Context: an optimization exercise on an open-source flow, tuned for small area and a short achievable clock period. The choices shown serve that exercise and are no tape-out recipe. Some runs may be left out. An edit can pass the tests and still lose a function that they never use. No functional check of the RTL was part of any run shown here. The clock port is modelled as an ideal driver; clocking choices that lean on that would not hold on a real chip.

## flow/design.v in outline (module list and top-level ports)
// module mul_A: 5203 lines
module mul_A (CLK, RESETn, a, b, y);
  // ...
==> flow/run.sh <==
#!/bin/bash
# synth_recipe.tcl (not shown) runs the flow's synth.tcl, then flattens the netlist and writes it again
# the make line also repeats each setting of config.mk as NAME=value (left out here)
make -C /OpenROAD-flow-scripts/flow DESIGN_CONFIG=/design/flow/config.mk WORK_HOME=/design/flow/orfs CLKGATE_MAP_FILE= SYNTH_SCRIPT=/design/flow/synth_recipe.tcl finish
==> flow/config.mk <==
export PLATFORM = sky130hd
export DESIGN_NAME = mul_A
export DESIGN_NICKNAME = mul_A
export VERILOG_FILES = /design/flow/design.v
export SDC_FILE = /design/flow/constraint.sdc
export NUM_CORES = 4
export LEC_CHECK = 0
export CAP_MARGIN = 20
export CORE_MARGIN = 2
export CORE_UTILIZATION = 55
export SETUP_SLACK_MARGIN = 2.75
export SLEW_MARGIN = 20
==> flow/constraint.sdc <==
create_clock -name core_clock -period 5.0 [get_ports {CLK}]
set_input_delay 1.0000 -clock core_clock [delete_from_list [all_inputs] [get_ports {CLK}]]
set_output_delay 1.0000 -clock core_clock [all_outputs]
set_load 0.01 [all_outputs]
Figure 1. Placed standard cells (run 1).
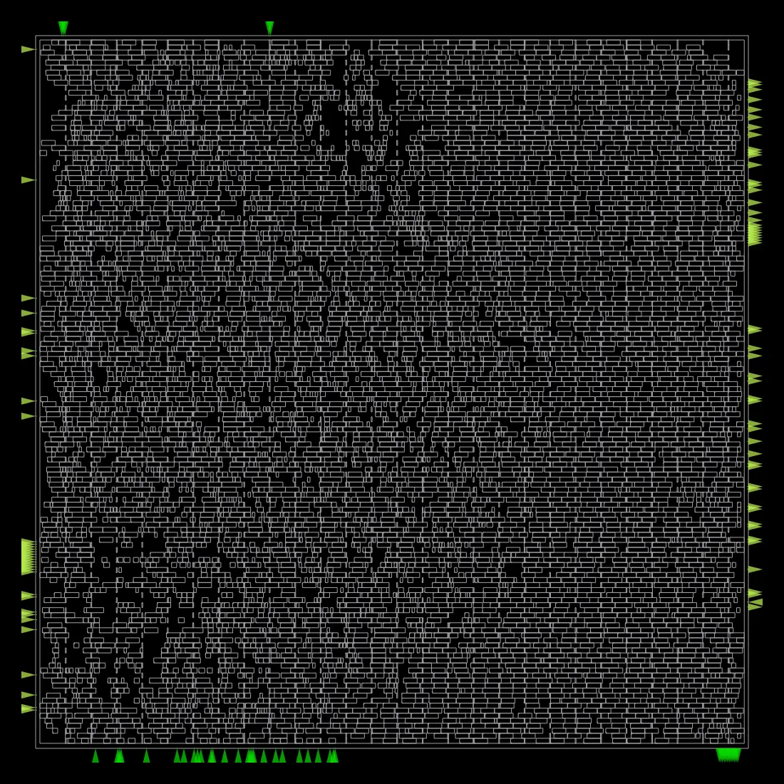
Layout Cells excl Fill: 8228
final core utilization: 63.5%

Figure 2. The metal 1 layer (run 1).
The bar under the picture is 100 um long. Supply wires on this layer in gray.
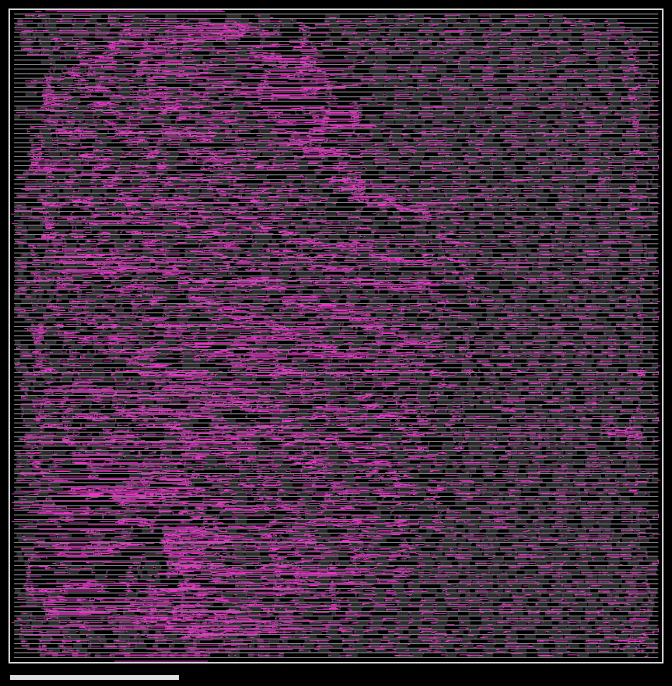
wire length on this layer	54.6 mm
share of all routed wire	46%

Figure 3. Local utilization (run 1).
The die is cut into 39 by 39 equal tiles; dark purple is low, yellow is high, 0 to 100% covered.
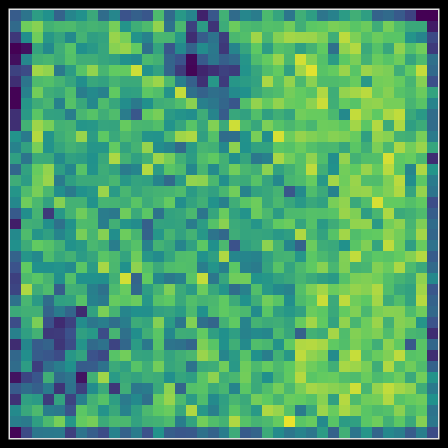
mean over tiles	60%
fullest tile	97%
nearly empty tiles	0.50%
emptiest ninth of the die	south-west
tiles over 75% full	25%
starting density of the core: 55.2%
core area: 145000 um^2

==> flow_summary_export.csv, run 1 <==
group,metric,value,unit
clock_tree,cts_buffer_depth,3,
layout,multi_input_area,23200,um^2
timing,hold_viol,0,
layout,clock_cell_area_share,9.06,%
synthesis,synthXorXnorAreaFrac,6.59,%
timing,worst_slew_pin_slew,955,ps
layout,seq_area_share,57.7,%
drt,post_drt_wl_per_cell,14.4,um
layout,mostFrequentLayoutCell,"dfxtp_1",
layout,nonClkBufAreaFrac,2.06,%
setup_path,endpoint_kind,"output port",
drt,drtAntennaViolNets,0,
hold_path,holdCritPathClass,"register to register",
synthesis,synth_compound_area_share,6.04,%
clock_tree,cts_made_buffers,237,
floorplan,dieWidth,386,um
synthesis,ys_seq_elements,2652,
synthesis,synth_cell_types,59,
layout,nNetsFinal,6781,
timing,holdWs,282,ps
synthesis,synth_top_family_by_area,"adder cells",
hold_path,holdPathStages,0,
place,place.gp.congestion,0.791,
timing,maxSlewHeadroom,36.3,%
place,placed_area,83300,um^2
clock_tree,insertion_delay,850,ps
global_route,gr-usage-met2,27.0,%
floorplan,io_pins,130,
layout,num-multi-input-gates,2184,
synthesis,syn-num-nets,6587,
global_route,grt_pass1_vias,40300,
global_route,grt_pass1_wl,199000,um
synthesis,synth_area_leaders,"dfxtp_1 66%, fa_1 12%, a22oi_1 4.6%",
clock_tree,clkSinkCount,2652,
run_status,status,"no timing/DRC/antenna violations",
synthesis,yosys-top-cells-count,"2652 x dfxtp_1, 840 x inv_1, 490 x a22oi_1",
setup_path,cp_slowest_cell,"dfxtp_1",
place,place_inst,7763,
clock_tree,post_cts_resized,313,
setup_path,critPathLaunchType,"register",
synthesis,yosys.area_share.simple,2.05,%
drt,vias,38300,
clock_tree,htreeDepth,4,
synthesis,synthMuxAreaShare,0.0265,%
setup_path,cp.arrival,1280,ps
global_route,antenna_found_initial,5,
layout,multi_input_area_share,25.2,%
global_route,grt_use_total,16.2,%
synthesis,synth_fa_ha_area_share,14.0,%
layout,design_area,92200,um^2
setup_path,r2r_setup_slack,2760,ps
synthesis,yosysWarnings,1,
layout,layout_common_cells,"2589 x dfxtp_1, 840 x inv_1, 489 x a22oi_1",
drt,routed-wl-met3,5000,um
global_route,grtUsageMet1,20.7,%
synthesis,synth_edf_count,0,
layout,num_antenna_cells,0,
setup_path,worstPathRequired,4000,ps
setup_path,crit_family,"flip-flops",
drt,drc_errors,0,
layout,seqCellArea,53200,um^2
timing,final-setup-viol-count,0,
drt,drt_first_pass_iters,5,
drt,wl,118000,um
clock_tree,path_clk_slew,60,ps
synthesis,avgSynthCellArea,13.6,um^2
setup_path,crit_cells,1,
drt,post_drt_via_cell_ratio,4.65,
synthesis,ys_seq_area_share,66.2,%
synthesis,syn-cell-area,80200,um^2
place,hpwl,78400,um
floorplan,die_y,386,um
global_route,grt_overflow_total,0,
global_route,grt_max_degree,71,
setup_path,worstPathCellList,"buf_2",
layout,seq_cells,2652,
synthesis,synthCells,5917,
timing,grt_setup_unrepaired,"true",
timing,max_freq,438,MHz
drt,wirelength_met1,54600,um
layout,n_all_inverters,840,
global_route,grtUsageMet3,3.62,%
synthesis,netlist.top_cell.by_area,"dfxtp_1",
floorplan,dieArea,149000,um^2
setup_path,r2r_cells,9,
job,maxCapViolations,0,
timing,drv_slew,0,
setup_path,path_buf_inv,1,
timing,finalSetupTns,0,ps
clock_tree,root_buffer,"clkbuf_16",
global_route,grt-busiest-layer,"met2",
synthesis,synthArstFlopShare,0,%
layout,syn_to_final_growth,15.0,%
timing,skew,92.8,ps
floorplan,rows,140,
synthesis,ys.flop_type,"dfxtp_1",
clock_tree,cts_tree,"built",
--- run 2: outline of the changes from run 1 ---
flow/design.v: 5203 -> 4877 lines; modules unchanged: 0
  mul_A: edited, 5203 -> 4877 lines
Figure 4. Placed standard cells (run 2).
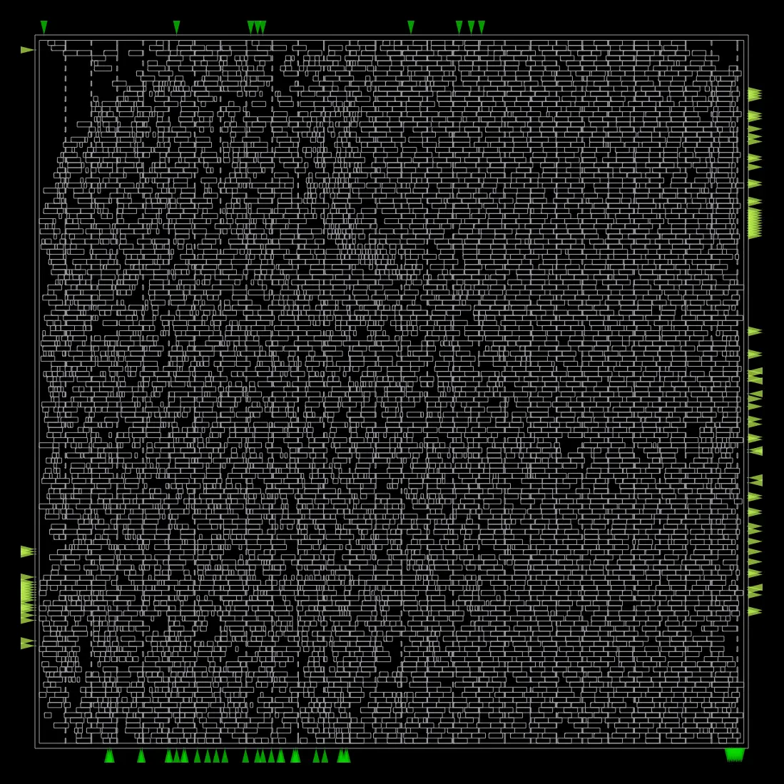
final core utilization: 64.3%
Layout Cells excl Fill: 8059
row count: 138

Figure 5. Routed clock nets over the placement (run 2).
The bar under the picture is 100 um long.
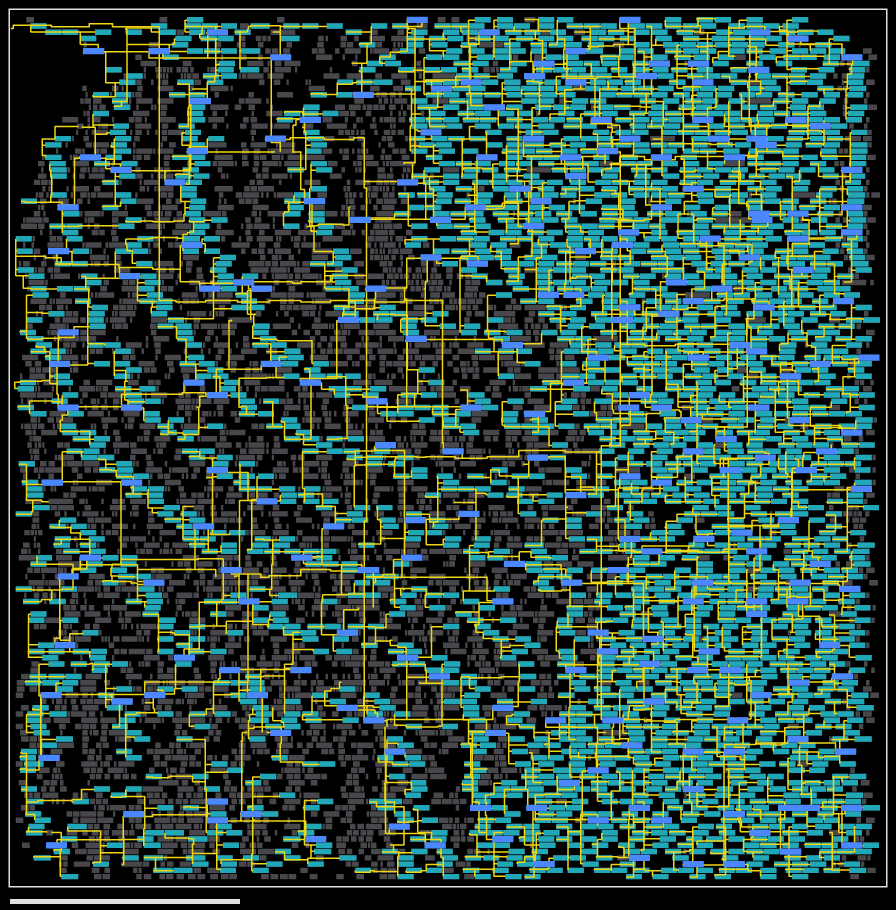
[blue] clock-net drivers | count: 232
[yellow] clock wires | length: 24.8 mm
[cyan] flip-flops | count: 2587
flops lie	spread over the die
routed clock nets	233

==> run 2 against run 1 <==
Compared with the run above:
- synthesized area is 2.5% lower
- synthesized cell count decreased by 3.0%
- register-to-register slack got worse by 250 ps
- first-iteration DRC count grew 30%
- clock skew shrank 20 ps
- routed wire length grew 2.3%
- critical path type is now register to register
- sequential share of layout area shrank 0.49 points
- final cell count decreased by 2.1%
- maximum frequency down 8.1%
==> flow_summary_export.csv, run 2 <==
group,metric,value,unit
clock_tree,clkSinkCount,2587,
synthesis,synth_cell_types,50,
synthesis,synthXorXnorAreaFrac,6.78,%
drt,drtAntennaViolNets,0,
place,place.gp.congestion,0.805,
layout,layout_common_cells,"2516 x dfxtp_1, 746 x inv_1, 490 x a22oi_1",
timing,drv_slew,0,
drt,drt_first_pass_iters,5,
timing,finalSetupTns,0,ps
timing,skew,72.9,ps
global_route,gr-usage-met2,28.1,%
drt,drc_errors,0,
drt,vias,37800,
layout,multi_input_area,23000,um^2
synthesis,syn-num-nets,6381,
global_route,grt_pass1_wl,198000,um
layout,design_area,90800,um^2
layout,seq_cells,2587,
job,maxCapViolations,0,
global_route,grt_overflow_total,0,
layout,nonClkBufAreaFrac,2.78,%
layout,num_antenna_cells,1,
global_route,grt-busiest-layer,"met2",
layout,seqCellArea,51900,um^2
layout,mostFrequentLayoutCell,"dfxtp_1",
synthesis,synthMuxAreaShare,0.0128,%
layout,num-multi-input-gates,2144,
timing,worst_slew_pin_slew,932,ps
clock_tree,cts_tree,"built",
layout,seq_area_share,57.2,%
setup_path,r2r_setup_slack,2510,ps
drt,routed-wl-met3,5100,um
floorplan,io_pins,130,
floorplan,dieArea,145000,um^2
global_route,grtUsageMet3,3.25,%
timing,final-setup-viol-count,0,
place,placed_area,81100,um^2
drt,post_drt_via_cell_ratio,4.69,
setup_path,worstPathRequired,5670,ps
timing,grt_setup_unrepaired,"true",
global_route,grt_max_degree,71,
synthesis,ys_seq_elements,2587,
global_route,grtUsageMet1,20.8,%
clock_tree,cts_buffer_depth,3,
global_route,grt_use_total,16.5,%
timing,setup_ws,2510,ps
synthesis,synth_top_family_by_area,"adder cells",
hold_path,holdPathStages,0,
setup_path,endpoint_kind,"register",
timing,holdWs,274,ps
synthesis,synth_area_leaders,"dfxtp_1 66%, fa_1 12%, a22oi_1 4.7%",
synthesis,ys_seq_area_share,66.3,%
drt,wl,121000,um
synthesis,yosys-top-cells-count,"2587 x dfxtp_1, 769 x inv_1, 490 x a22oi_1",
setup_path,path_buf_inv,6,
timing,maxSlewHeadroom,37.9,%
floorplan,die_y,381,um
drt,wirelength_met1,54700,um
synthesis,synth_fa_ha_area_share,13.8,%
setup_path,worstPathCellList,"ha_4, fa_2, a21o_1, a221oi_4, nand3_2, buf_4, buf_6, buf_4, buf_4, buf_4, buf_4, nand2_4, xnor2_2",
setup_path,cp.arrival,3150,ps
clock_tree,post_cts_resized,332,
clock_tree,cts_made_buffers,232,
synthesis,yosys.area_share.simple,2.08,%
layout,clock_cell_area_share,8.91,%
setup_path,r2r_cells,13,
floorplan,dieWidth,381,um
synthesis,synthArstFlopShare,0,%
clock_tree,path_clk_slew,60,ps
synthesis,syn-cell-area,78200,um^2
clock_tree,htreeDepth,4,
layout,nNetsFinal,6609,
synthesis,avgSynthCellArea,13.6,um^2
timing,max_freq,402,MHz
synthesis,netlist.top_cell.by_area,"dfxtp_1",
run_status,status,"no timing/DRC/antenna violations",
layout,multi_input_area_share,25.3,%
global_route,grt_pass1_vias,40000,
synthesis,ys.flop_type,"dfxtp_1",
layout,n_all_inverters,769,
setup_path,cp_slowest_cell,"fa_2",
place,place_inst,7550,
drt,post_drt_wl_per_cell,15.0,um
synthesis,synth_edf_count,0,
timing,hold_viol,0,
setup_path,crit_family,"buffers and inverters",
Figure 6. Local utilization (run 2).
The die is cut into 38 by 38 equal tiles; dark purple is low, yellow is high, 0 to 100% covered.
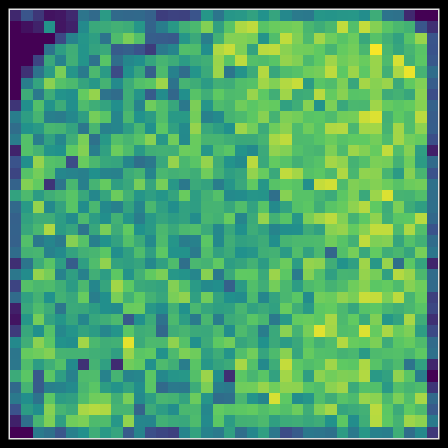
fullest tile	99%
tiles over 75% full	23%
emptiest ninth of the die	north-west
mean over tiles	61%
nearly empty tiles	1.2%
core area: 141000 um^2
starting density of the core: 55.3%

--- run 3: outline of the changes from run 2 ---
flow/design.v: 4877 -> 4283 lines; modules unchanged: 0
  mul_A: edited, 4877 -> 4283 lines
--- a/flow/config.mk
+++ b/flow/config.mk
@@ -8,5 +8,4 @@
 export CAP_MARGIN = 20
 export CORE_MARGIN = 2
-export CORE_UTILIZATION = 55
-export SETUP_SLACK_MARGIN = 2.75
+export CORE_UTILIZATION = 40
 export SLEW_MARGIN = 20
Figure 7. The metal 1 layer (run 3).
The bar under the picture is 100 um long. Supply wires on this layer in gray.
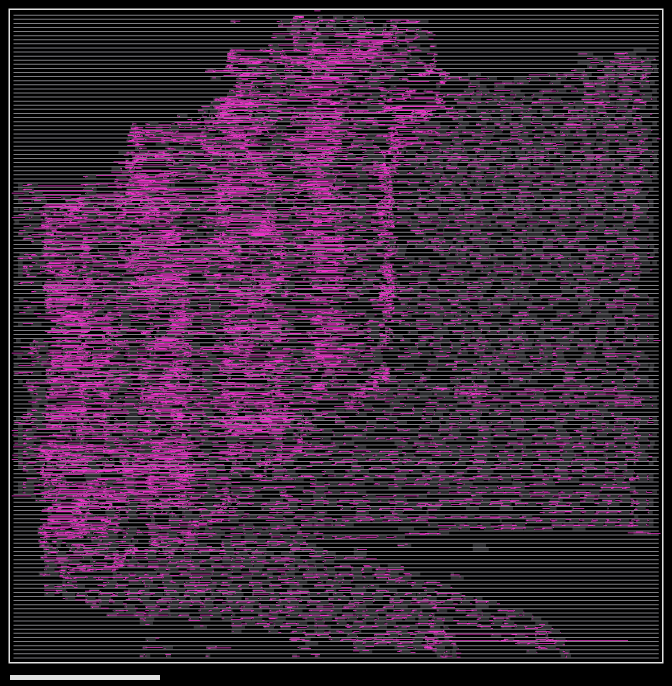
main direction	horizontal
nets with wire on the layer	5759
drt total wl: 117000 um
met1 Use GR: 16.2%
total vias in the final route: 35500

Figure 8. Routed clock nets over the placement (run 3).
The bar under the picture is 100 um long.
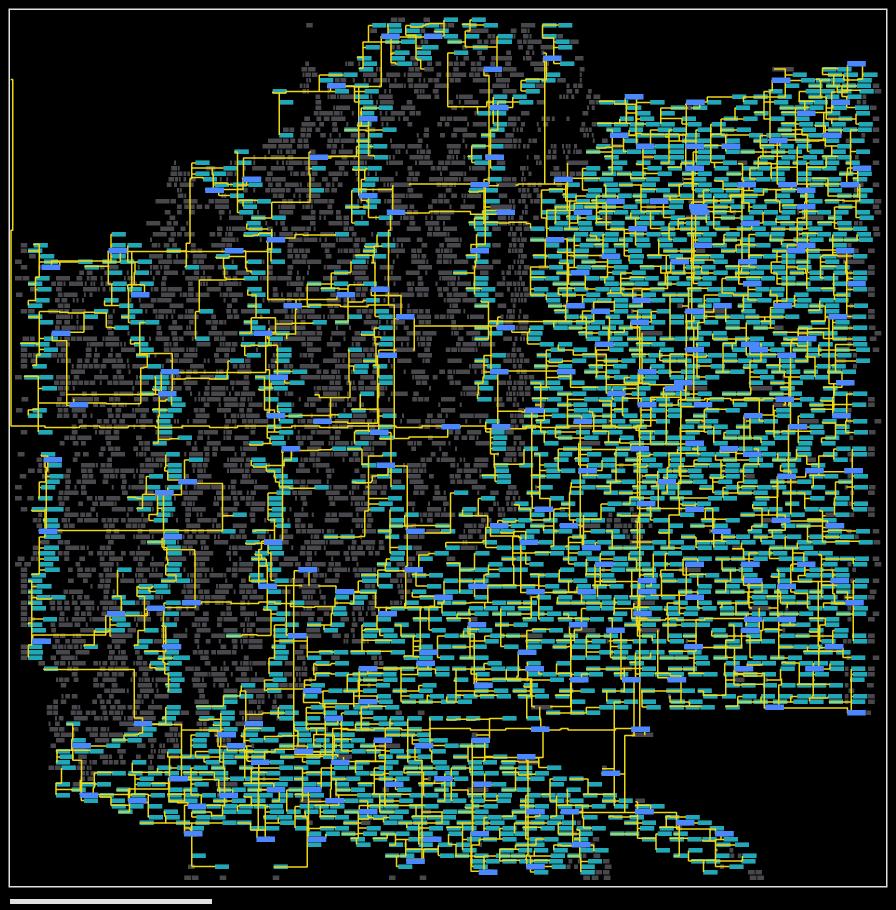
[blue] clock-net drivers | count: 225
[cyan] flip-flops | count: 2392
[yellow] clock wires | length: 24.3 mm
flops lie	spread over the die

==> run 3 against run 2 <==
Compared with the run above:
- still clean on timing, DRC and antenna
- non-clock buffer count fell by 83
- synthesized cell count down 5.7%
- cell area shrank 6.0%
- clock skew grew 6.0 ps
- critical path depth shrank 5
- hold slack lost 11 ps
- global-route usage decreased by 3.9 points
- synthesized area down 5.7%
- sequential share of layout area fell by 1.0 points
- via count decreased by 6.1%
==> flow_summary_export.csv, run 3 <==
group,metric,value,unit
run_status,status,"no timing/DRC/antenna violations",
timing,min_period,3290,ps
setup_path,endpoint_kind,"register",
layout,design_area,85400,um^2
synthesis,synth_edf_count,0,
global_route,gr-usage-met2,20.1,%
synthesis,avgSynthCellArea,13.6,um^2
setup_path,critPathLaunchType,"register",
floorplan,rows,157,
layout,num-nonclk-buffers,153,
clock_tree,insertion_delay,850,ps
setup_path,criticalPathCategory,"register to register",
setup_path,cp.arrival,3970,ps
global_route,grt-busiest-layer,"met2",
synthesis,yosys-top-cells-count,"2392 x dfxtp_1, 570 x inv_1, 493 x a22oi_1",
layout,seq_area_share,56.2,%
timing,worst_slew_pin_slew,1130,ps
timing,skew,78.9,ps
layout,nonClkBufAreaFrac,1.80,%
layout,multi_input_area_share,26.4,%
synthesis,yosys.area_share.simple,2.15,%
hold_path,holdCritPathClass,"register to register",
synthesis,synth_top_family_by_area,"adder cells",
clock_tree,cts_hold_buf,0,
timing,hold_viol,0,
clock_tree,cts_made_buffers,225,
synthesis,ys_seq_elements,2392,
floorplan,io_pins,130,
synthesis,synthXorXnorAreaFrac,7.14,%
drt,post_drt_wl_per_cell,14.4,um
synthesis,synth_area_leaders,"dfxtp_1 65%, fa_1 13%, xnor2_1 5.5%",
place,place_inst,7743,
place,hpwl,75600,um
synthesis,ys_seq_area_share,65.0,%
layout,nNetsFinal,6145,
setup_path,cp_slowest_cell,"dfxtp_1",
synthesis,synth_fa_ha_area_share,14.6,%
setup_path,crit_cells,8,
global_route,grt_max_degree,71,
floorplan,initial_core_util,40.3,%
timing,setup_ws,1710,ps
place,placed_area,77200,um^2
clock_tree,postCtsSetupRepairBufs,0,
setup_path,r2r_cells,8,
layout,seq_cells,2392,
floorplan,core_area,183000,um^2
synthesis,synth_compound_area_share,6.57,%
timing,grt_setup_unrepaired,"false",
layout,num-multi-input-gates,2161,
layout,fin_util,46.6,%
global_route,antenna_found_initial,0,
timing,holdWs,263,ps
drt,drt_iter0_markers,2052,
drt,routed-wl-met3,6330,um
timing,final-setup-viol-count,0,
synthesis,synthCells,5414,
setup_path,crit_family,"adder cells",
timing,max_freq,304,MHz
layout,layout_common_cells,"2351 x dfxtp_1, 570 x inv_1, 493 x a22oi_1",
drt,maxUsedRoutingLayer,"met4",
floorplan,die_y,433,um
timing,min_period_over_period,65.8,%
place,place.gp.congestion,0.814,
synthesis,synth_cell_types,63,
layout,mostFrequentLayoutCell,"dfxtp_1",
synthesis,syn-num-nets,6053,
layout,nClkBuffers,306,
setup_path,path_common_cell,"fa_1",
setup_path,r2r_setup_slack,1710,ps
clock_tree,root_buffer,"clkbuf_16",
job,maxCapViolations,0,
floorplan,dieArea,188000,um^2
clock_tree,cts_buffer_depth,3,
timing,finalSetupTns,0,ps
global_route,grt_overflow_total,0,
layout,fillers,16200,
drt,drtAntennaViolNets,0,
layout,clock_cell_area_share,9.49,%
synthesis,synthMuxAreaShare,0.0543,%
timing,maxSlewHeadroom,24.5,%
global_route,grtUsageMet3,2.88,%
global_route,grt_pass1_vias,36400,
drt,drc_errors,0,
drt,drt_first_pass_iters,7,
layout,largest_class,"registers",
timing,drv_slew,0,
hold_path,holdPathStages,0,
synthesis,synthArstFlopShare,0,%
setup_path,worstPathRequired,5680,ps
setup_path,max_stage_delay,1010,ps
setup_path,path_buf_inv,3,
setup_path,worstPathCellList,"buf_4, a22oi_1, xnor2_1, fa_1, inv_1, fa_1, inv_1, fa_1",
layout,seqCellArea,48000,um^2
layout,num_antenna_cells,1,
drt,post_drt_via_cell_ratio,4.35,
setup_path,cp_max_fo,19,
clock_tree,path_clk_slew,60,ps
global_route,grt_use_total,12.6,%
drt,met2_length,53200,um
place,numPortBuffers,129,
synthesis,yosysMostFrequentCell,"dfxtp_1",
synthesis,syn-cell-area,73700,um^2
layout,multi_input_area,22500,um^2
layout,drive_gt1_share,8.03,%
clock_tree,clkSinkCount,2392,
synthesis,synth_top_cell_area_share,65.0,%
layout,syn_to_final_growth,15.8,%
clock_tree,htreeDepth,4,
synthesis,ys.flop_type,"dfxtp_1",
global_route,grt_pass1_wl,191000,um
clock_tree,post_cts_resized,0,
layout,n_all_inverters,573,
floorplan,tap-cell-count,2464,
floorplan,dieWidth,433,um
layout,layoutNonFillerInstCount,8167,
place,place_ws,1640,ps
synthesis,yosysWarnings,1,
drt,wirelength_met1,53700,um
clock_tree,cts_tree,"built",
synthesis,netlist.top_cell.by_area,"dfxtp_1",
Figure 9. Placed cells, one color a class (run 3).
Fill, decap, tap and diode cells in gray.
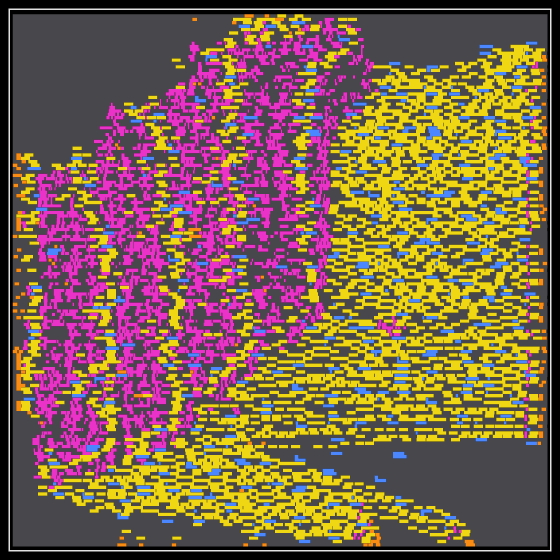
color	class	cells	share of their area
orange	remaining buffers and delay cells	153	1.9%
yellow	sequential cells	2392	58%
blue	clock drivers and dummy loads	423	9.8%
magenta	remaining logic cells	2734	30%

==> inputs of run 4 (changes only) <==
--- a/flow/config.mk
+++ b/flow/config.mk
@@ -7,5 +7,6 @@
 export LEC_CHECK = 0
 export CAP_MARGIN = 20
 export CORE_MARGIN = 2
-export CORE_UTILIZATION = 40
+export CORE_UTILIZATION = 55
+export SETUP_SLACK_MARGIN = 2.6
 export SLEW_MARGIN = 20
Figure 10. The metal 1 layer (run 4).
The bar under the picture is 100 um long. Supply wires on this layer in gray.
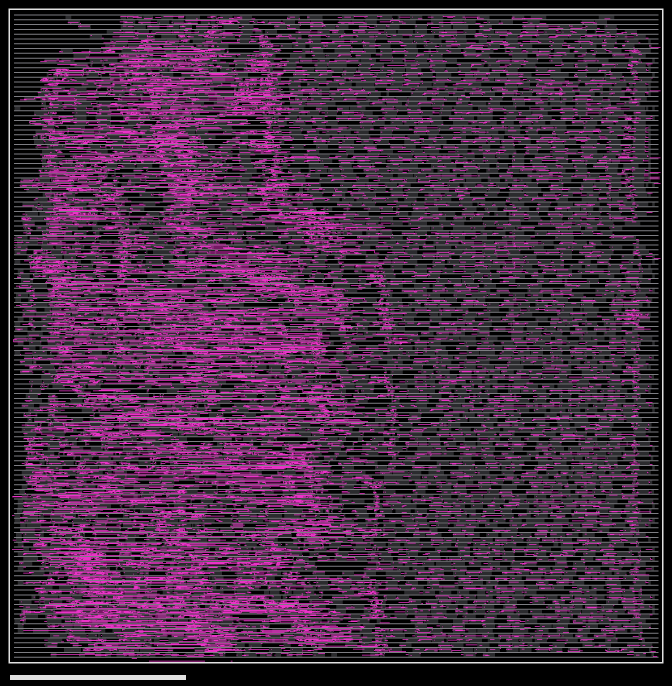
main direction	horizontal
wire length on this layer	54.8 mm
longest straight run	103 um
nets with wire on the layer	5954
share of all routed wire	42%
total vias in the final route: 37300
met1 Use GR: 23.7%
drt total wl: 129000 um

Figure 11. Routed clock nets over the placement (run 4).
The bar under the picture is 100 um long.
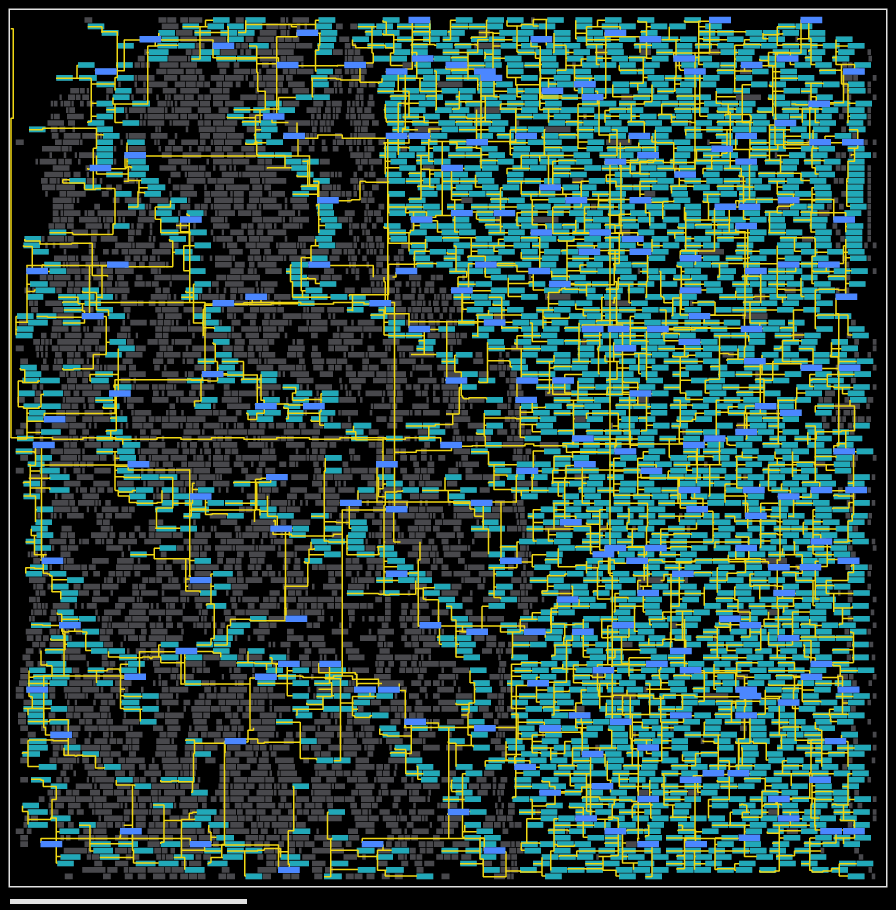
[yellow] clock wires | length: 22.8 mm
[cyan] flip-flops | count: 2392
[blue] clock-net drivers | count: 214
routed clock nets	215
flops lie	spread over the die
skew final: 67.6 ps
worst skew pair latency: 820 ps

==> run 4 against run 3 <==
Compared with the run above:
- sequential share of layout area decreased by 2.3 points
- first-iteration DRC count grew 4.8%
- clock skew shrank 11 ps
- largest cell class unchanged
- still clean on timing, DRC and antenna
- final cell count fell by 6.3%
- critical path depth down 1
- global-route usage grew 6.4 points
- via count is 4.9% higher
- highest routed layer is now met5
==> flow_summary_export.csv, run 4 <==
group,metric,value,unit
hold_path,holdPathStages,0,
setup_path,r2r_setup_slack,2320,ps
synthesis,yosysMostFrequentCell,"dfxtp_1",
place,place_inst,7063,
drt,maxUsedRoutingLayer,"met5",
clock_tree,postCtsSetupRepairBufs,125,
place,hpwl,77700,um
setup_path,worstPathRequired,5710,ps
setup_path,max_stage_delay,570,ps
setup_path,endpoint_kind,"register",
drt,met2_length,61100,um
clock_tree,cts_made_buffers,214,
drt,post_drt_via_cell_ratio,4.87,
synthesis,synthMuxAreaShare,0.0543,%
layout,seq_area_share,53.9,%
clock_tree,post_cts_resized,660,
hold_path,holdCritPathClass,"register to register",
layout,largest_class,"registers",
floorplan,tap-cell-count,1768,
layout,multi_input_area_share,27.8,%
synthesis,ys_seq_elements,2392,
drt,routed-wl-met3,7780,um
layout,layout_common_cells,"2255 x dfxtp_1, 452 x inv_1, 365 x xnor2_1",
place,numPortBuffers,129,
synthesis,yosys.area_share.simple,2.15,%
synthesis,yosys-top-cells-count,"2392 x dfxtp_1, 570 x inv_1, 493 x a22oi_1",
layout,syn_to_final_growth,21.3,%
setup_path,cp_max_fo,7,
synthesis,synthArstFlopShare,0,%
global_route,grtUsageMet3,4.43,%
layout,mostFrequentLayoutCell,"dfxtp_1",
floorplan,dieArea,137000,um^2
layout,drive_gt1_share,23.7,%
floorplan,io_pins,130,
setup_path,path_common_cell,"fa_1",
setup_path,criticalPathCategory,"register to register",
setup_path,worstPathCellList,"buf_12, a22oi_2, xor2_1, fa_1, fa_1, inv_2, fa_2",
clock_tree,htreeDepth,4,
layout,design_area,89400,um^2
synthesis,ys.flop_type,"dfxtp_1",
layout,nNetsFinal,6343,
layout,clock_cell_area_share,8.55,%
drt,drtAntennaViolNets,0,
drt,drt_first_pass_iters,5,
global_route,grt_overflow_total,0,
clock_tree,path_clk_slew,60,ps
job,maxCapViolations,0,
layout,num-nonclk-buffers,362,
place,place.gp.congestion,0.815,
layout,multi_input_area,24900,um^2
global_route,grt_max_degree,71,
synthesis,synth_top_family_by_area,"adder cells",
timing,maxSlewHeadroom,40.8,%
synthesis,synth_top_cell_area_share,65.0,%
layout,layoutNonFillerInstCount,7653,
layout,n_all_inverters,573,
timing,hold_viol,0,
floorplan,dieWidth,370,um
layout,fillers,9612,
clock_tree,cts_hold_buf,0,
synthesis,synthXorXnorAreaFrac,7.14,%
timing,min_period,2680,ps
global_route,grt_pass1_vias,38300,
timing,grt_setup_unrepaired,"true",
clock_tree,cts_buffer_depth,3,
timing,max_freq,373,MHz
layout,num-multi-input-gates,2161,
timing,holdWs,259,ps
floorplan,rows,134,
setup_path,crit_cells,7,
global_route,grt_use_total,19.0,%
clock_tree,root_buffer,"clkbuf_16",
setup_path,cp_slowest_cell,"fa_1",
floorplan,die_y,370,um
setup_path,path_buf_inv,2,
synthesis,synth_edf_count,0,
timing,setup_ws,2320,ps
setup_path,critPathLaunchType,"register",
synthesis,synth_area_leaders,"dfxtp_1 65%, fa_1 13%, xnor2_1 5.5%",
synthesis,ys_seq_area_share,65.0,%
drt,post_drt_wl_per_cell,16.9,um
layout,nonClkBufAreaFrac,4.85,%
layout,nClkBuffers,296,
run_status,status,"no timing/DRC/antenna violations",
drt,wirelength_met1,54800,um
setup_path,cp.arrival,3400,ps
synthesis,synth_cell_types,63,
place,place_ws,1720,ps
timing,drv_slew,0,
setup_path,crit_family,"adder cells",
clock_tree,cts_tree,"built",
drt,drt_iter0_markers,2150,
drt,drc_errors,0,
global_route,gr-usage-met2,31.2,%
synthesis,netlist.top_cell.by_area,"dfxtp_1",
layout,num_antenna_cells,0,
setup_path,r2r_cells,7,
synthesis,synth_compound_area_share,6.57,%
synthesis,synthCells,5414,
clock_tree,clkSinkCount,2392,
Figure 12. Local utilization (run 4).
The die is cut into 37 by 37 equal tiles; dark purple is low, yellow is high, 0 to 100% covered.
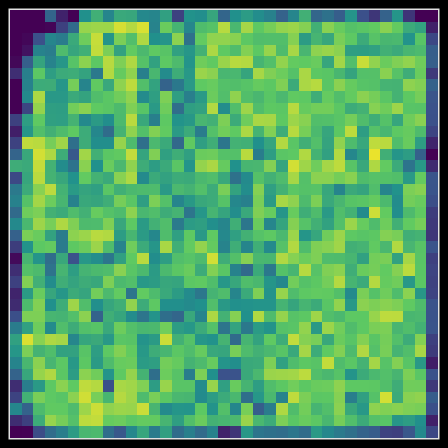
nearly empty tiles	1.4%
tiles over 75% full	31%
fullest tile	97%
mean over tiles	64%
starting density of the core: 55.3%
final core utilization: 67.1%
core area: 133000 um^2

==> inputs of run 5 (changes only) <==
--- a/flow/config.mk
+++ b/flow/config.mk
@@ -8,5 +8,6 @@
 export CAP_MARGIN = 20
 export CORE_MARGIN = 2
 export CORE_UTILIZATION = 55
+export CTS_BUF_LIST = sky130_fd_sc_hd__clkbuf_8 sky130_fd_sc_hd__clkbuf_4
 export SETUP_SLACK_MARGIN = 2.6
 export SLEW_MARGIN = 20
Figure 13. Routed clock nets over the placement (run 5).
The bar under the picture is 100 um long.
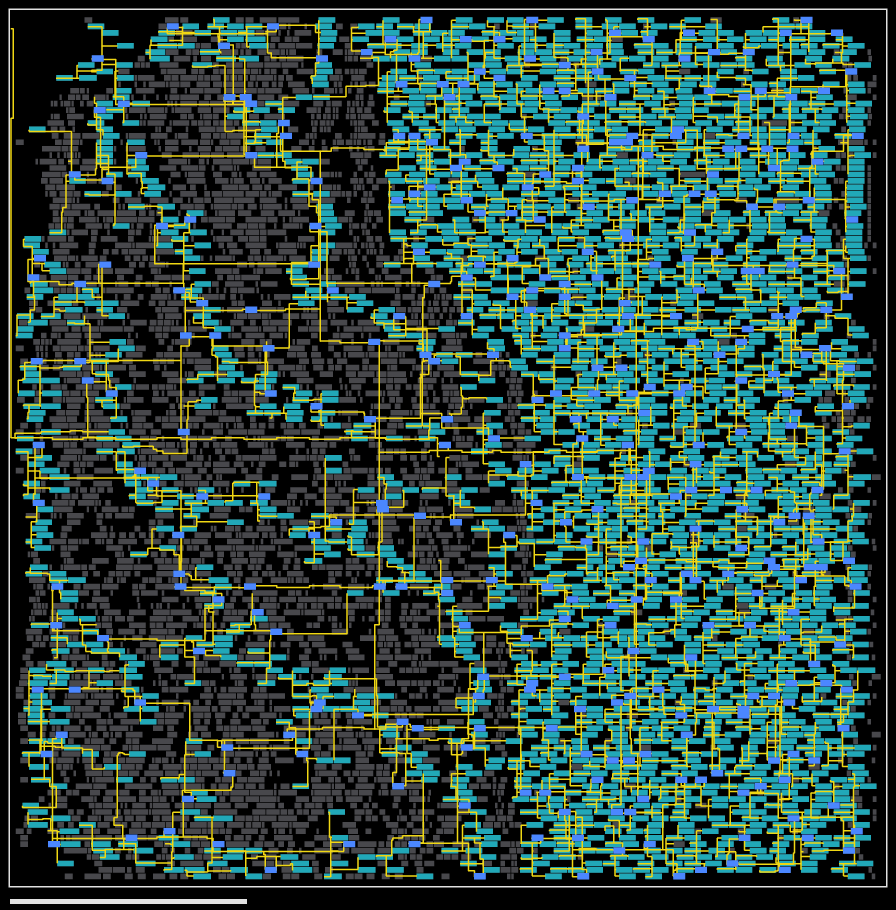
[cyan] flip-flops | count: 2392
[blue] clock-net drivers | count: 364
[yellow] clock wires | length: 24.6 mm
routed clock nets	365
flops lie	spread over the die

Figure 14. The metal 1 layer (run 5).
The bar under the picture is 100 um long. Supply wires on this layer in gray.
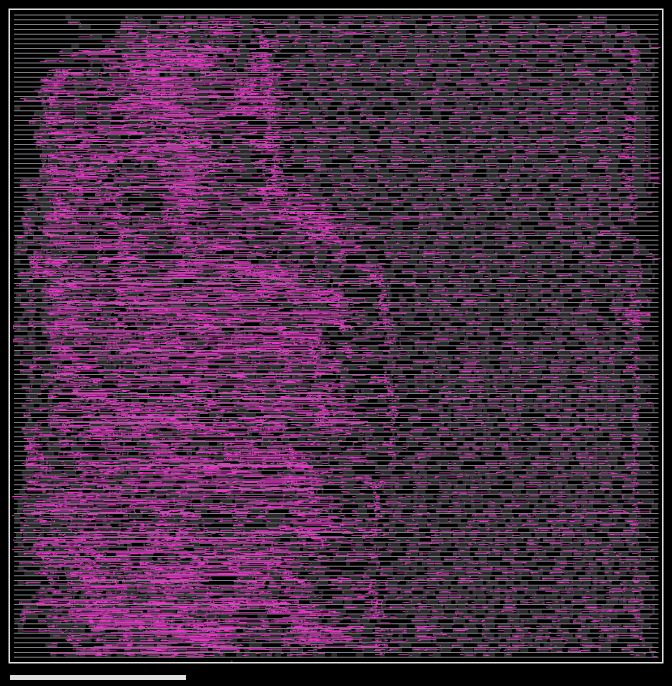
wire length on this layer	55.5 mm
nets with wire on the layer	6094
main direction	horizontal
longest straight run	72.2 um
total vias in the final route: 38100
met1 Use GR: 23.4%

==> run 5 against run 4 <==
Compared with the run above:
- flip-flop and latch count unchanged
- critical path depth unchanged
- final cell count rose by 3.1%
- synthesized cell count did not move
- largest cell class unchanged
- global-route usage increased by 0.073 points
- clock-buffer cell count is 273 higher
- sequential share of layout area fell by 0.096 points
- highest routed layer is now met4
- cell area increased by 0.19%
- clock skew is 7.8 ps higher
- maximum frequency down 1.1%
- hold slack better by 8.3 ps
- routed wire length grew 1.6%
==> flow_summary_export.csv, run 5 <==
group,metric,value,unit
run_status,status,"no timing/DRC/antenna violations",
layout,drive_gt1_share,27.4,%
layout,largest_class,"registers",
setup_path,endpoint_kind,"register",
layout,nClkBuffers,569,
drt,drc_errors,0,
layout,fillers,9722,
synthesis,yosys-top-cells-count,"2392 x dfxtp_1, 570 x inv_1, 493 x a22oi_1",
drt,drtAntennaViolNets,0,
place,placed_area,76500,um^2
synthesis,synth_edf_count,0,
synthesis,yosysWarnings,1,
place,place_inst,7063,
place,place.gp.congestion,0.815,
timing,final-setup-viol-count,0,
global_route,gr-usage-met2,31.4,%
drt,routed-wl-met3,8430,um
setup_path,max_stage_delay,590,ps
timing,maxSlewHeadroom,40.6,%
drt,wirelength_met1,55500,um
global_route,grt_pass1_wl,207000,um
clock_tree,postCtsSetupRepairBufs,127,
drt,post_drt_via_cell_ratio,4.83,
drt,maxUsedRoutingLayer,"met4",
clock_tree,cts_tree,"built",
layout,mostFrequentLayoutCell,"dfxtp_1",
clock_tree,cts_made_buffers,364,
layout,layout_common_cells,"2243 x dfxtp_1, 458 x clkbuf_8, 442 x inv_1",
layout,nNetsFinal,6508,
hold_path,holdPathStages,0,
layout,nonClkBufAreaFrac,5.03,%
layout,seqCellArea,48200,um^2
floorplan,initial_core_util,55.3,%
synthesis,synth_top_family_by_area,"adder cells",
synthesis,synth_area_leaders,"dfxtp_1 65%, fa_1 13%, xnor2_1 5.5%",
synthesis,syn-cell-area,73700,um^2
drt,wl,131000,um
global_route,grt_use_total,19.0,%
layout,design_area,89600,um^2
setup_path,cp_slowest_cell,"fa_1",
floorplan,die_y,370,um
setup_path,r2r_cells,7,
layout,num_antenna_cells,3,
synthesis,ys.flop_type,"dfxtp_1",
timing,max_freq,369,MHz
timing,min_period_over_period,54.3,%
synthesis,synth_top_cell_area_share,65.0,%
timing,hold_viol,0,
drt,post_drt_wl_per_cell,16.6,um
place,hpwl,77700,um
timing,setup_ws,2290,ps
synthesis,synthCells,5414,
synthesis,synthArstFlopShare,0,%
global_route,grtUsageMet3,4.87,%
floorplan,dieWidth,370,um
clock_tree,root_buffer,"clkbuf_8",
global_route,grt_overflow_total,0,
layout,seq_area_share,53.8,%
clock_tree,clkSinkCount,2392,
synthesis,yosysMostFrequentCell,"dfxtp_1",
layout,multi_input_area,24800,um^2
clock_tree,cts_hold_buf,0,
synthesis,synthXorXnorAreaFrac,7.14,%
global_route,grt_pass1_vias,39900,
synthesis,synth_cell_types,63,
drt,drt_iter0_markers,2103,
layout,clock_cell_area_share,8.61,%
floorplan,dieArea,137000,um^2
clock_tree,insertion_delay,970,ps
setup_path,worstPathCellList,"clkbuf_16, a22oi_2, xor2_1, fa_2, fa_1, inv_2, fa_2",
setup_path,worstPathRequired,5880,ps
synthesis,synth_fa_ha_area_share,14.6,%
synthesis,netlist.top_cell.by_area,"dfxtp_1",
setup_path,crit_family,"adder cells",
setup_path,r2r_setup_slack,2290,ps
layout,multi_input_area_share,27.7,%
floorplan,core_area,133000,um^2
timing,worst_slew_pin_slew,891,ps
setup_path,crit_cells,7,
clock_tree,cts_buffer_depth,4,
layout,num-multi-input-gates,2161,
layout,seq_cells,2392,
clock_tree,post_cts_resized,603,
synthesis,synth_compound_area_share,6.57,%
synthesis,avgSynthCellArea,13.6,um^2
drt,drt_first_pass_iters,5,
drt,met2_length,62300,um
place,place_ws,1720,ps
floorplan,io_pins,130,
synthesis,yosys.area_share.simple,2.15,%
timing,finalSetupTns,0,ps
layout,num-nonclk-buffers,377,
layout,n_all_inverters,573,
synthesis,ys_seq_area_share,65.0,%
synthesis,ys_seq_elements,2392,
setup_path,criticalPathCategory,"register to register",
setup_path,cp.arrival,3590,ps
timing,min_period,2710,ps
hold_path,holdCritPathClass,"register to register",
setup_path,critPathLaunchType,"register",
global_route,grt-busiest-layer,"met2",
global_route,antenna_found_initial,2,
clock_tree,path_clk_slew,60,ps
job,maxCapViolations,0,
setup_path,path_buf_inv,2,
timing,drv_slew,0,
global_route,grt_max_degree,71,
setup_path,cp_max_fo,8,
layout,syn_to_final_growth,21.6,%
place,numPortBuffers,129,
timing,holdWs,268,ps
synthesis,synthMuxAreaShare,0.0543,%
clock_tree,htreeDepth,5,
timing,grt_setup_unrepaired,"true",
setup_path,path_common_cell,"fa_2",
synthesis,syn-num-nets,6053,
timing,skew,75.4,ps
Figure 15. Placed standard cells (run 5).
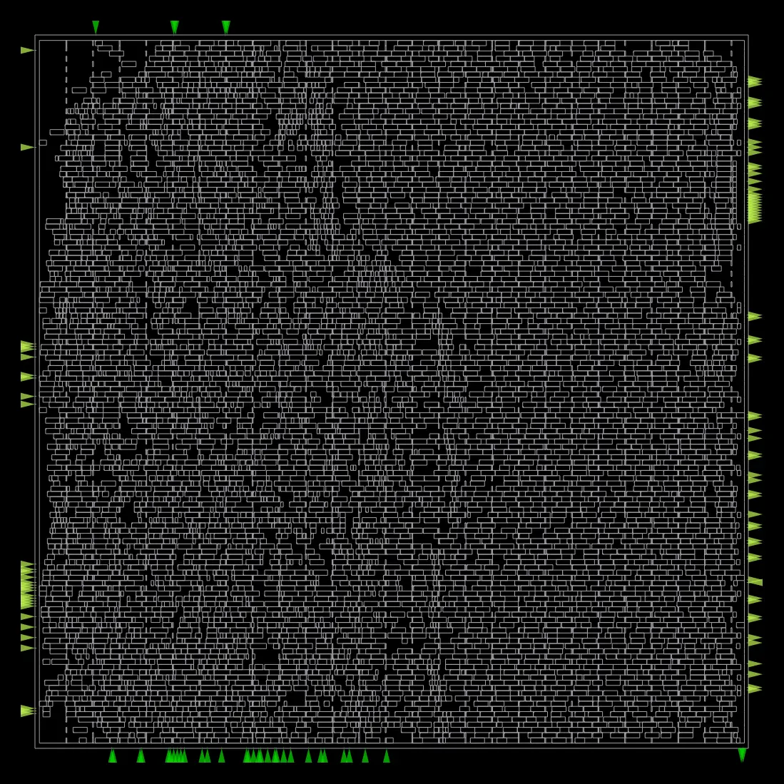
Tapcell Cnt: 1768
Layout Cells excl Fill: 7889
final core utilization: 67.2%
row count: 134

## Run 6: large edit since run 5, in outline
flow/design.v: 4283 -> 4533 lines; modules unchanged: 0
  mul_A: edited, 4283 -> 4521 lines
  fa: new, 6 lines
  ha: new, 6 lines
==> module fa as of run 6 <==
module fa (a, b, ci, s, co);
	input a, b, ci;
	output s, co;
	assign s = a ^ b ^ ci;
	assign co = (a & b) | (a & ci) | (b & ci);
endmodule
==> module ha as of run 6 <==
module ha (a, b, s, co);
	input a, b;
	output s, co;
	assign s = a ^ b;
	assign co = a & b;
endmodule
--- a/flow/config.mk
+++ b/flow/config.mk
@@ -9,5 +9,8 @@
 export CORE_MARGIN = 2
 export CORE_UTILIZATION = 55
-export CTS_BUF_LIST = sky130_fd_sc_hd__clkbuf_8 sky130_fd_sc_hd__clkbuf_4
-export SETUP_SLACK_MARGIN = 2.6
+export CTS_CLUSTER_DIAMETER = 120
+export CTS_CLUSTER_SIZE = 30
+export SETUP_SLACK_MARGIN = 2.85
 export SLEW_MARGIN = 20
+export SYNTH_HIERARCHICAL = 1
+export SYNTH_MINIMUM_KEEP_SIZE = 0
Figure 16. Placed standard cells (run 6).
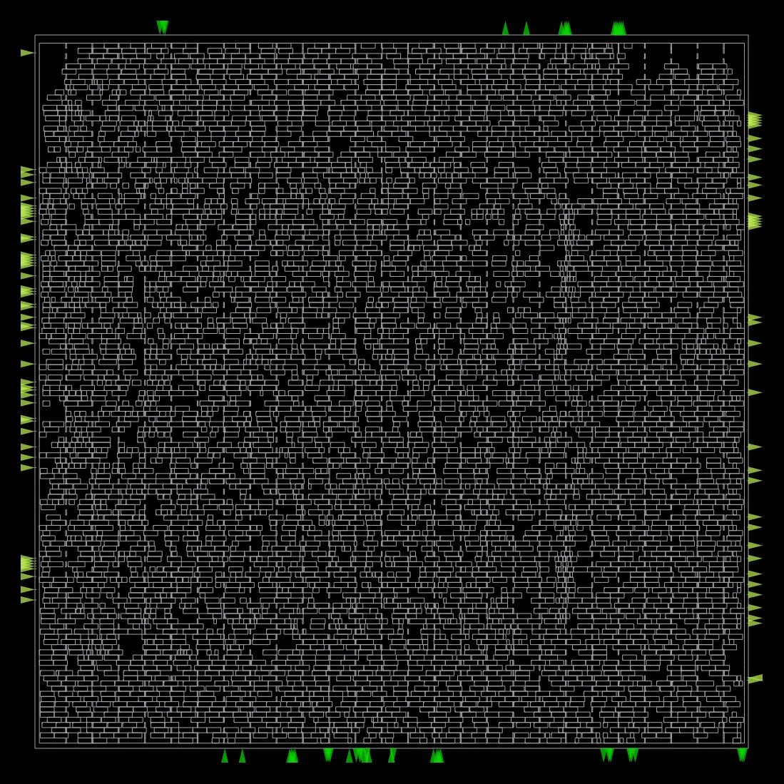
Seq cells: 2604
final core utilization: 60.1%
core area: 136000 um^2

Figure 17. Local utilization (run 6).
The die is cut into 37 by 37 equal tiles; dark purple is low, yellow is high, 0 to 100% covered.
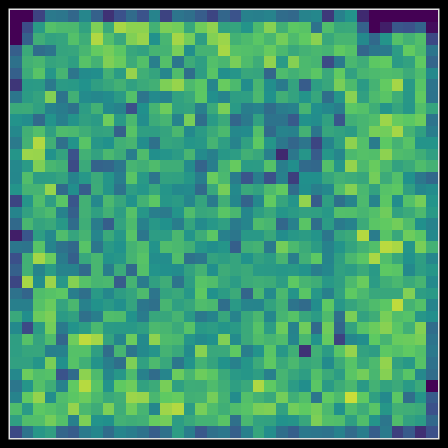
tiles over 75% full	12%
nearly empty tiles	0.90%
mean over tiles	57%
fullest tile	92%
starting density of the core: 55.5%

==> run 6 against run 5 <==
Compared with the run above:
- first-iteration DRC count decreased by 20%
- synthesized cell count decreased by 9.2%
- cell area decreased by 8.9%
- non-clock buffer count decreased by 174
- die area increased by 2.3%
- flip-flop and latch count increased by 212
- critical path type is now register to output port
- largest cell class unchanged
==> flow_summary_export.csv, run 6 <==
group,metric,value,unit
run_status,status,"no timing/DRC/antenna violations",
timing,worst_slew_pin_slew,847,ps
floorplan,rows,135,
global_route,grtUsageMet1,20.7,%
layout,mostFrequentLayoutCell,"dfxtp_1",
floorplan,io_pins,130,
synthesis,yosysWarnings,7,
synthesis,synthXorXnorAreaFrac,6.90,%
clock_tree,root_buffer,"clkbuf_16",
floorplan,die_y,374,um
layout,num-nonclk-buffers,203,
global_route,grtUsageMet3,2.33,%
synthesis,synthCells,4915,
global_route,grt-busiest-layer,"met2",
synthesis,syn-num-nets,5562,
layout,layout_common_cells,"2550 x dfxtp_1, 567 x xnor2_1, 496 x a22oi_1",
setup_path,crit_cells,1,
drt,maxUsedRoutingLayer,"met4",
drt,vias,33400,
hold_path,holdCritPathClass,"register to register",
clock_tree,post_cts_resized,322,
timing,max_freq,456,MHz
global_route,grt_pass1_wl,189000,um
layout,layoutNonFillerInstCount,6796,
setup_path,cp.arrival,1200,ps
global_route,antenna_found_initial,0,
place,hpwl,78700,um
layout,seqCellArea,52200,um^2
drt,drt_first_pass_iters,5,
synthesis,synth_area_leaders,"dfxtp_1 69%, fa_1 13%, xnor2_1 6.6%",
drt,drt_iter0_markers,1679,
timing,final-setup-viol-count,0,
synthesis,ys.flop_type,"dfxtp_1",
place,placed_area,78300,um^2
clock_tree,path_clk_slew,110,ps
global_route,grt_overflow_total,0,
drt,wirelength_met1,50500,um
layout,design_area,81600,um^2
layout,nClkBuffers,99,
global_route,grt_max_degree,71,
setup_path,criticalPathCategory,"register to output port",
layout,largest_class,"registers",
timing,drv_slew,0,
layout,clock_cell_area_share,3.23,%
place,place.gp.congestion,0.786,
setup_path,critPathLaunchType,"register",
floorplan,tap-cell-count,1781,
timing,skew,30.6,ps
synthesis,synth_fa_ha_area_share,14.6,%
place,place_inst,6652,
synthesis,yosys.area_share.simple,1.70,%
timing,grt_setup_unrepaired,"true",
setup_path,path_buf_inv,1,
synthesis,avgSynthCellArea,15.3,um^2
floorplan,dieWidth,374,um
layout,multi_input_area,22300,um^2
synthesis,netlist.top_cell.by_area,"dfxtp_1",
setup_path,cp_slowest_cell,"dfxtp_2",
layout,nNetsFinal,5651,
drt,routed-wl-met3,3630,um
setup_path,worstPathRequired,4000,ps
clock_tree,cts_made_buffers,96,
synthesis,yosysMostFrequentCell,"dfxtp_1",
timing,min_period,2200,ps
drt,wl,118000,um
clock_tree,cts_buffer_depth,3,
synthesis,yosys-top-cells-count,"2604 x dfxtp_1, 567 x xnor2_1, 496 x a22oi_1",
global_route,grt_use_total,16.8,%
place,numPortBuffers,129,
layout,syn_to_final_growth,8.28,%
setup_path,worstPathCellList,"buf_6",
drt,post_drt_wl_per_cell,17.3,um
synthesis,synth_edf_count,0,
setup_path,cp_max_fo,1,
drt,drtAntennaViolNets,0,
layout,num_antenna_cells,2,
layout,multi_input_area_share,27.3,%
floorplan,dieArea,140000,um^2
layout,drive_gt1_share,7.06,%
layout,fillers,10500,
synthesis,synth_top_cell_area_share,69.2,%
synthesis,ys_seq_area_share,69.2,%
clock_tree,htreeDepth,3,
synthesis,synth_compound_area_share,6.21,%
clock_tree,cts_tree,"built",
synthesis,synthArstFlopShare,0,%
layout,n_all_inverters,56,
synthesis,ys_seq_elements,2604,
timing,setup_ws,2800,ps
clock_tree,postCtsSetupRepairBufs,11,
timing,holdWs,313,ps
global_route,gr-usage-met2,30.1,%
timing,finalSetupTns,0,ps
setup_path,max_stage_delay,340,ps
global_route,grt_pass1_vias,35100,
setup_path,crit_family,"flip-flops",
drt,drc_errors,0,
synthesis,synthMuxAreaShare,0.0133,%
setup_path,r2r_setup_slack,2860,ps
timing,min_period_over_period,43.9,%
drt,post_drt_via_cell_ratio,4.92,
clock_tree,insertion_delay,750,ps
job,maxCapViolations,0,
drt,met2_length,59800,um
place,place_ws,2270,ps
layout,seq_area_share,64.0,%
clock_tree,clkSinkCount,2604,
hold_path,holdPathStages,0,
synthesis,synth_top_family_by_area,"adder cells",
setup_path,endpoint_kind,"output port",
synthesis,synth_cell_types,52,
clock_tree,cts_hold_buf,0,
layout,nonClkBufAreaFrac,2.50,%
timing,maxSlewHeadroom,43.5,%
synthesis,syn-cell-area,75400,um^2
timing,hold_viol,0,
setup_path,r2r_cells,8,
layout,num-multi-input-gates,2043,
Figure 18. The metal 1 layer (run 6).
The bar under the picture is 100 um long. Supply wires on this layer in gray.
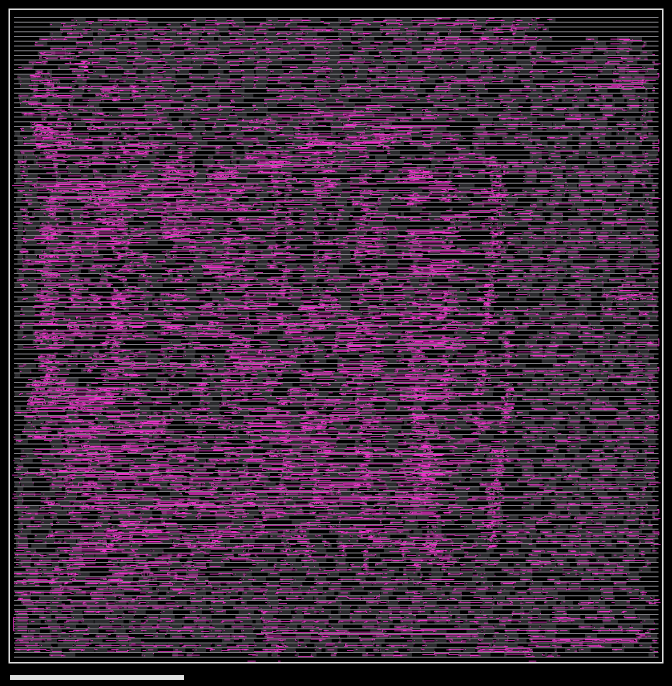
share of all routed wire	43%
main direction	horizontal
wire length on this layer	50.5 mm
longest straight run	71.8 um
nets with wire on the layer	5258

==> run 7: too many edits to list; what changed since run 6 <==
flow/design.v: 4533 -> 4569 lines; modules unchanged: 2
  mul_A: edited, 4521 -> 4557 lines
--- a/flow/config.mk
+++ b/flow/config.mk
@@ -10,5 +10,5 @@
 export CORE_UTILIZATION = 55
 export CTS_CLUSTER_DIAMETER = 120
-export CTS_CLUSTER_SIZE = 30
+export CTS_CLUSTER_SIZE = 32
 export SETUP_SLACK_MARGIN = 2.85
 export SLEW_MARGIN = 20
Figure 19. Local utilization (run 7).
The die is cut into 38 by 38 equal tiles; dark purple is low, yellow is high, 0 to 100% covered.
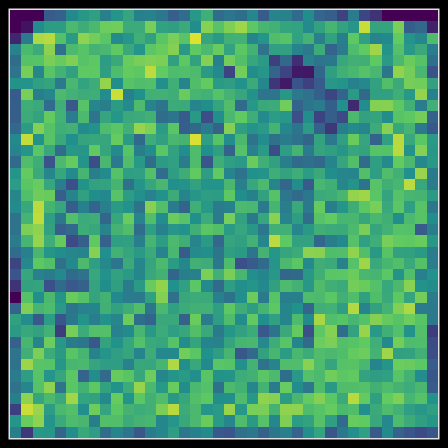
nearly empty tiles	0.70%
mean over tiles	56%
fullest tile	95%
tiles over 75% full	13%
starting density of the core: 55.2%
core area: 137000 um^2
final core utilization: 59.6%

Figure 20. The metal 1 layer (run 7).
The bar under the picture is 100 um long. Supply wires on this layer in gray.
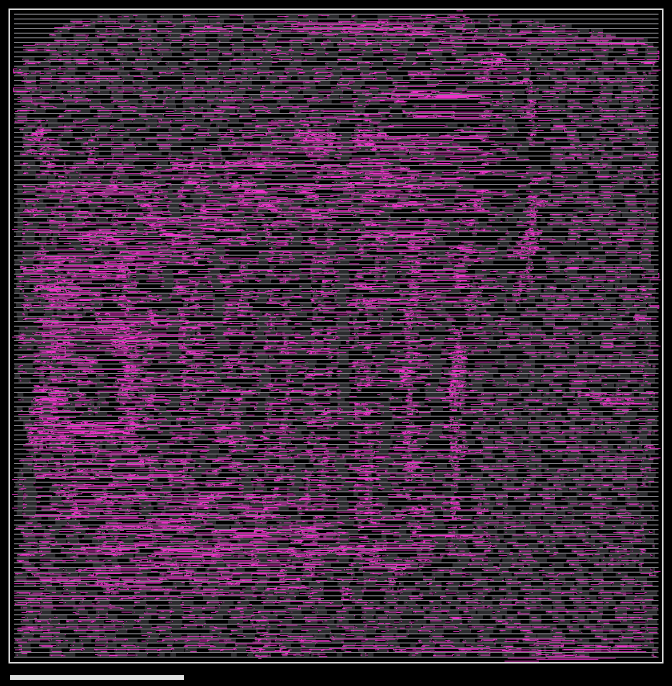
nets with wire on the layer	5327
longest straight run	117 um
share of all routed wire	45%
wire length on this layer	51.8 mm
main direction	horizontal

==> run 7 against run 6 <==
Compared with the run above:
- die area is 0.47% higher
- core utilization decreased by 0.54 points
- routed wire length fell by 3.0%
- hold slack improved by 0.83 ps
- sequential share of layout area is 0.39 points higher
- critical endpoint is now m7_34_1
- cell area barely moved
- maximum frequency down 0.31%
- worst setup slack got worse by 6.8 ps
- still clean
- register-to-register slack got worse by 60 ps
- flip-flop and latch count increased by 18
- synthesized cell count is 1.1% higher
==> flow_summary_export.csv, run 7 <==
group,metric,value,unit
run_status,status,"no timing/DRC/antenna violations",
timing,min_period,2200,ps
setup_path,r2r_setup_slack,2800,ps
setup_path,crit_cells,6,
place,placed_area,78700,um^2
layout,drive_gt1_share,6.84,%
synthesis,synth_top_family_by_area,"adder cells",
clock_tree,clkSinkCount,2622,
clock_tree,root_buffer,"clkbuf_16",
synthesis,synthMuxAreaShare,0.0132,%
timing,worst_slew_pin_slew,1080,ps
synthesis,yosysWarnings,7,
global_route,antenna_found_initial,1,
place,place.gp.congestion,0.814,
synthesis,ys_seq_area_share,69.3,%
synthesis,synth_top_cell_area_share,69.3,%
clock_tree,postCtsSetupRepairBufs,1,
setup_path,endpoint_kind,"register",
setup_path,cp_max_fo,13,
setup_path,cp_slowest_cell,"fa_2",
clock_tree,path_clk_slew,120,ps
synthesis,syn-cell-area,75700,um^2
synthesis,yosysMostFrequentCell,"dfxtp_1",
timing,max_freq,454,MHz
setup_path,path_buf_inv,2,
setup_path,worstPathRequired,5610,ps
drt,vias,33300,
synthesis,synthXorXnorAreaFrac,6.88,%
layout,num-multi-input-gates,2050,
layout,nClkBuffers,94,
setup_path,critPathLaunchType,"register",
layout,multi_input_area_share,27.2,%
synthesis,synth_cell_types,47,
timing,min_period_over_period,44.0,%
setup_path,r2r_cells,6,
timing,holdWs,314,ps
drt,maxUsedRoutingLayer,"met4",
global_route,grt-busiest-layer,"met2",
global_route,grt_pass1_wl,184000,um
layout,layout_common_cells,"2562 x dfxtp_1, 492 x a22oi_1, 461 x fa_1",
clock_tree,cts_tree,"built",
hold_path,holdCritPathClass,"register to register",
synthesis,netlist.top_cell.by_area,"dfxtp_1",
layout,syn_to_final_growth,7.86,%
timing,finalSetupTns,0,ps
synthesis,yosys.area_share.simple,1.77,%
synthesis,synth_area_leaders,"dfxtp_1 69%, fa_1 13%, a22oi_1 4.9%",
timing,hold_viol,0,
floorplan,rows,136,
layout,clock_cell_area_share,2.99,%
layout,seqCellArea,52600,um^2
global_route,grt_pass1_vias,34400,
layout,largest_class,"registers",
layout,multi_input_area,22200,um^2
drt,wl,114000,um
synthesis,synthCells,4967,
setup_path,cp.arrival,2820,ps
drt,wirelength_met1,51800,um
layout,n_all_inverters,78,
clock_tree,cts_hold_buf,0,
hold_path,holdPathStages,0,
global_route,grtUsageMet3,2.05,%
job,maxCapViolations,0,
synthesis,synthArstFlopShare,0,%
synthesis,synth_edf_count,0,
floorplan,dieWidth,375,um
global_route,grt_use_total,16.1,%
global_route,grt_overflow_total,0,
layout,nNetsFinal,5685,
floorplan,dieArea,141000,um^2
timing,setup_ws,2800,ps
timing,final-setup-viol-count,0,
layout,num_antenna_cells,2,
layout,fillers,10700,
synthesis,yosys-top-cells-count,"2622 x dfxtp_1, 496 x a22oi_1, 493 x fa_1",
drt,met2_length,55100,um
clock_tree,cts_made_buffers,91,
synthesis,synth_compound_area_share,6.00,%
drt,post_drt_via_cell_ratio,4.86,
synthesis,ys_seq_elements,2622,
place,hpwl,76700,um
layout,seq_cells,2622,
drt,drt_iter0_markers,1486,
layout,num-nonclk-buffers,195,
place,numPortBuffers,129,
setup_path,path_common_cell,"fa_2",
place,place_inst,6712,
global_route,gr-usage-met2,27.7,%
layout,mostFrequentLayoutCell,"dfxtp_1",
place,place_ws,2370,ps
timing,grt_setup_unrepaired,"true",
floorplan,die_y,375,um
clock_tree,cts_buffer_depth,3,
synthesis,avgSynthCellArea,15.2,um^2
drt,drtAntennaViolNets,0,
drt,drt_first_pass_iters,7,
layout,layoutNonFillerInstCount,6840,
synthesis,synth_fa_ha_area_share,14.5,%
layout,seq_area_share,64.4,%
setup_path,criticalPathCategory,"register to register",
clock_tree,post_cts_resized,340,
setup_path,crit_family,"adder cells",
setup_path,max_stage_delay,530,ps
layout,design_area,81700,um^2
timing,drv_slew,0,
drt,drc_errors,0,
floorplan,tap-cell-count,1794,
synthesis,ys.flop_type,"dfxtp_1",
synthesis,syn-num-nets,5614,
layout,nonClkBufAreaFrac,2.28,%
setup_path,worstPathCellList,"buf_12, buf_16, and2_1, fa_2, fa_2, fa_1",
global_route,grt_max_degree,71,
clock_tree,htreeDepth,3,
floorplan,io_pins,130,
drt,routed-wl-met3,3540,um
timing,maxSlewHeadroom,28.0,%
global_route,grtUsageMet1,21.0,%
drt,post_drt_wl_per_cell,16.7,um
Figure 21. Routed clock nets over the placement (run 7).
The bar under the picture is 100 um long.
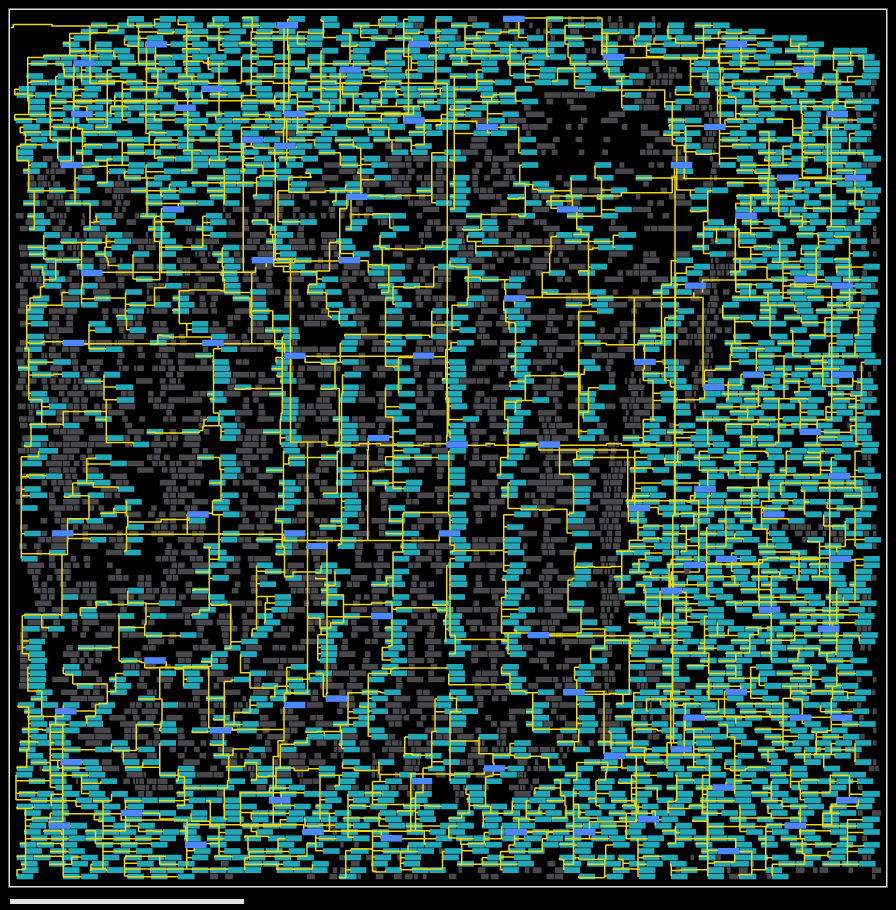
[yellow] clock wires | length: 22.3 mm
[cyan] flip-flops | count: 2622
[blue] clock-net drivers | count: 91
flops lie	spread over the die
routed clock nets	92
skew final: 38.0 ps
worst skew pair latency: 740 ps

## Run 8: large edit since run 7, in outline
flow/design.v: 4569 -> 4644 lines; modules unchanged: 2
  mul_A: edited, 4557 -> 4632 lines
--- a/flow/config.mk
+++ b/flow/config.mk
@@ -10,5 +10,5 @@
 export CORE_UTILIZATION = 55
 export CTS_CLUSTER_DIAMETER = 120
-export CTS_CLUSTER_SIZE = 32
+export CTS_CLUSTER_SIZE = 30
 export SETUP_SLACK_MARGIN = 2.85
 export SLEW_MARGIN = 20
Figure 22. The metal 1 layer (run 8).
The bar under the picture is 100 um long. Supply wires on this layer in gray.
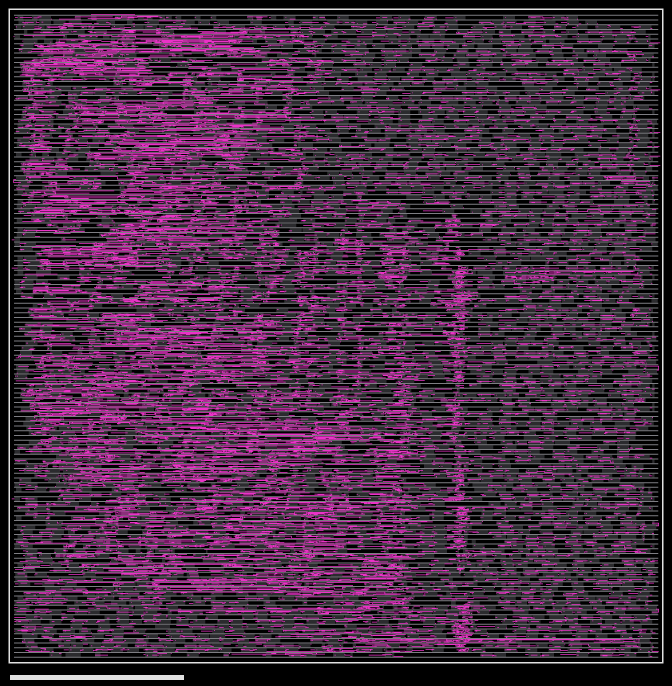
main direction	horizontal
share of all routed wire	45%
nets with wire on the layer	5334
wire length on this layer	56.1 mm
longest straight run	75.2 um
met1 Use GR: 22.9%
drt total wl: 124000 um
total vias in the final route: 33900

Figure 23. Placed standard cells (run 8).
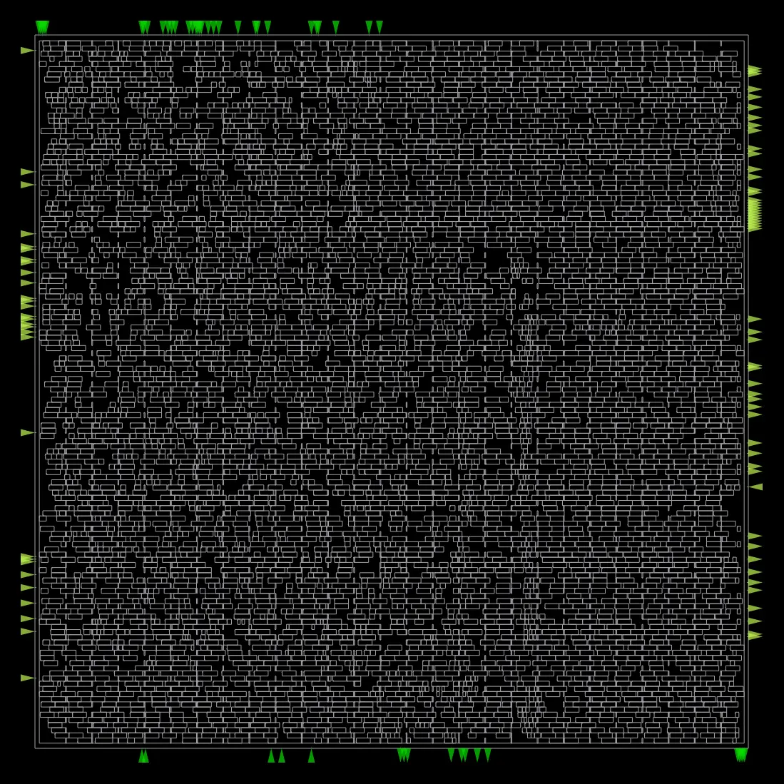
sequential cell area share: 64.0%
Seq cells: 2622
final core utilization: 59.9%
Layout Cells excl Fill: 6861
Tapcell Cnt: 1794

==> run 8 against run 7 <==
Compared with the run above:
- still clean on timing, DRC and antenna
- cell area is 0.74% higher
- worst setup slack gained 3.5 ps
- highest routed layer unchanged
- core utilization up 0.37 points
- sequential share of layout area shrank 0.44 points
- critical endpoint is now y[23]
- non-clock buffer count grew 12
- hold slack got worse by 2.3 ps
- first-iteration DRC count increased by 20%
- clock skew increased by 13 ps
- synthesized area grew 0.35%
==> flow_summary_export.csv, run 8 <==
group,metric,value,unit
run_status,status,"no timing/DRC/antenna violations",
setup_path,crit_family,"flip-flops",
layout,num-nonclk-buffers,207,
layout,nonClkBufAreaFrac,2.46,%
synthesis,avgSynthCellArea,15.3,um^2
setup_path,cp_max_fo,1,
synthesis,synthXorXnorAreaFrac,6.85,%
layout,syn_to_final_growth,8.29,%
floorplan,dieArea,141000,um^2
synthesis,yosys-top-cells-count,"2622 x dfxtp_1, 566 x xnor2_1, 496 x a22oi_1",
global_route,grt_max_degree,71,
synthesis,synth_area_leaders,"dfxtp_1 69%, fa_1 13%, xnor2_1 6.5%",
setup_path,cp.arrival,1200,ps
synthesis,synthCells,4964,
clock_tree,path_clk_slew,110,ps
timing,worst_slew_pin_slew,915,ps
layout,num_antenna_cells,0,
clock_tree,root_buffer,"clkbuf_16",
setup_path,max_stage_delay,330,ps
setup_path,criticalPathCategory,"register to output port",
drt,maxUsedRoutingLayer,"met4",
clock_tree,cts_hold_buf,0,
timing,max_freq,455,MHz
setup_path,endpoint_kind,"output port",
hold_path,holdPathStages,0,
setup_path,r2r_setup_slack,2840,ps
setup_path,path_buf_inv,1,
synthesis,synth_edf_count,0,
layout,mostFrequentLayoutCell,"dfxtp_1",
synthesis,ys_seq_area_share,69.1,%
synthesis,yosysMostFrequentCell,"dfxtp_1",
timing,holdWs,311,ps
clock_tree,post_cts_resized,320,
clock_tree,cts_made_buffers,97,
place,place_ws,2300,ps
layout,multi_input_area_share,27.4,%
clock_tree,insertion_delay,760,ps
timing,drv_slew,0,
floorplan,initial_core_util,55.3,%
layout,drive_gt1_share,6.73,%
global_route,antenna_found_initial,1,
floorplan,core_area,137000,um^2
timing,min_period_over_period,44.0,%
clock_tree,cts_buffer_depth,3,
setup_path,r2r_cells,7,
synthesis,synthMuxAreaShare,0.0132,%
hold_path,holdCritPathClass,"register to register",
drt,routed-wl-met3,3720,um
layout,clock_cell_area_share,3.19,%
timing,hold_viol,0,
place,place_inst,6711,
timing,final-setup-viol-count,0,
layout,multi_input_area,22500,um^2
layout,fillers,10700,
synthesis,syn-cell-area,76000,um^2
drt,post_drt_wl_per_cell,18.0,um
place,hpwl,82600,um
clock_tree,cts_tree,"built",
layout,nNetsFinal,5735,
setup_path,worstPathCellList,"buf_6",
synthesis,syn-num-nets,5638,
global_route,grtUsageMet3,2.47,%
global_route,grt-busiest-layer,"met2",
layout,num-multi-input-gates,2069,
clock_tree,htreeDepth,3,
global_route,grt_overflow_total,0,
floorplan,rows,136,
synthesis,netlist.top_cell.by_area,"dfxtp_1",
timing,min_period,2200,ps
timing,grt_setup_unrepaired,"true",
global_route,grt_use_total,17.5,%
synthesis,synth_top_family_by_area,"adder cells",
place,numPortBuffers,129,
synthesis,ys.flop_type,"dfxtp_1",
synthesis,synthArstFlopShare,0,%
timing,finalSetupTns,0,ps
setup_path,crit_cells,1,
drt,wirelength_met1,56100,um
timing,skew,51.1,ps
synthesis,yosys.area_share.simple,1.74,%
setup_path,worstPathRequired,4000,ps
clock_tree,postCtsSetupRepairBufs,11,
place,place.gp.congestion,0.794,
drt,post_drt_via_cell_ratio,4.94,
floorplan,die_y,376,um
layout,design_area,82300,um^2
global_route,grt_pass1_vias,34600,
layout,n_all_inverters,64,
clock_tree,clkSinkCount,2622,
layout,largest_class,"registers",
layout,seqCellArea,52600,um^2
synthesis,synth_compound_area_share,6.05,%
drt,drc_errors,0,
drt,drt_iter0_markers,1779,
synthesis,yosysWarnings,7,
job,maxCapViolations,0,
timing,maxSlewHeadroom,39.0,%
synthesis,synth_top_cell_area_share,69.1,%
drt,drt_first_pass_iters,5,
drt,met2_length,60200,um
floorplan,io_pins,130,
timing,setup_ws,2800,ps
layout,nClkBuffers,98,
setup_path,cp_slowest_cell,"dfxtp_2",
global_route,grt_pass1_wl,194000,um
setup_path,critPathLaunchType,"register",
layout,layout_common_cells,"2552 x dfxtp_1, 566 x xnor2_1, 496 x a22oi_1",
floorplan,dieWidth,376,um
synthesis,synth_cell_types,52,
global_route,gr-usage-met2,30.2,%
synthesis,ys_seq_elements,2622,
drt,drtAntennaViolNets,0,
synthesis,synth_fa_ha_area_share,14.9,%
place,placed_area,79000,um^2
Figure 24. Local utilization (run 8).
The die is cut into 38 by 38 equal tiles; dark purple is low, yellow is high, 0 to 100% covered.
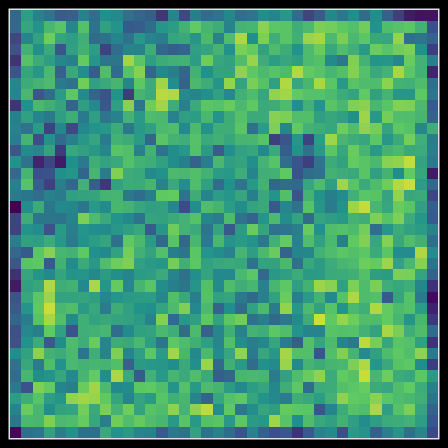
fullest tile	92%
tiles over 75% full	13%
nearly empty tiles	0.10%
mean over tiles	57%

--- run 9: outline of the changes from run 8 ---
flow/design.v: 4644 -> 4828 lines; modules unchanged: 2
  mul_A: edited, 4632 -> 4816 lines
Figure 25. The metal 1 layer (run 9).
The bar under the picture is 100 um long. Supply wires on this layer in gray.
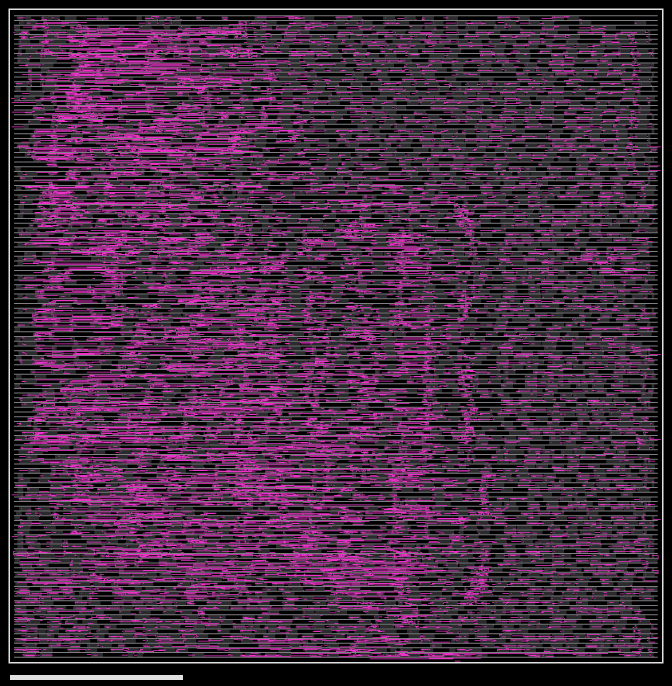
main direction	horizontal
wire length on this layer	55.3 mm
longest straight run	103 um
share of all routed wire	45%
nets with wire on the layer	5329

Figure 26. Placed standard cells (run 9).
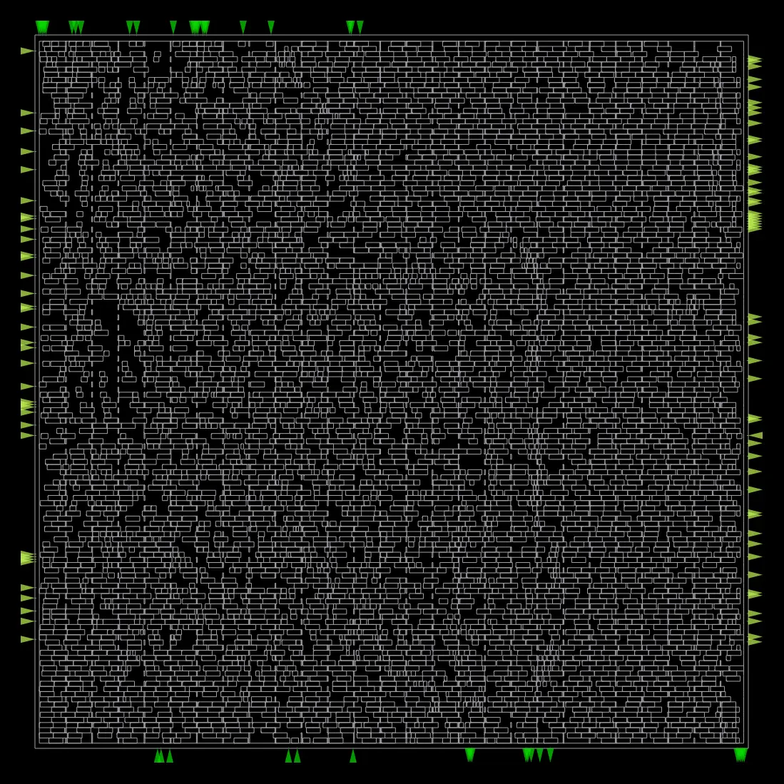
final core utilization: 60.3%
row count: 136
Layout Cells excl Fill: 6851
sequential cell area share: 64.2%
Seq cells: 2643

==> run 9 against run 8 <==
Compared with the run above:
- final cell count down 0.15%
- register-to-register slack about the same
- first-iteration DRC count fell by 1.1%
- clock skew fell by 12 ps
- routed wire length barely moved
- die area is 0.13% higher
- via count decreased by 0.77%
- synthesized area is 0.13% higher
- global-route usage hardly changed
- core utilization up 0.33 points
==> flow_summary_export.csv, run 9 <==
group,metric,value,unit
global_route,grt_pass1_wl,194000,um
clock_tree,cts_tree,"built",
synthesis,synth_edf_count,0,
clock_tree,path_clk_slew,110,ps
setup_path,cp.arrival,1220,ps
place,hpwl,82500,um
hold_path,holdPathStages,0,
layout,nonClkBufAreaFrac,2.65,%
layout,layout_common_cells,"2560 x dfxtp_1, 564 x xnor2_1, 496 x a22oi_1",
run_status,status,"no timing/DRC/antenna violations",
synthesis,synth_area_leaders,"dfxtp_1 70%, fa_1 13%, xnor2_1 6.5%",
global_route,gr-usage-met2,30.2,%
drt,wl,124000,um
setup_path,endpoint_kind,"output port",
layout,clock_cell_area_share,3.28,%
place,place_inst,6684,
setup_path,cp_max_fo,1,
clock_tree,htreeDepth,3,
synthesis,synth_cell_types,40,
timing,grt_setup_unrepaired,"true",
timing,hold_viol,0,
layout,num-nonclk-buffers,217,
global_route,grtUsageMet3,2.23,%
synthesis,yosys-top-cells-count,"2643 x dfxtp_1, 565 x xnor2_1, 497 x a22oi_1",
place,numPortBuffers,129,
layout,multi_input_area,22300,um^2
synthesis,yosysMostFrequentCell,"dfxtp_1",
timing,max_freq,451,MHz
clock_tree,root_buffer,"clkbuf_16",
drt,routed-wl-met3,4180,um
synthesis,yosysWarnings,7,
job,maxCapViolations,0,
drt,drt_iter0_markers,1759,
synthesis,synth_compound_area_share,5.88,%
layout,largest_class,"registers",
synthesis,synth_fa_ha_area_share,14.9,%
floorplan,dieArea,141000,um^2
synthesis,synth_top_cell_area_share,69.5,%
drt,drt_first_pass_iters,5,
setup_path,worstPathCellList,"buf_6",
layout,n_all_inverters,54,
setup_path,r2r_cells,7,
layout,design_area,82700,um^2
drt,drc_errors,0,
setup_path,r2r_setup_slack,2850,ps
timing,setup_ws,2780,ps
setup_path,cp_slowest_cell,"dfxtp_2",
timing,min_period,2220,ps
floorplan,die_y,376,um
layout,nClkBuffers,99,
setup_path,path_buf_inv,1,
clock_tree,cts_made_buffers,98,
layout,num_antenna_cells,1,
clock_tree,insertion_delay,760,ps
setup_path,crit_family,"flip-flops",
setup_path,criticalPathCategory,"register to output port",
clock_tree,post_cts_resized,357,
global_route,grt_overflow_total,0,
clock_tree,cts_hold_buf,0,
drt,post_drt_wl_per_cell,18.0,um
synthesis,synthCells,4937,
global_route,grtUsageMet1,22.9,%
global_route,grt_use_total,17.5,%
synthesis,syn-cell-area,76100,um^2
timing,maxSlewHeadroom,40.8,%
timing,min_period_over_period,44.4,%
hold_path,holdCritPathClass,"register to register",
drt,vias,33600,
global_route,grt_max_degree,71,
layout,nNetsFinal,5723,
timing,drv_slew,0,
synthesis,synth_top_family_by_area,"adder cells",
timing,final-setup-viol-count,0,
synthesis,ys.flop_type,"dfxtp_1",
synthesis,synthXorXnorAreaFrac,6.84,%
global_route,grt-busiest-layer,"met2",
setup_path,worstPathRequired,4000,ps
layout,fillers,10600,
layout,drive_gt1_share,7.38,%
setup_path,max_stage_delay,360,ps
drt,drtAntennaViolNets,0,
Figure 27. Local utilization (run 9).
The die is cut into 38 by 38 equal tiles; dark purple is low, yellow is high, 0 to 100% covered.
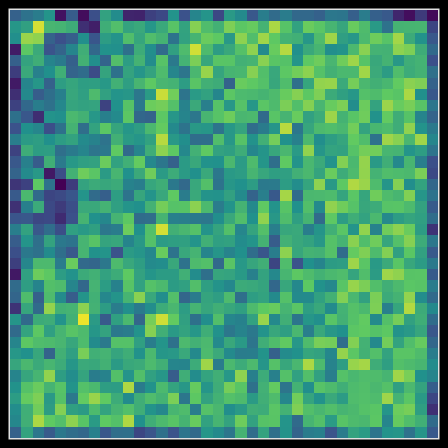
tiles over 75% full	12%
nearly empty tiles	0.10%
fullest tile	97%
mean over tiles	57%
starting density of the core: 55.4%
core area: 137000 um^2


## Gallery

Placed cells, one color a class.
Fill, decap, tap and diode cells in gray.
panel A
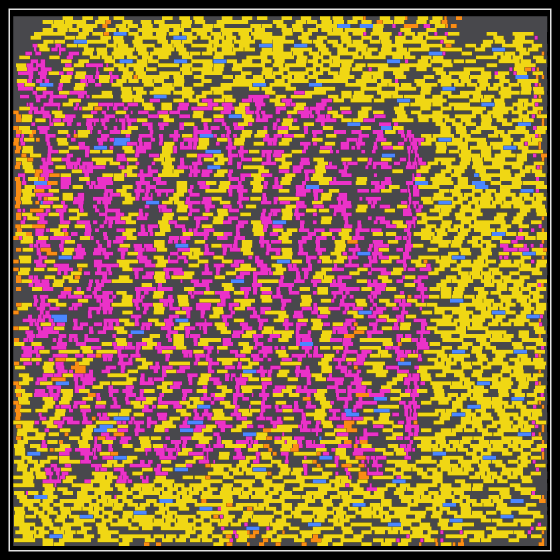
panel B
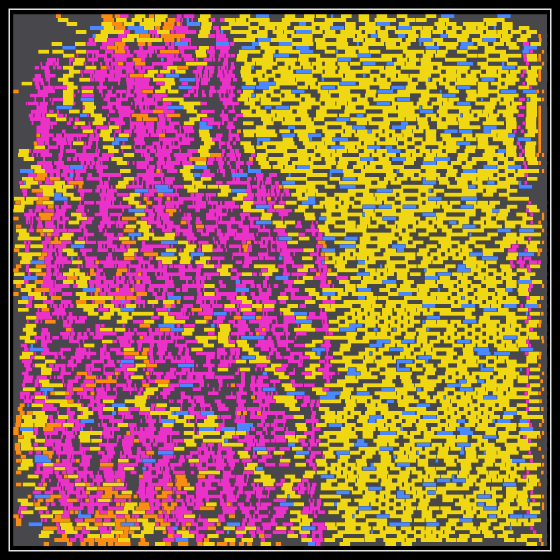
panel C
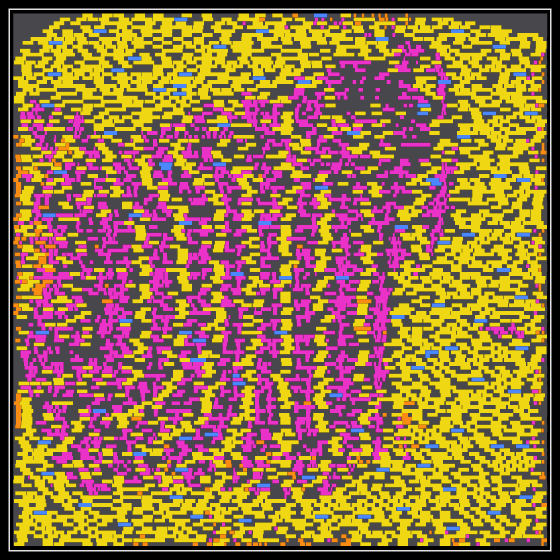
panel D
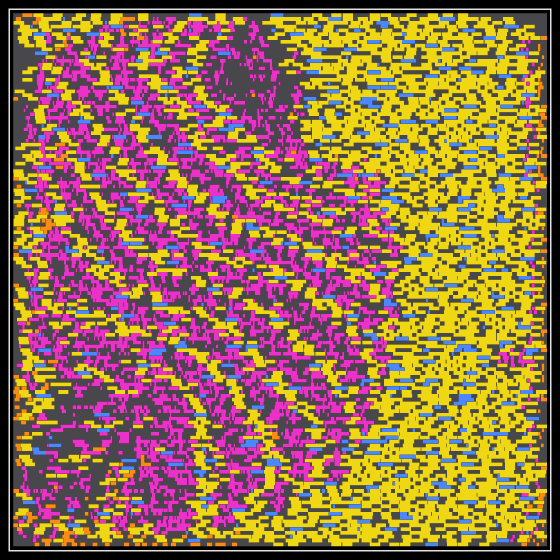
panel E
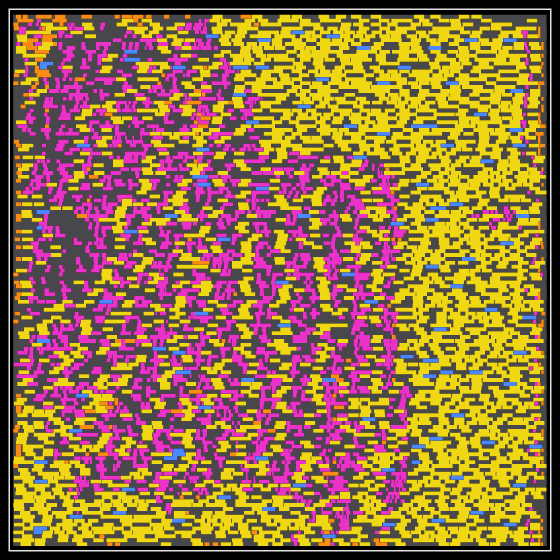
Panel C comes from run 7.
Panel A comes from run 6.
Panel B comes from run 4.
Panel D comes from run 1.
Panel E comes from run 9.


==> screenshots <==
Placed cells, one color a class.
Fill, decap, tap and diode cells in gray.
Plate I
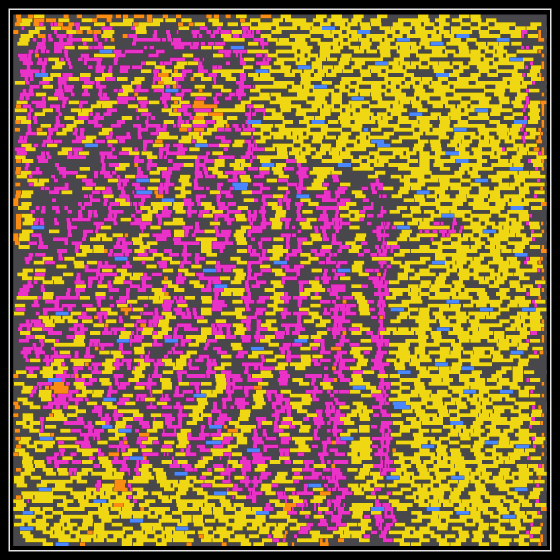
Plate II
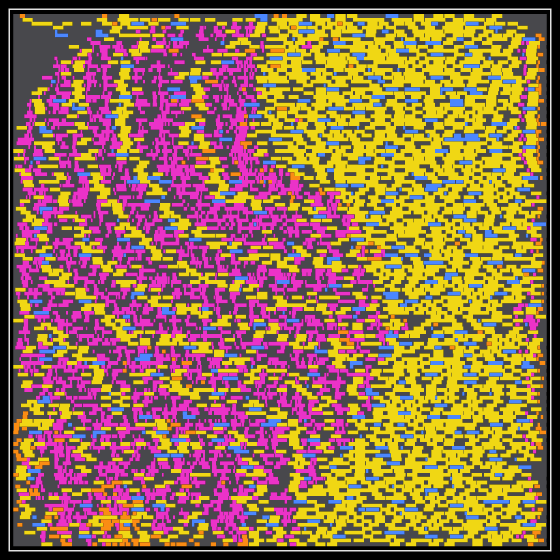
The one with the most cells is Plate II.
Plate I: run 8
Plate II: run 2

separate check: timing with driven ports:
The results above use ideal ports. As a check the final layouts listed here were re-extracted and re-timed, cells and wires unchanged.
Step 1 (the two cells are an assumption about what drives the block):
set clk [get_ports {CLK}]
set_driving_cell -lib_cell sky130_fd_sc_hd__clkbuf_16 $clk
set_driving_cell -lib_cell sky130_fd_sc_hd__buf_2 [delete_from_list [all_inputs] $clk]
Step 2 moves the port delays by t, midway between the first and last clock arrival at a register: inputs arrive t later, outputs are due t later. That takes back most of the time a late clock gives input paths.
Three values: no drivers, after step 1, after step 2; two values: the first two.
| run | t (ns) | setup WS [ns] | worst register clock-pin slew, ns |
|---|---|---|---|
| run 1 | 0.879 | 2.717 / 2.643 / 2.761 | 0.07 / 0.07 |
| run 2 | 0.892 | 2.515 / 2.515 / 2.515 | 0.07 / 0.07 |
| run 3 | 0.894 | 1.711 / 1.711 / 1.711 | 0.07 / 0.07 |
| run 4 | 0.869 | 2.317 / 2.317 / 2.317 | 0.07 / 0.07 |
| run 5 | 1.016 | 2.287 / 2.287 / 2.287 | 0.07 / 0.07 |
| run 6 | 0.818 | 2.805 / 2.726 / 2.863 | 0.12 / 0.12 |
| run 7 | 0.797 | 2.798 / 2.752 / 2.798 | 0.12 / 0.12 |
| run 8 | 0.821 | 2.801 / 2.720 / 2.836 | 0.12 / 0.12 |
| run 9 | 0.811 | 2.782 / 2.707 / 2.846 | 0.12 / 0.12 |
After both steps every run listed still meets setup and hold.
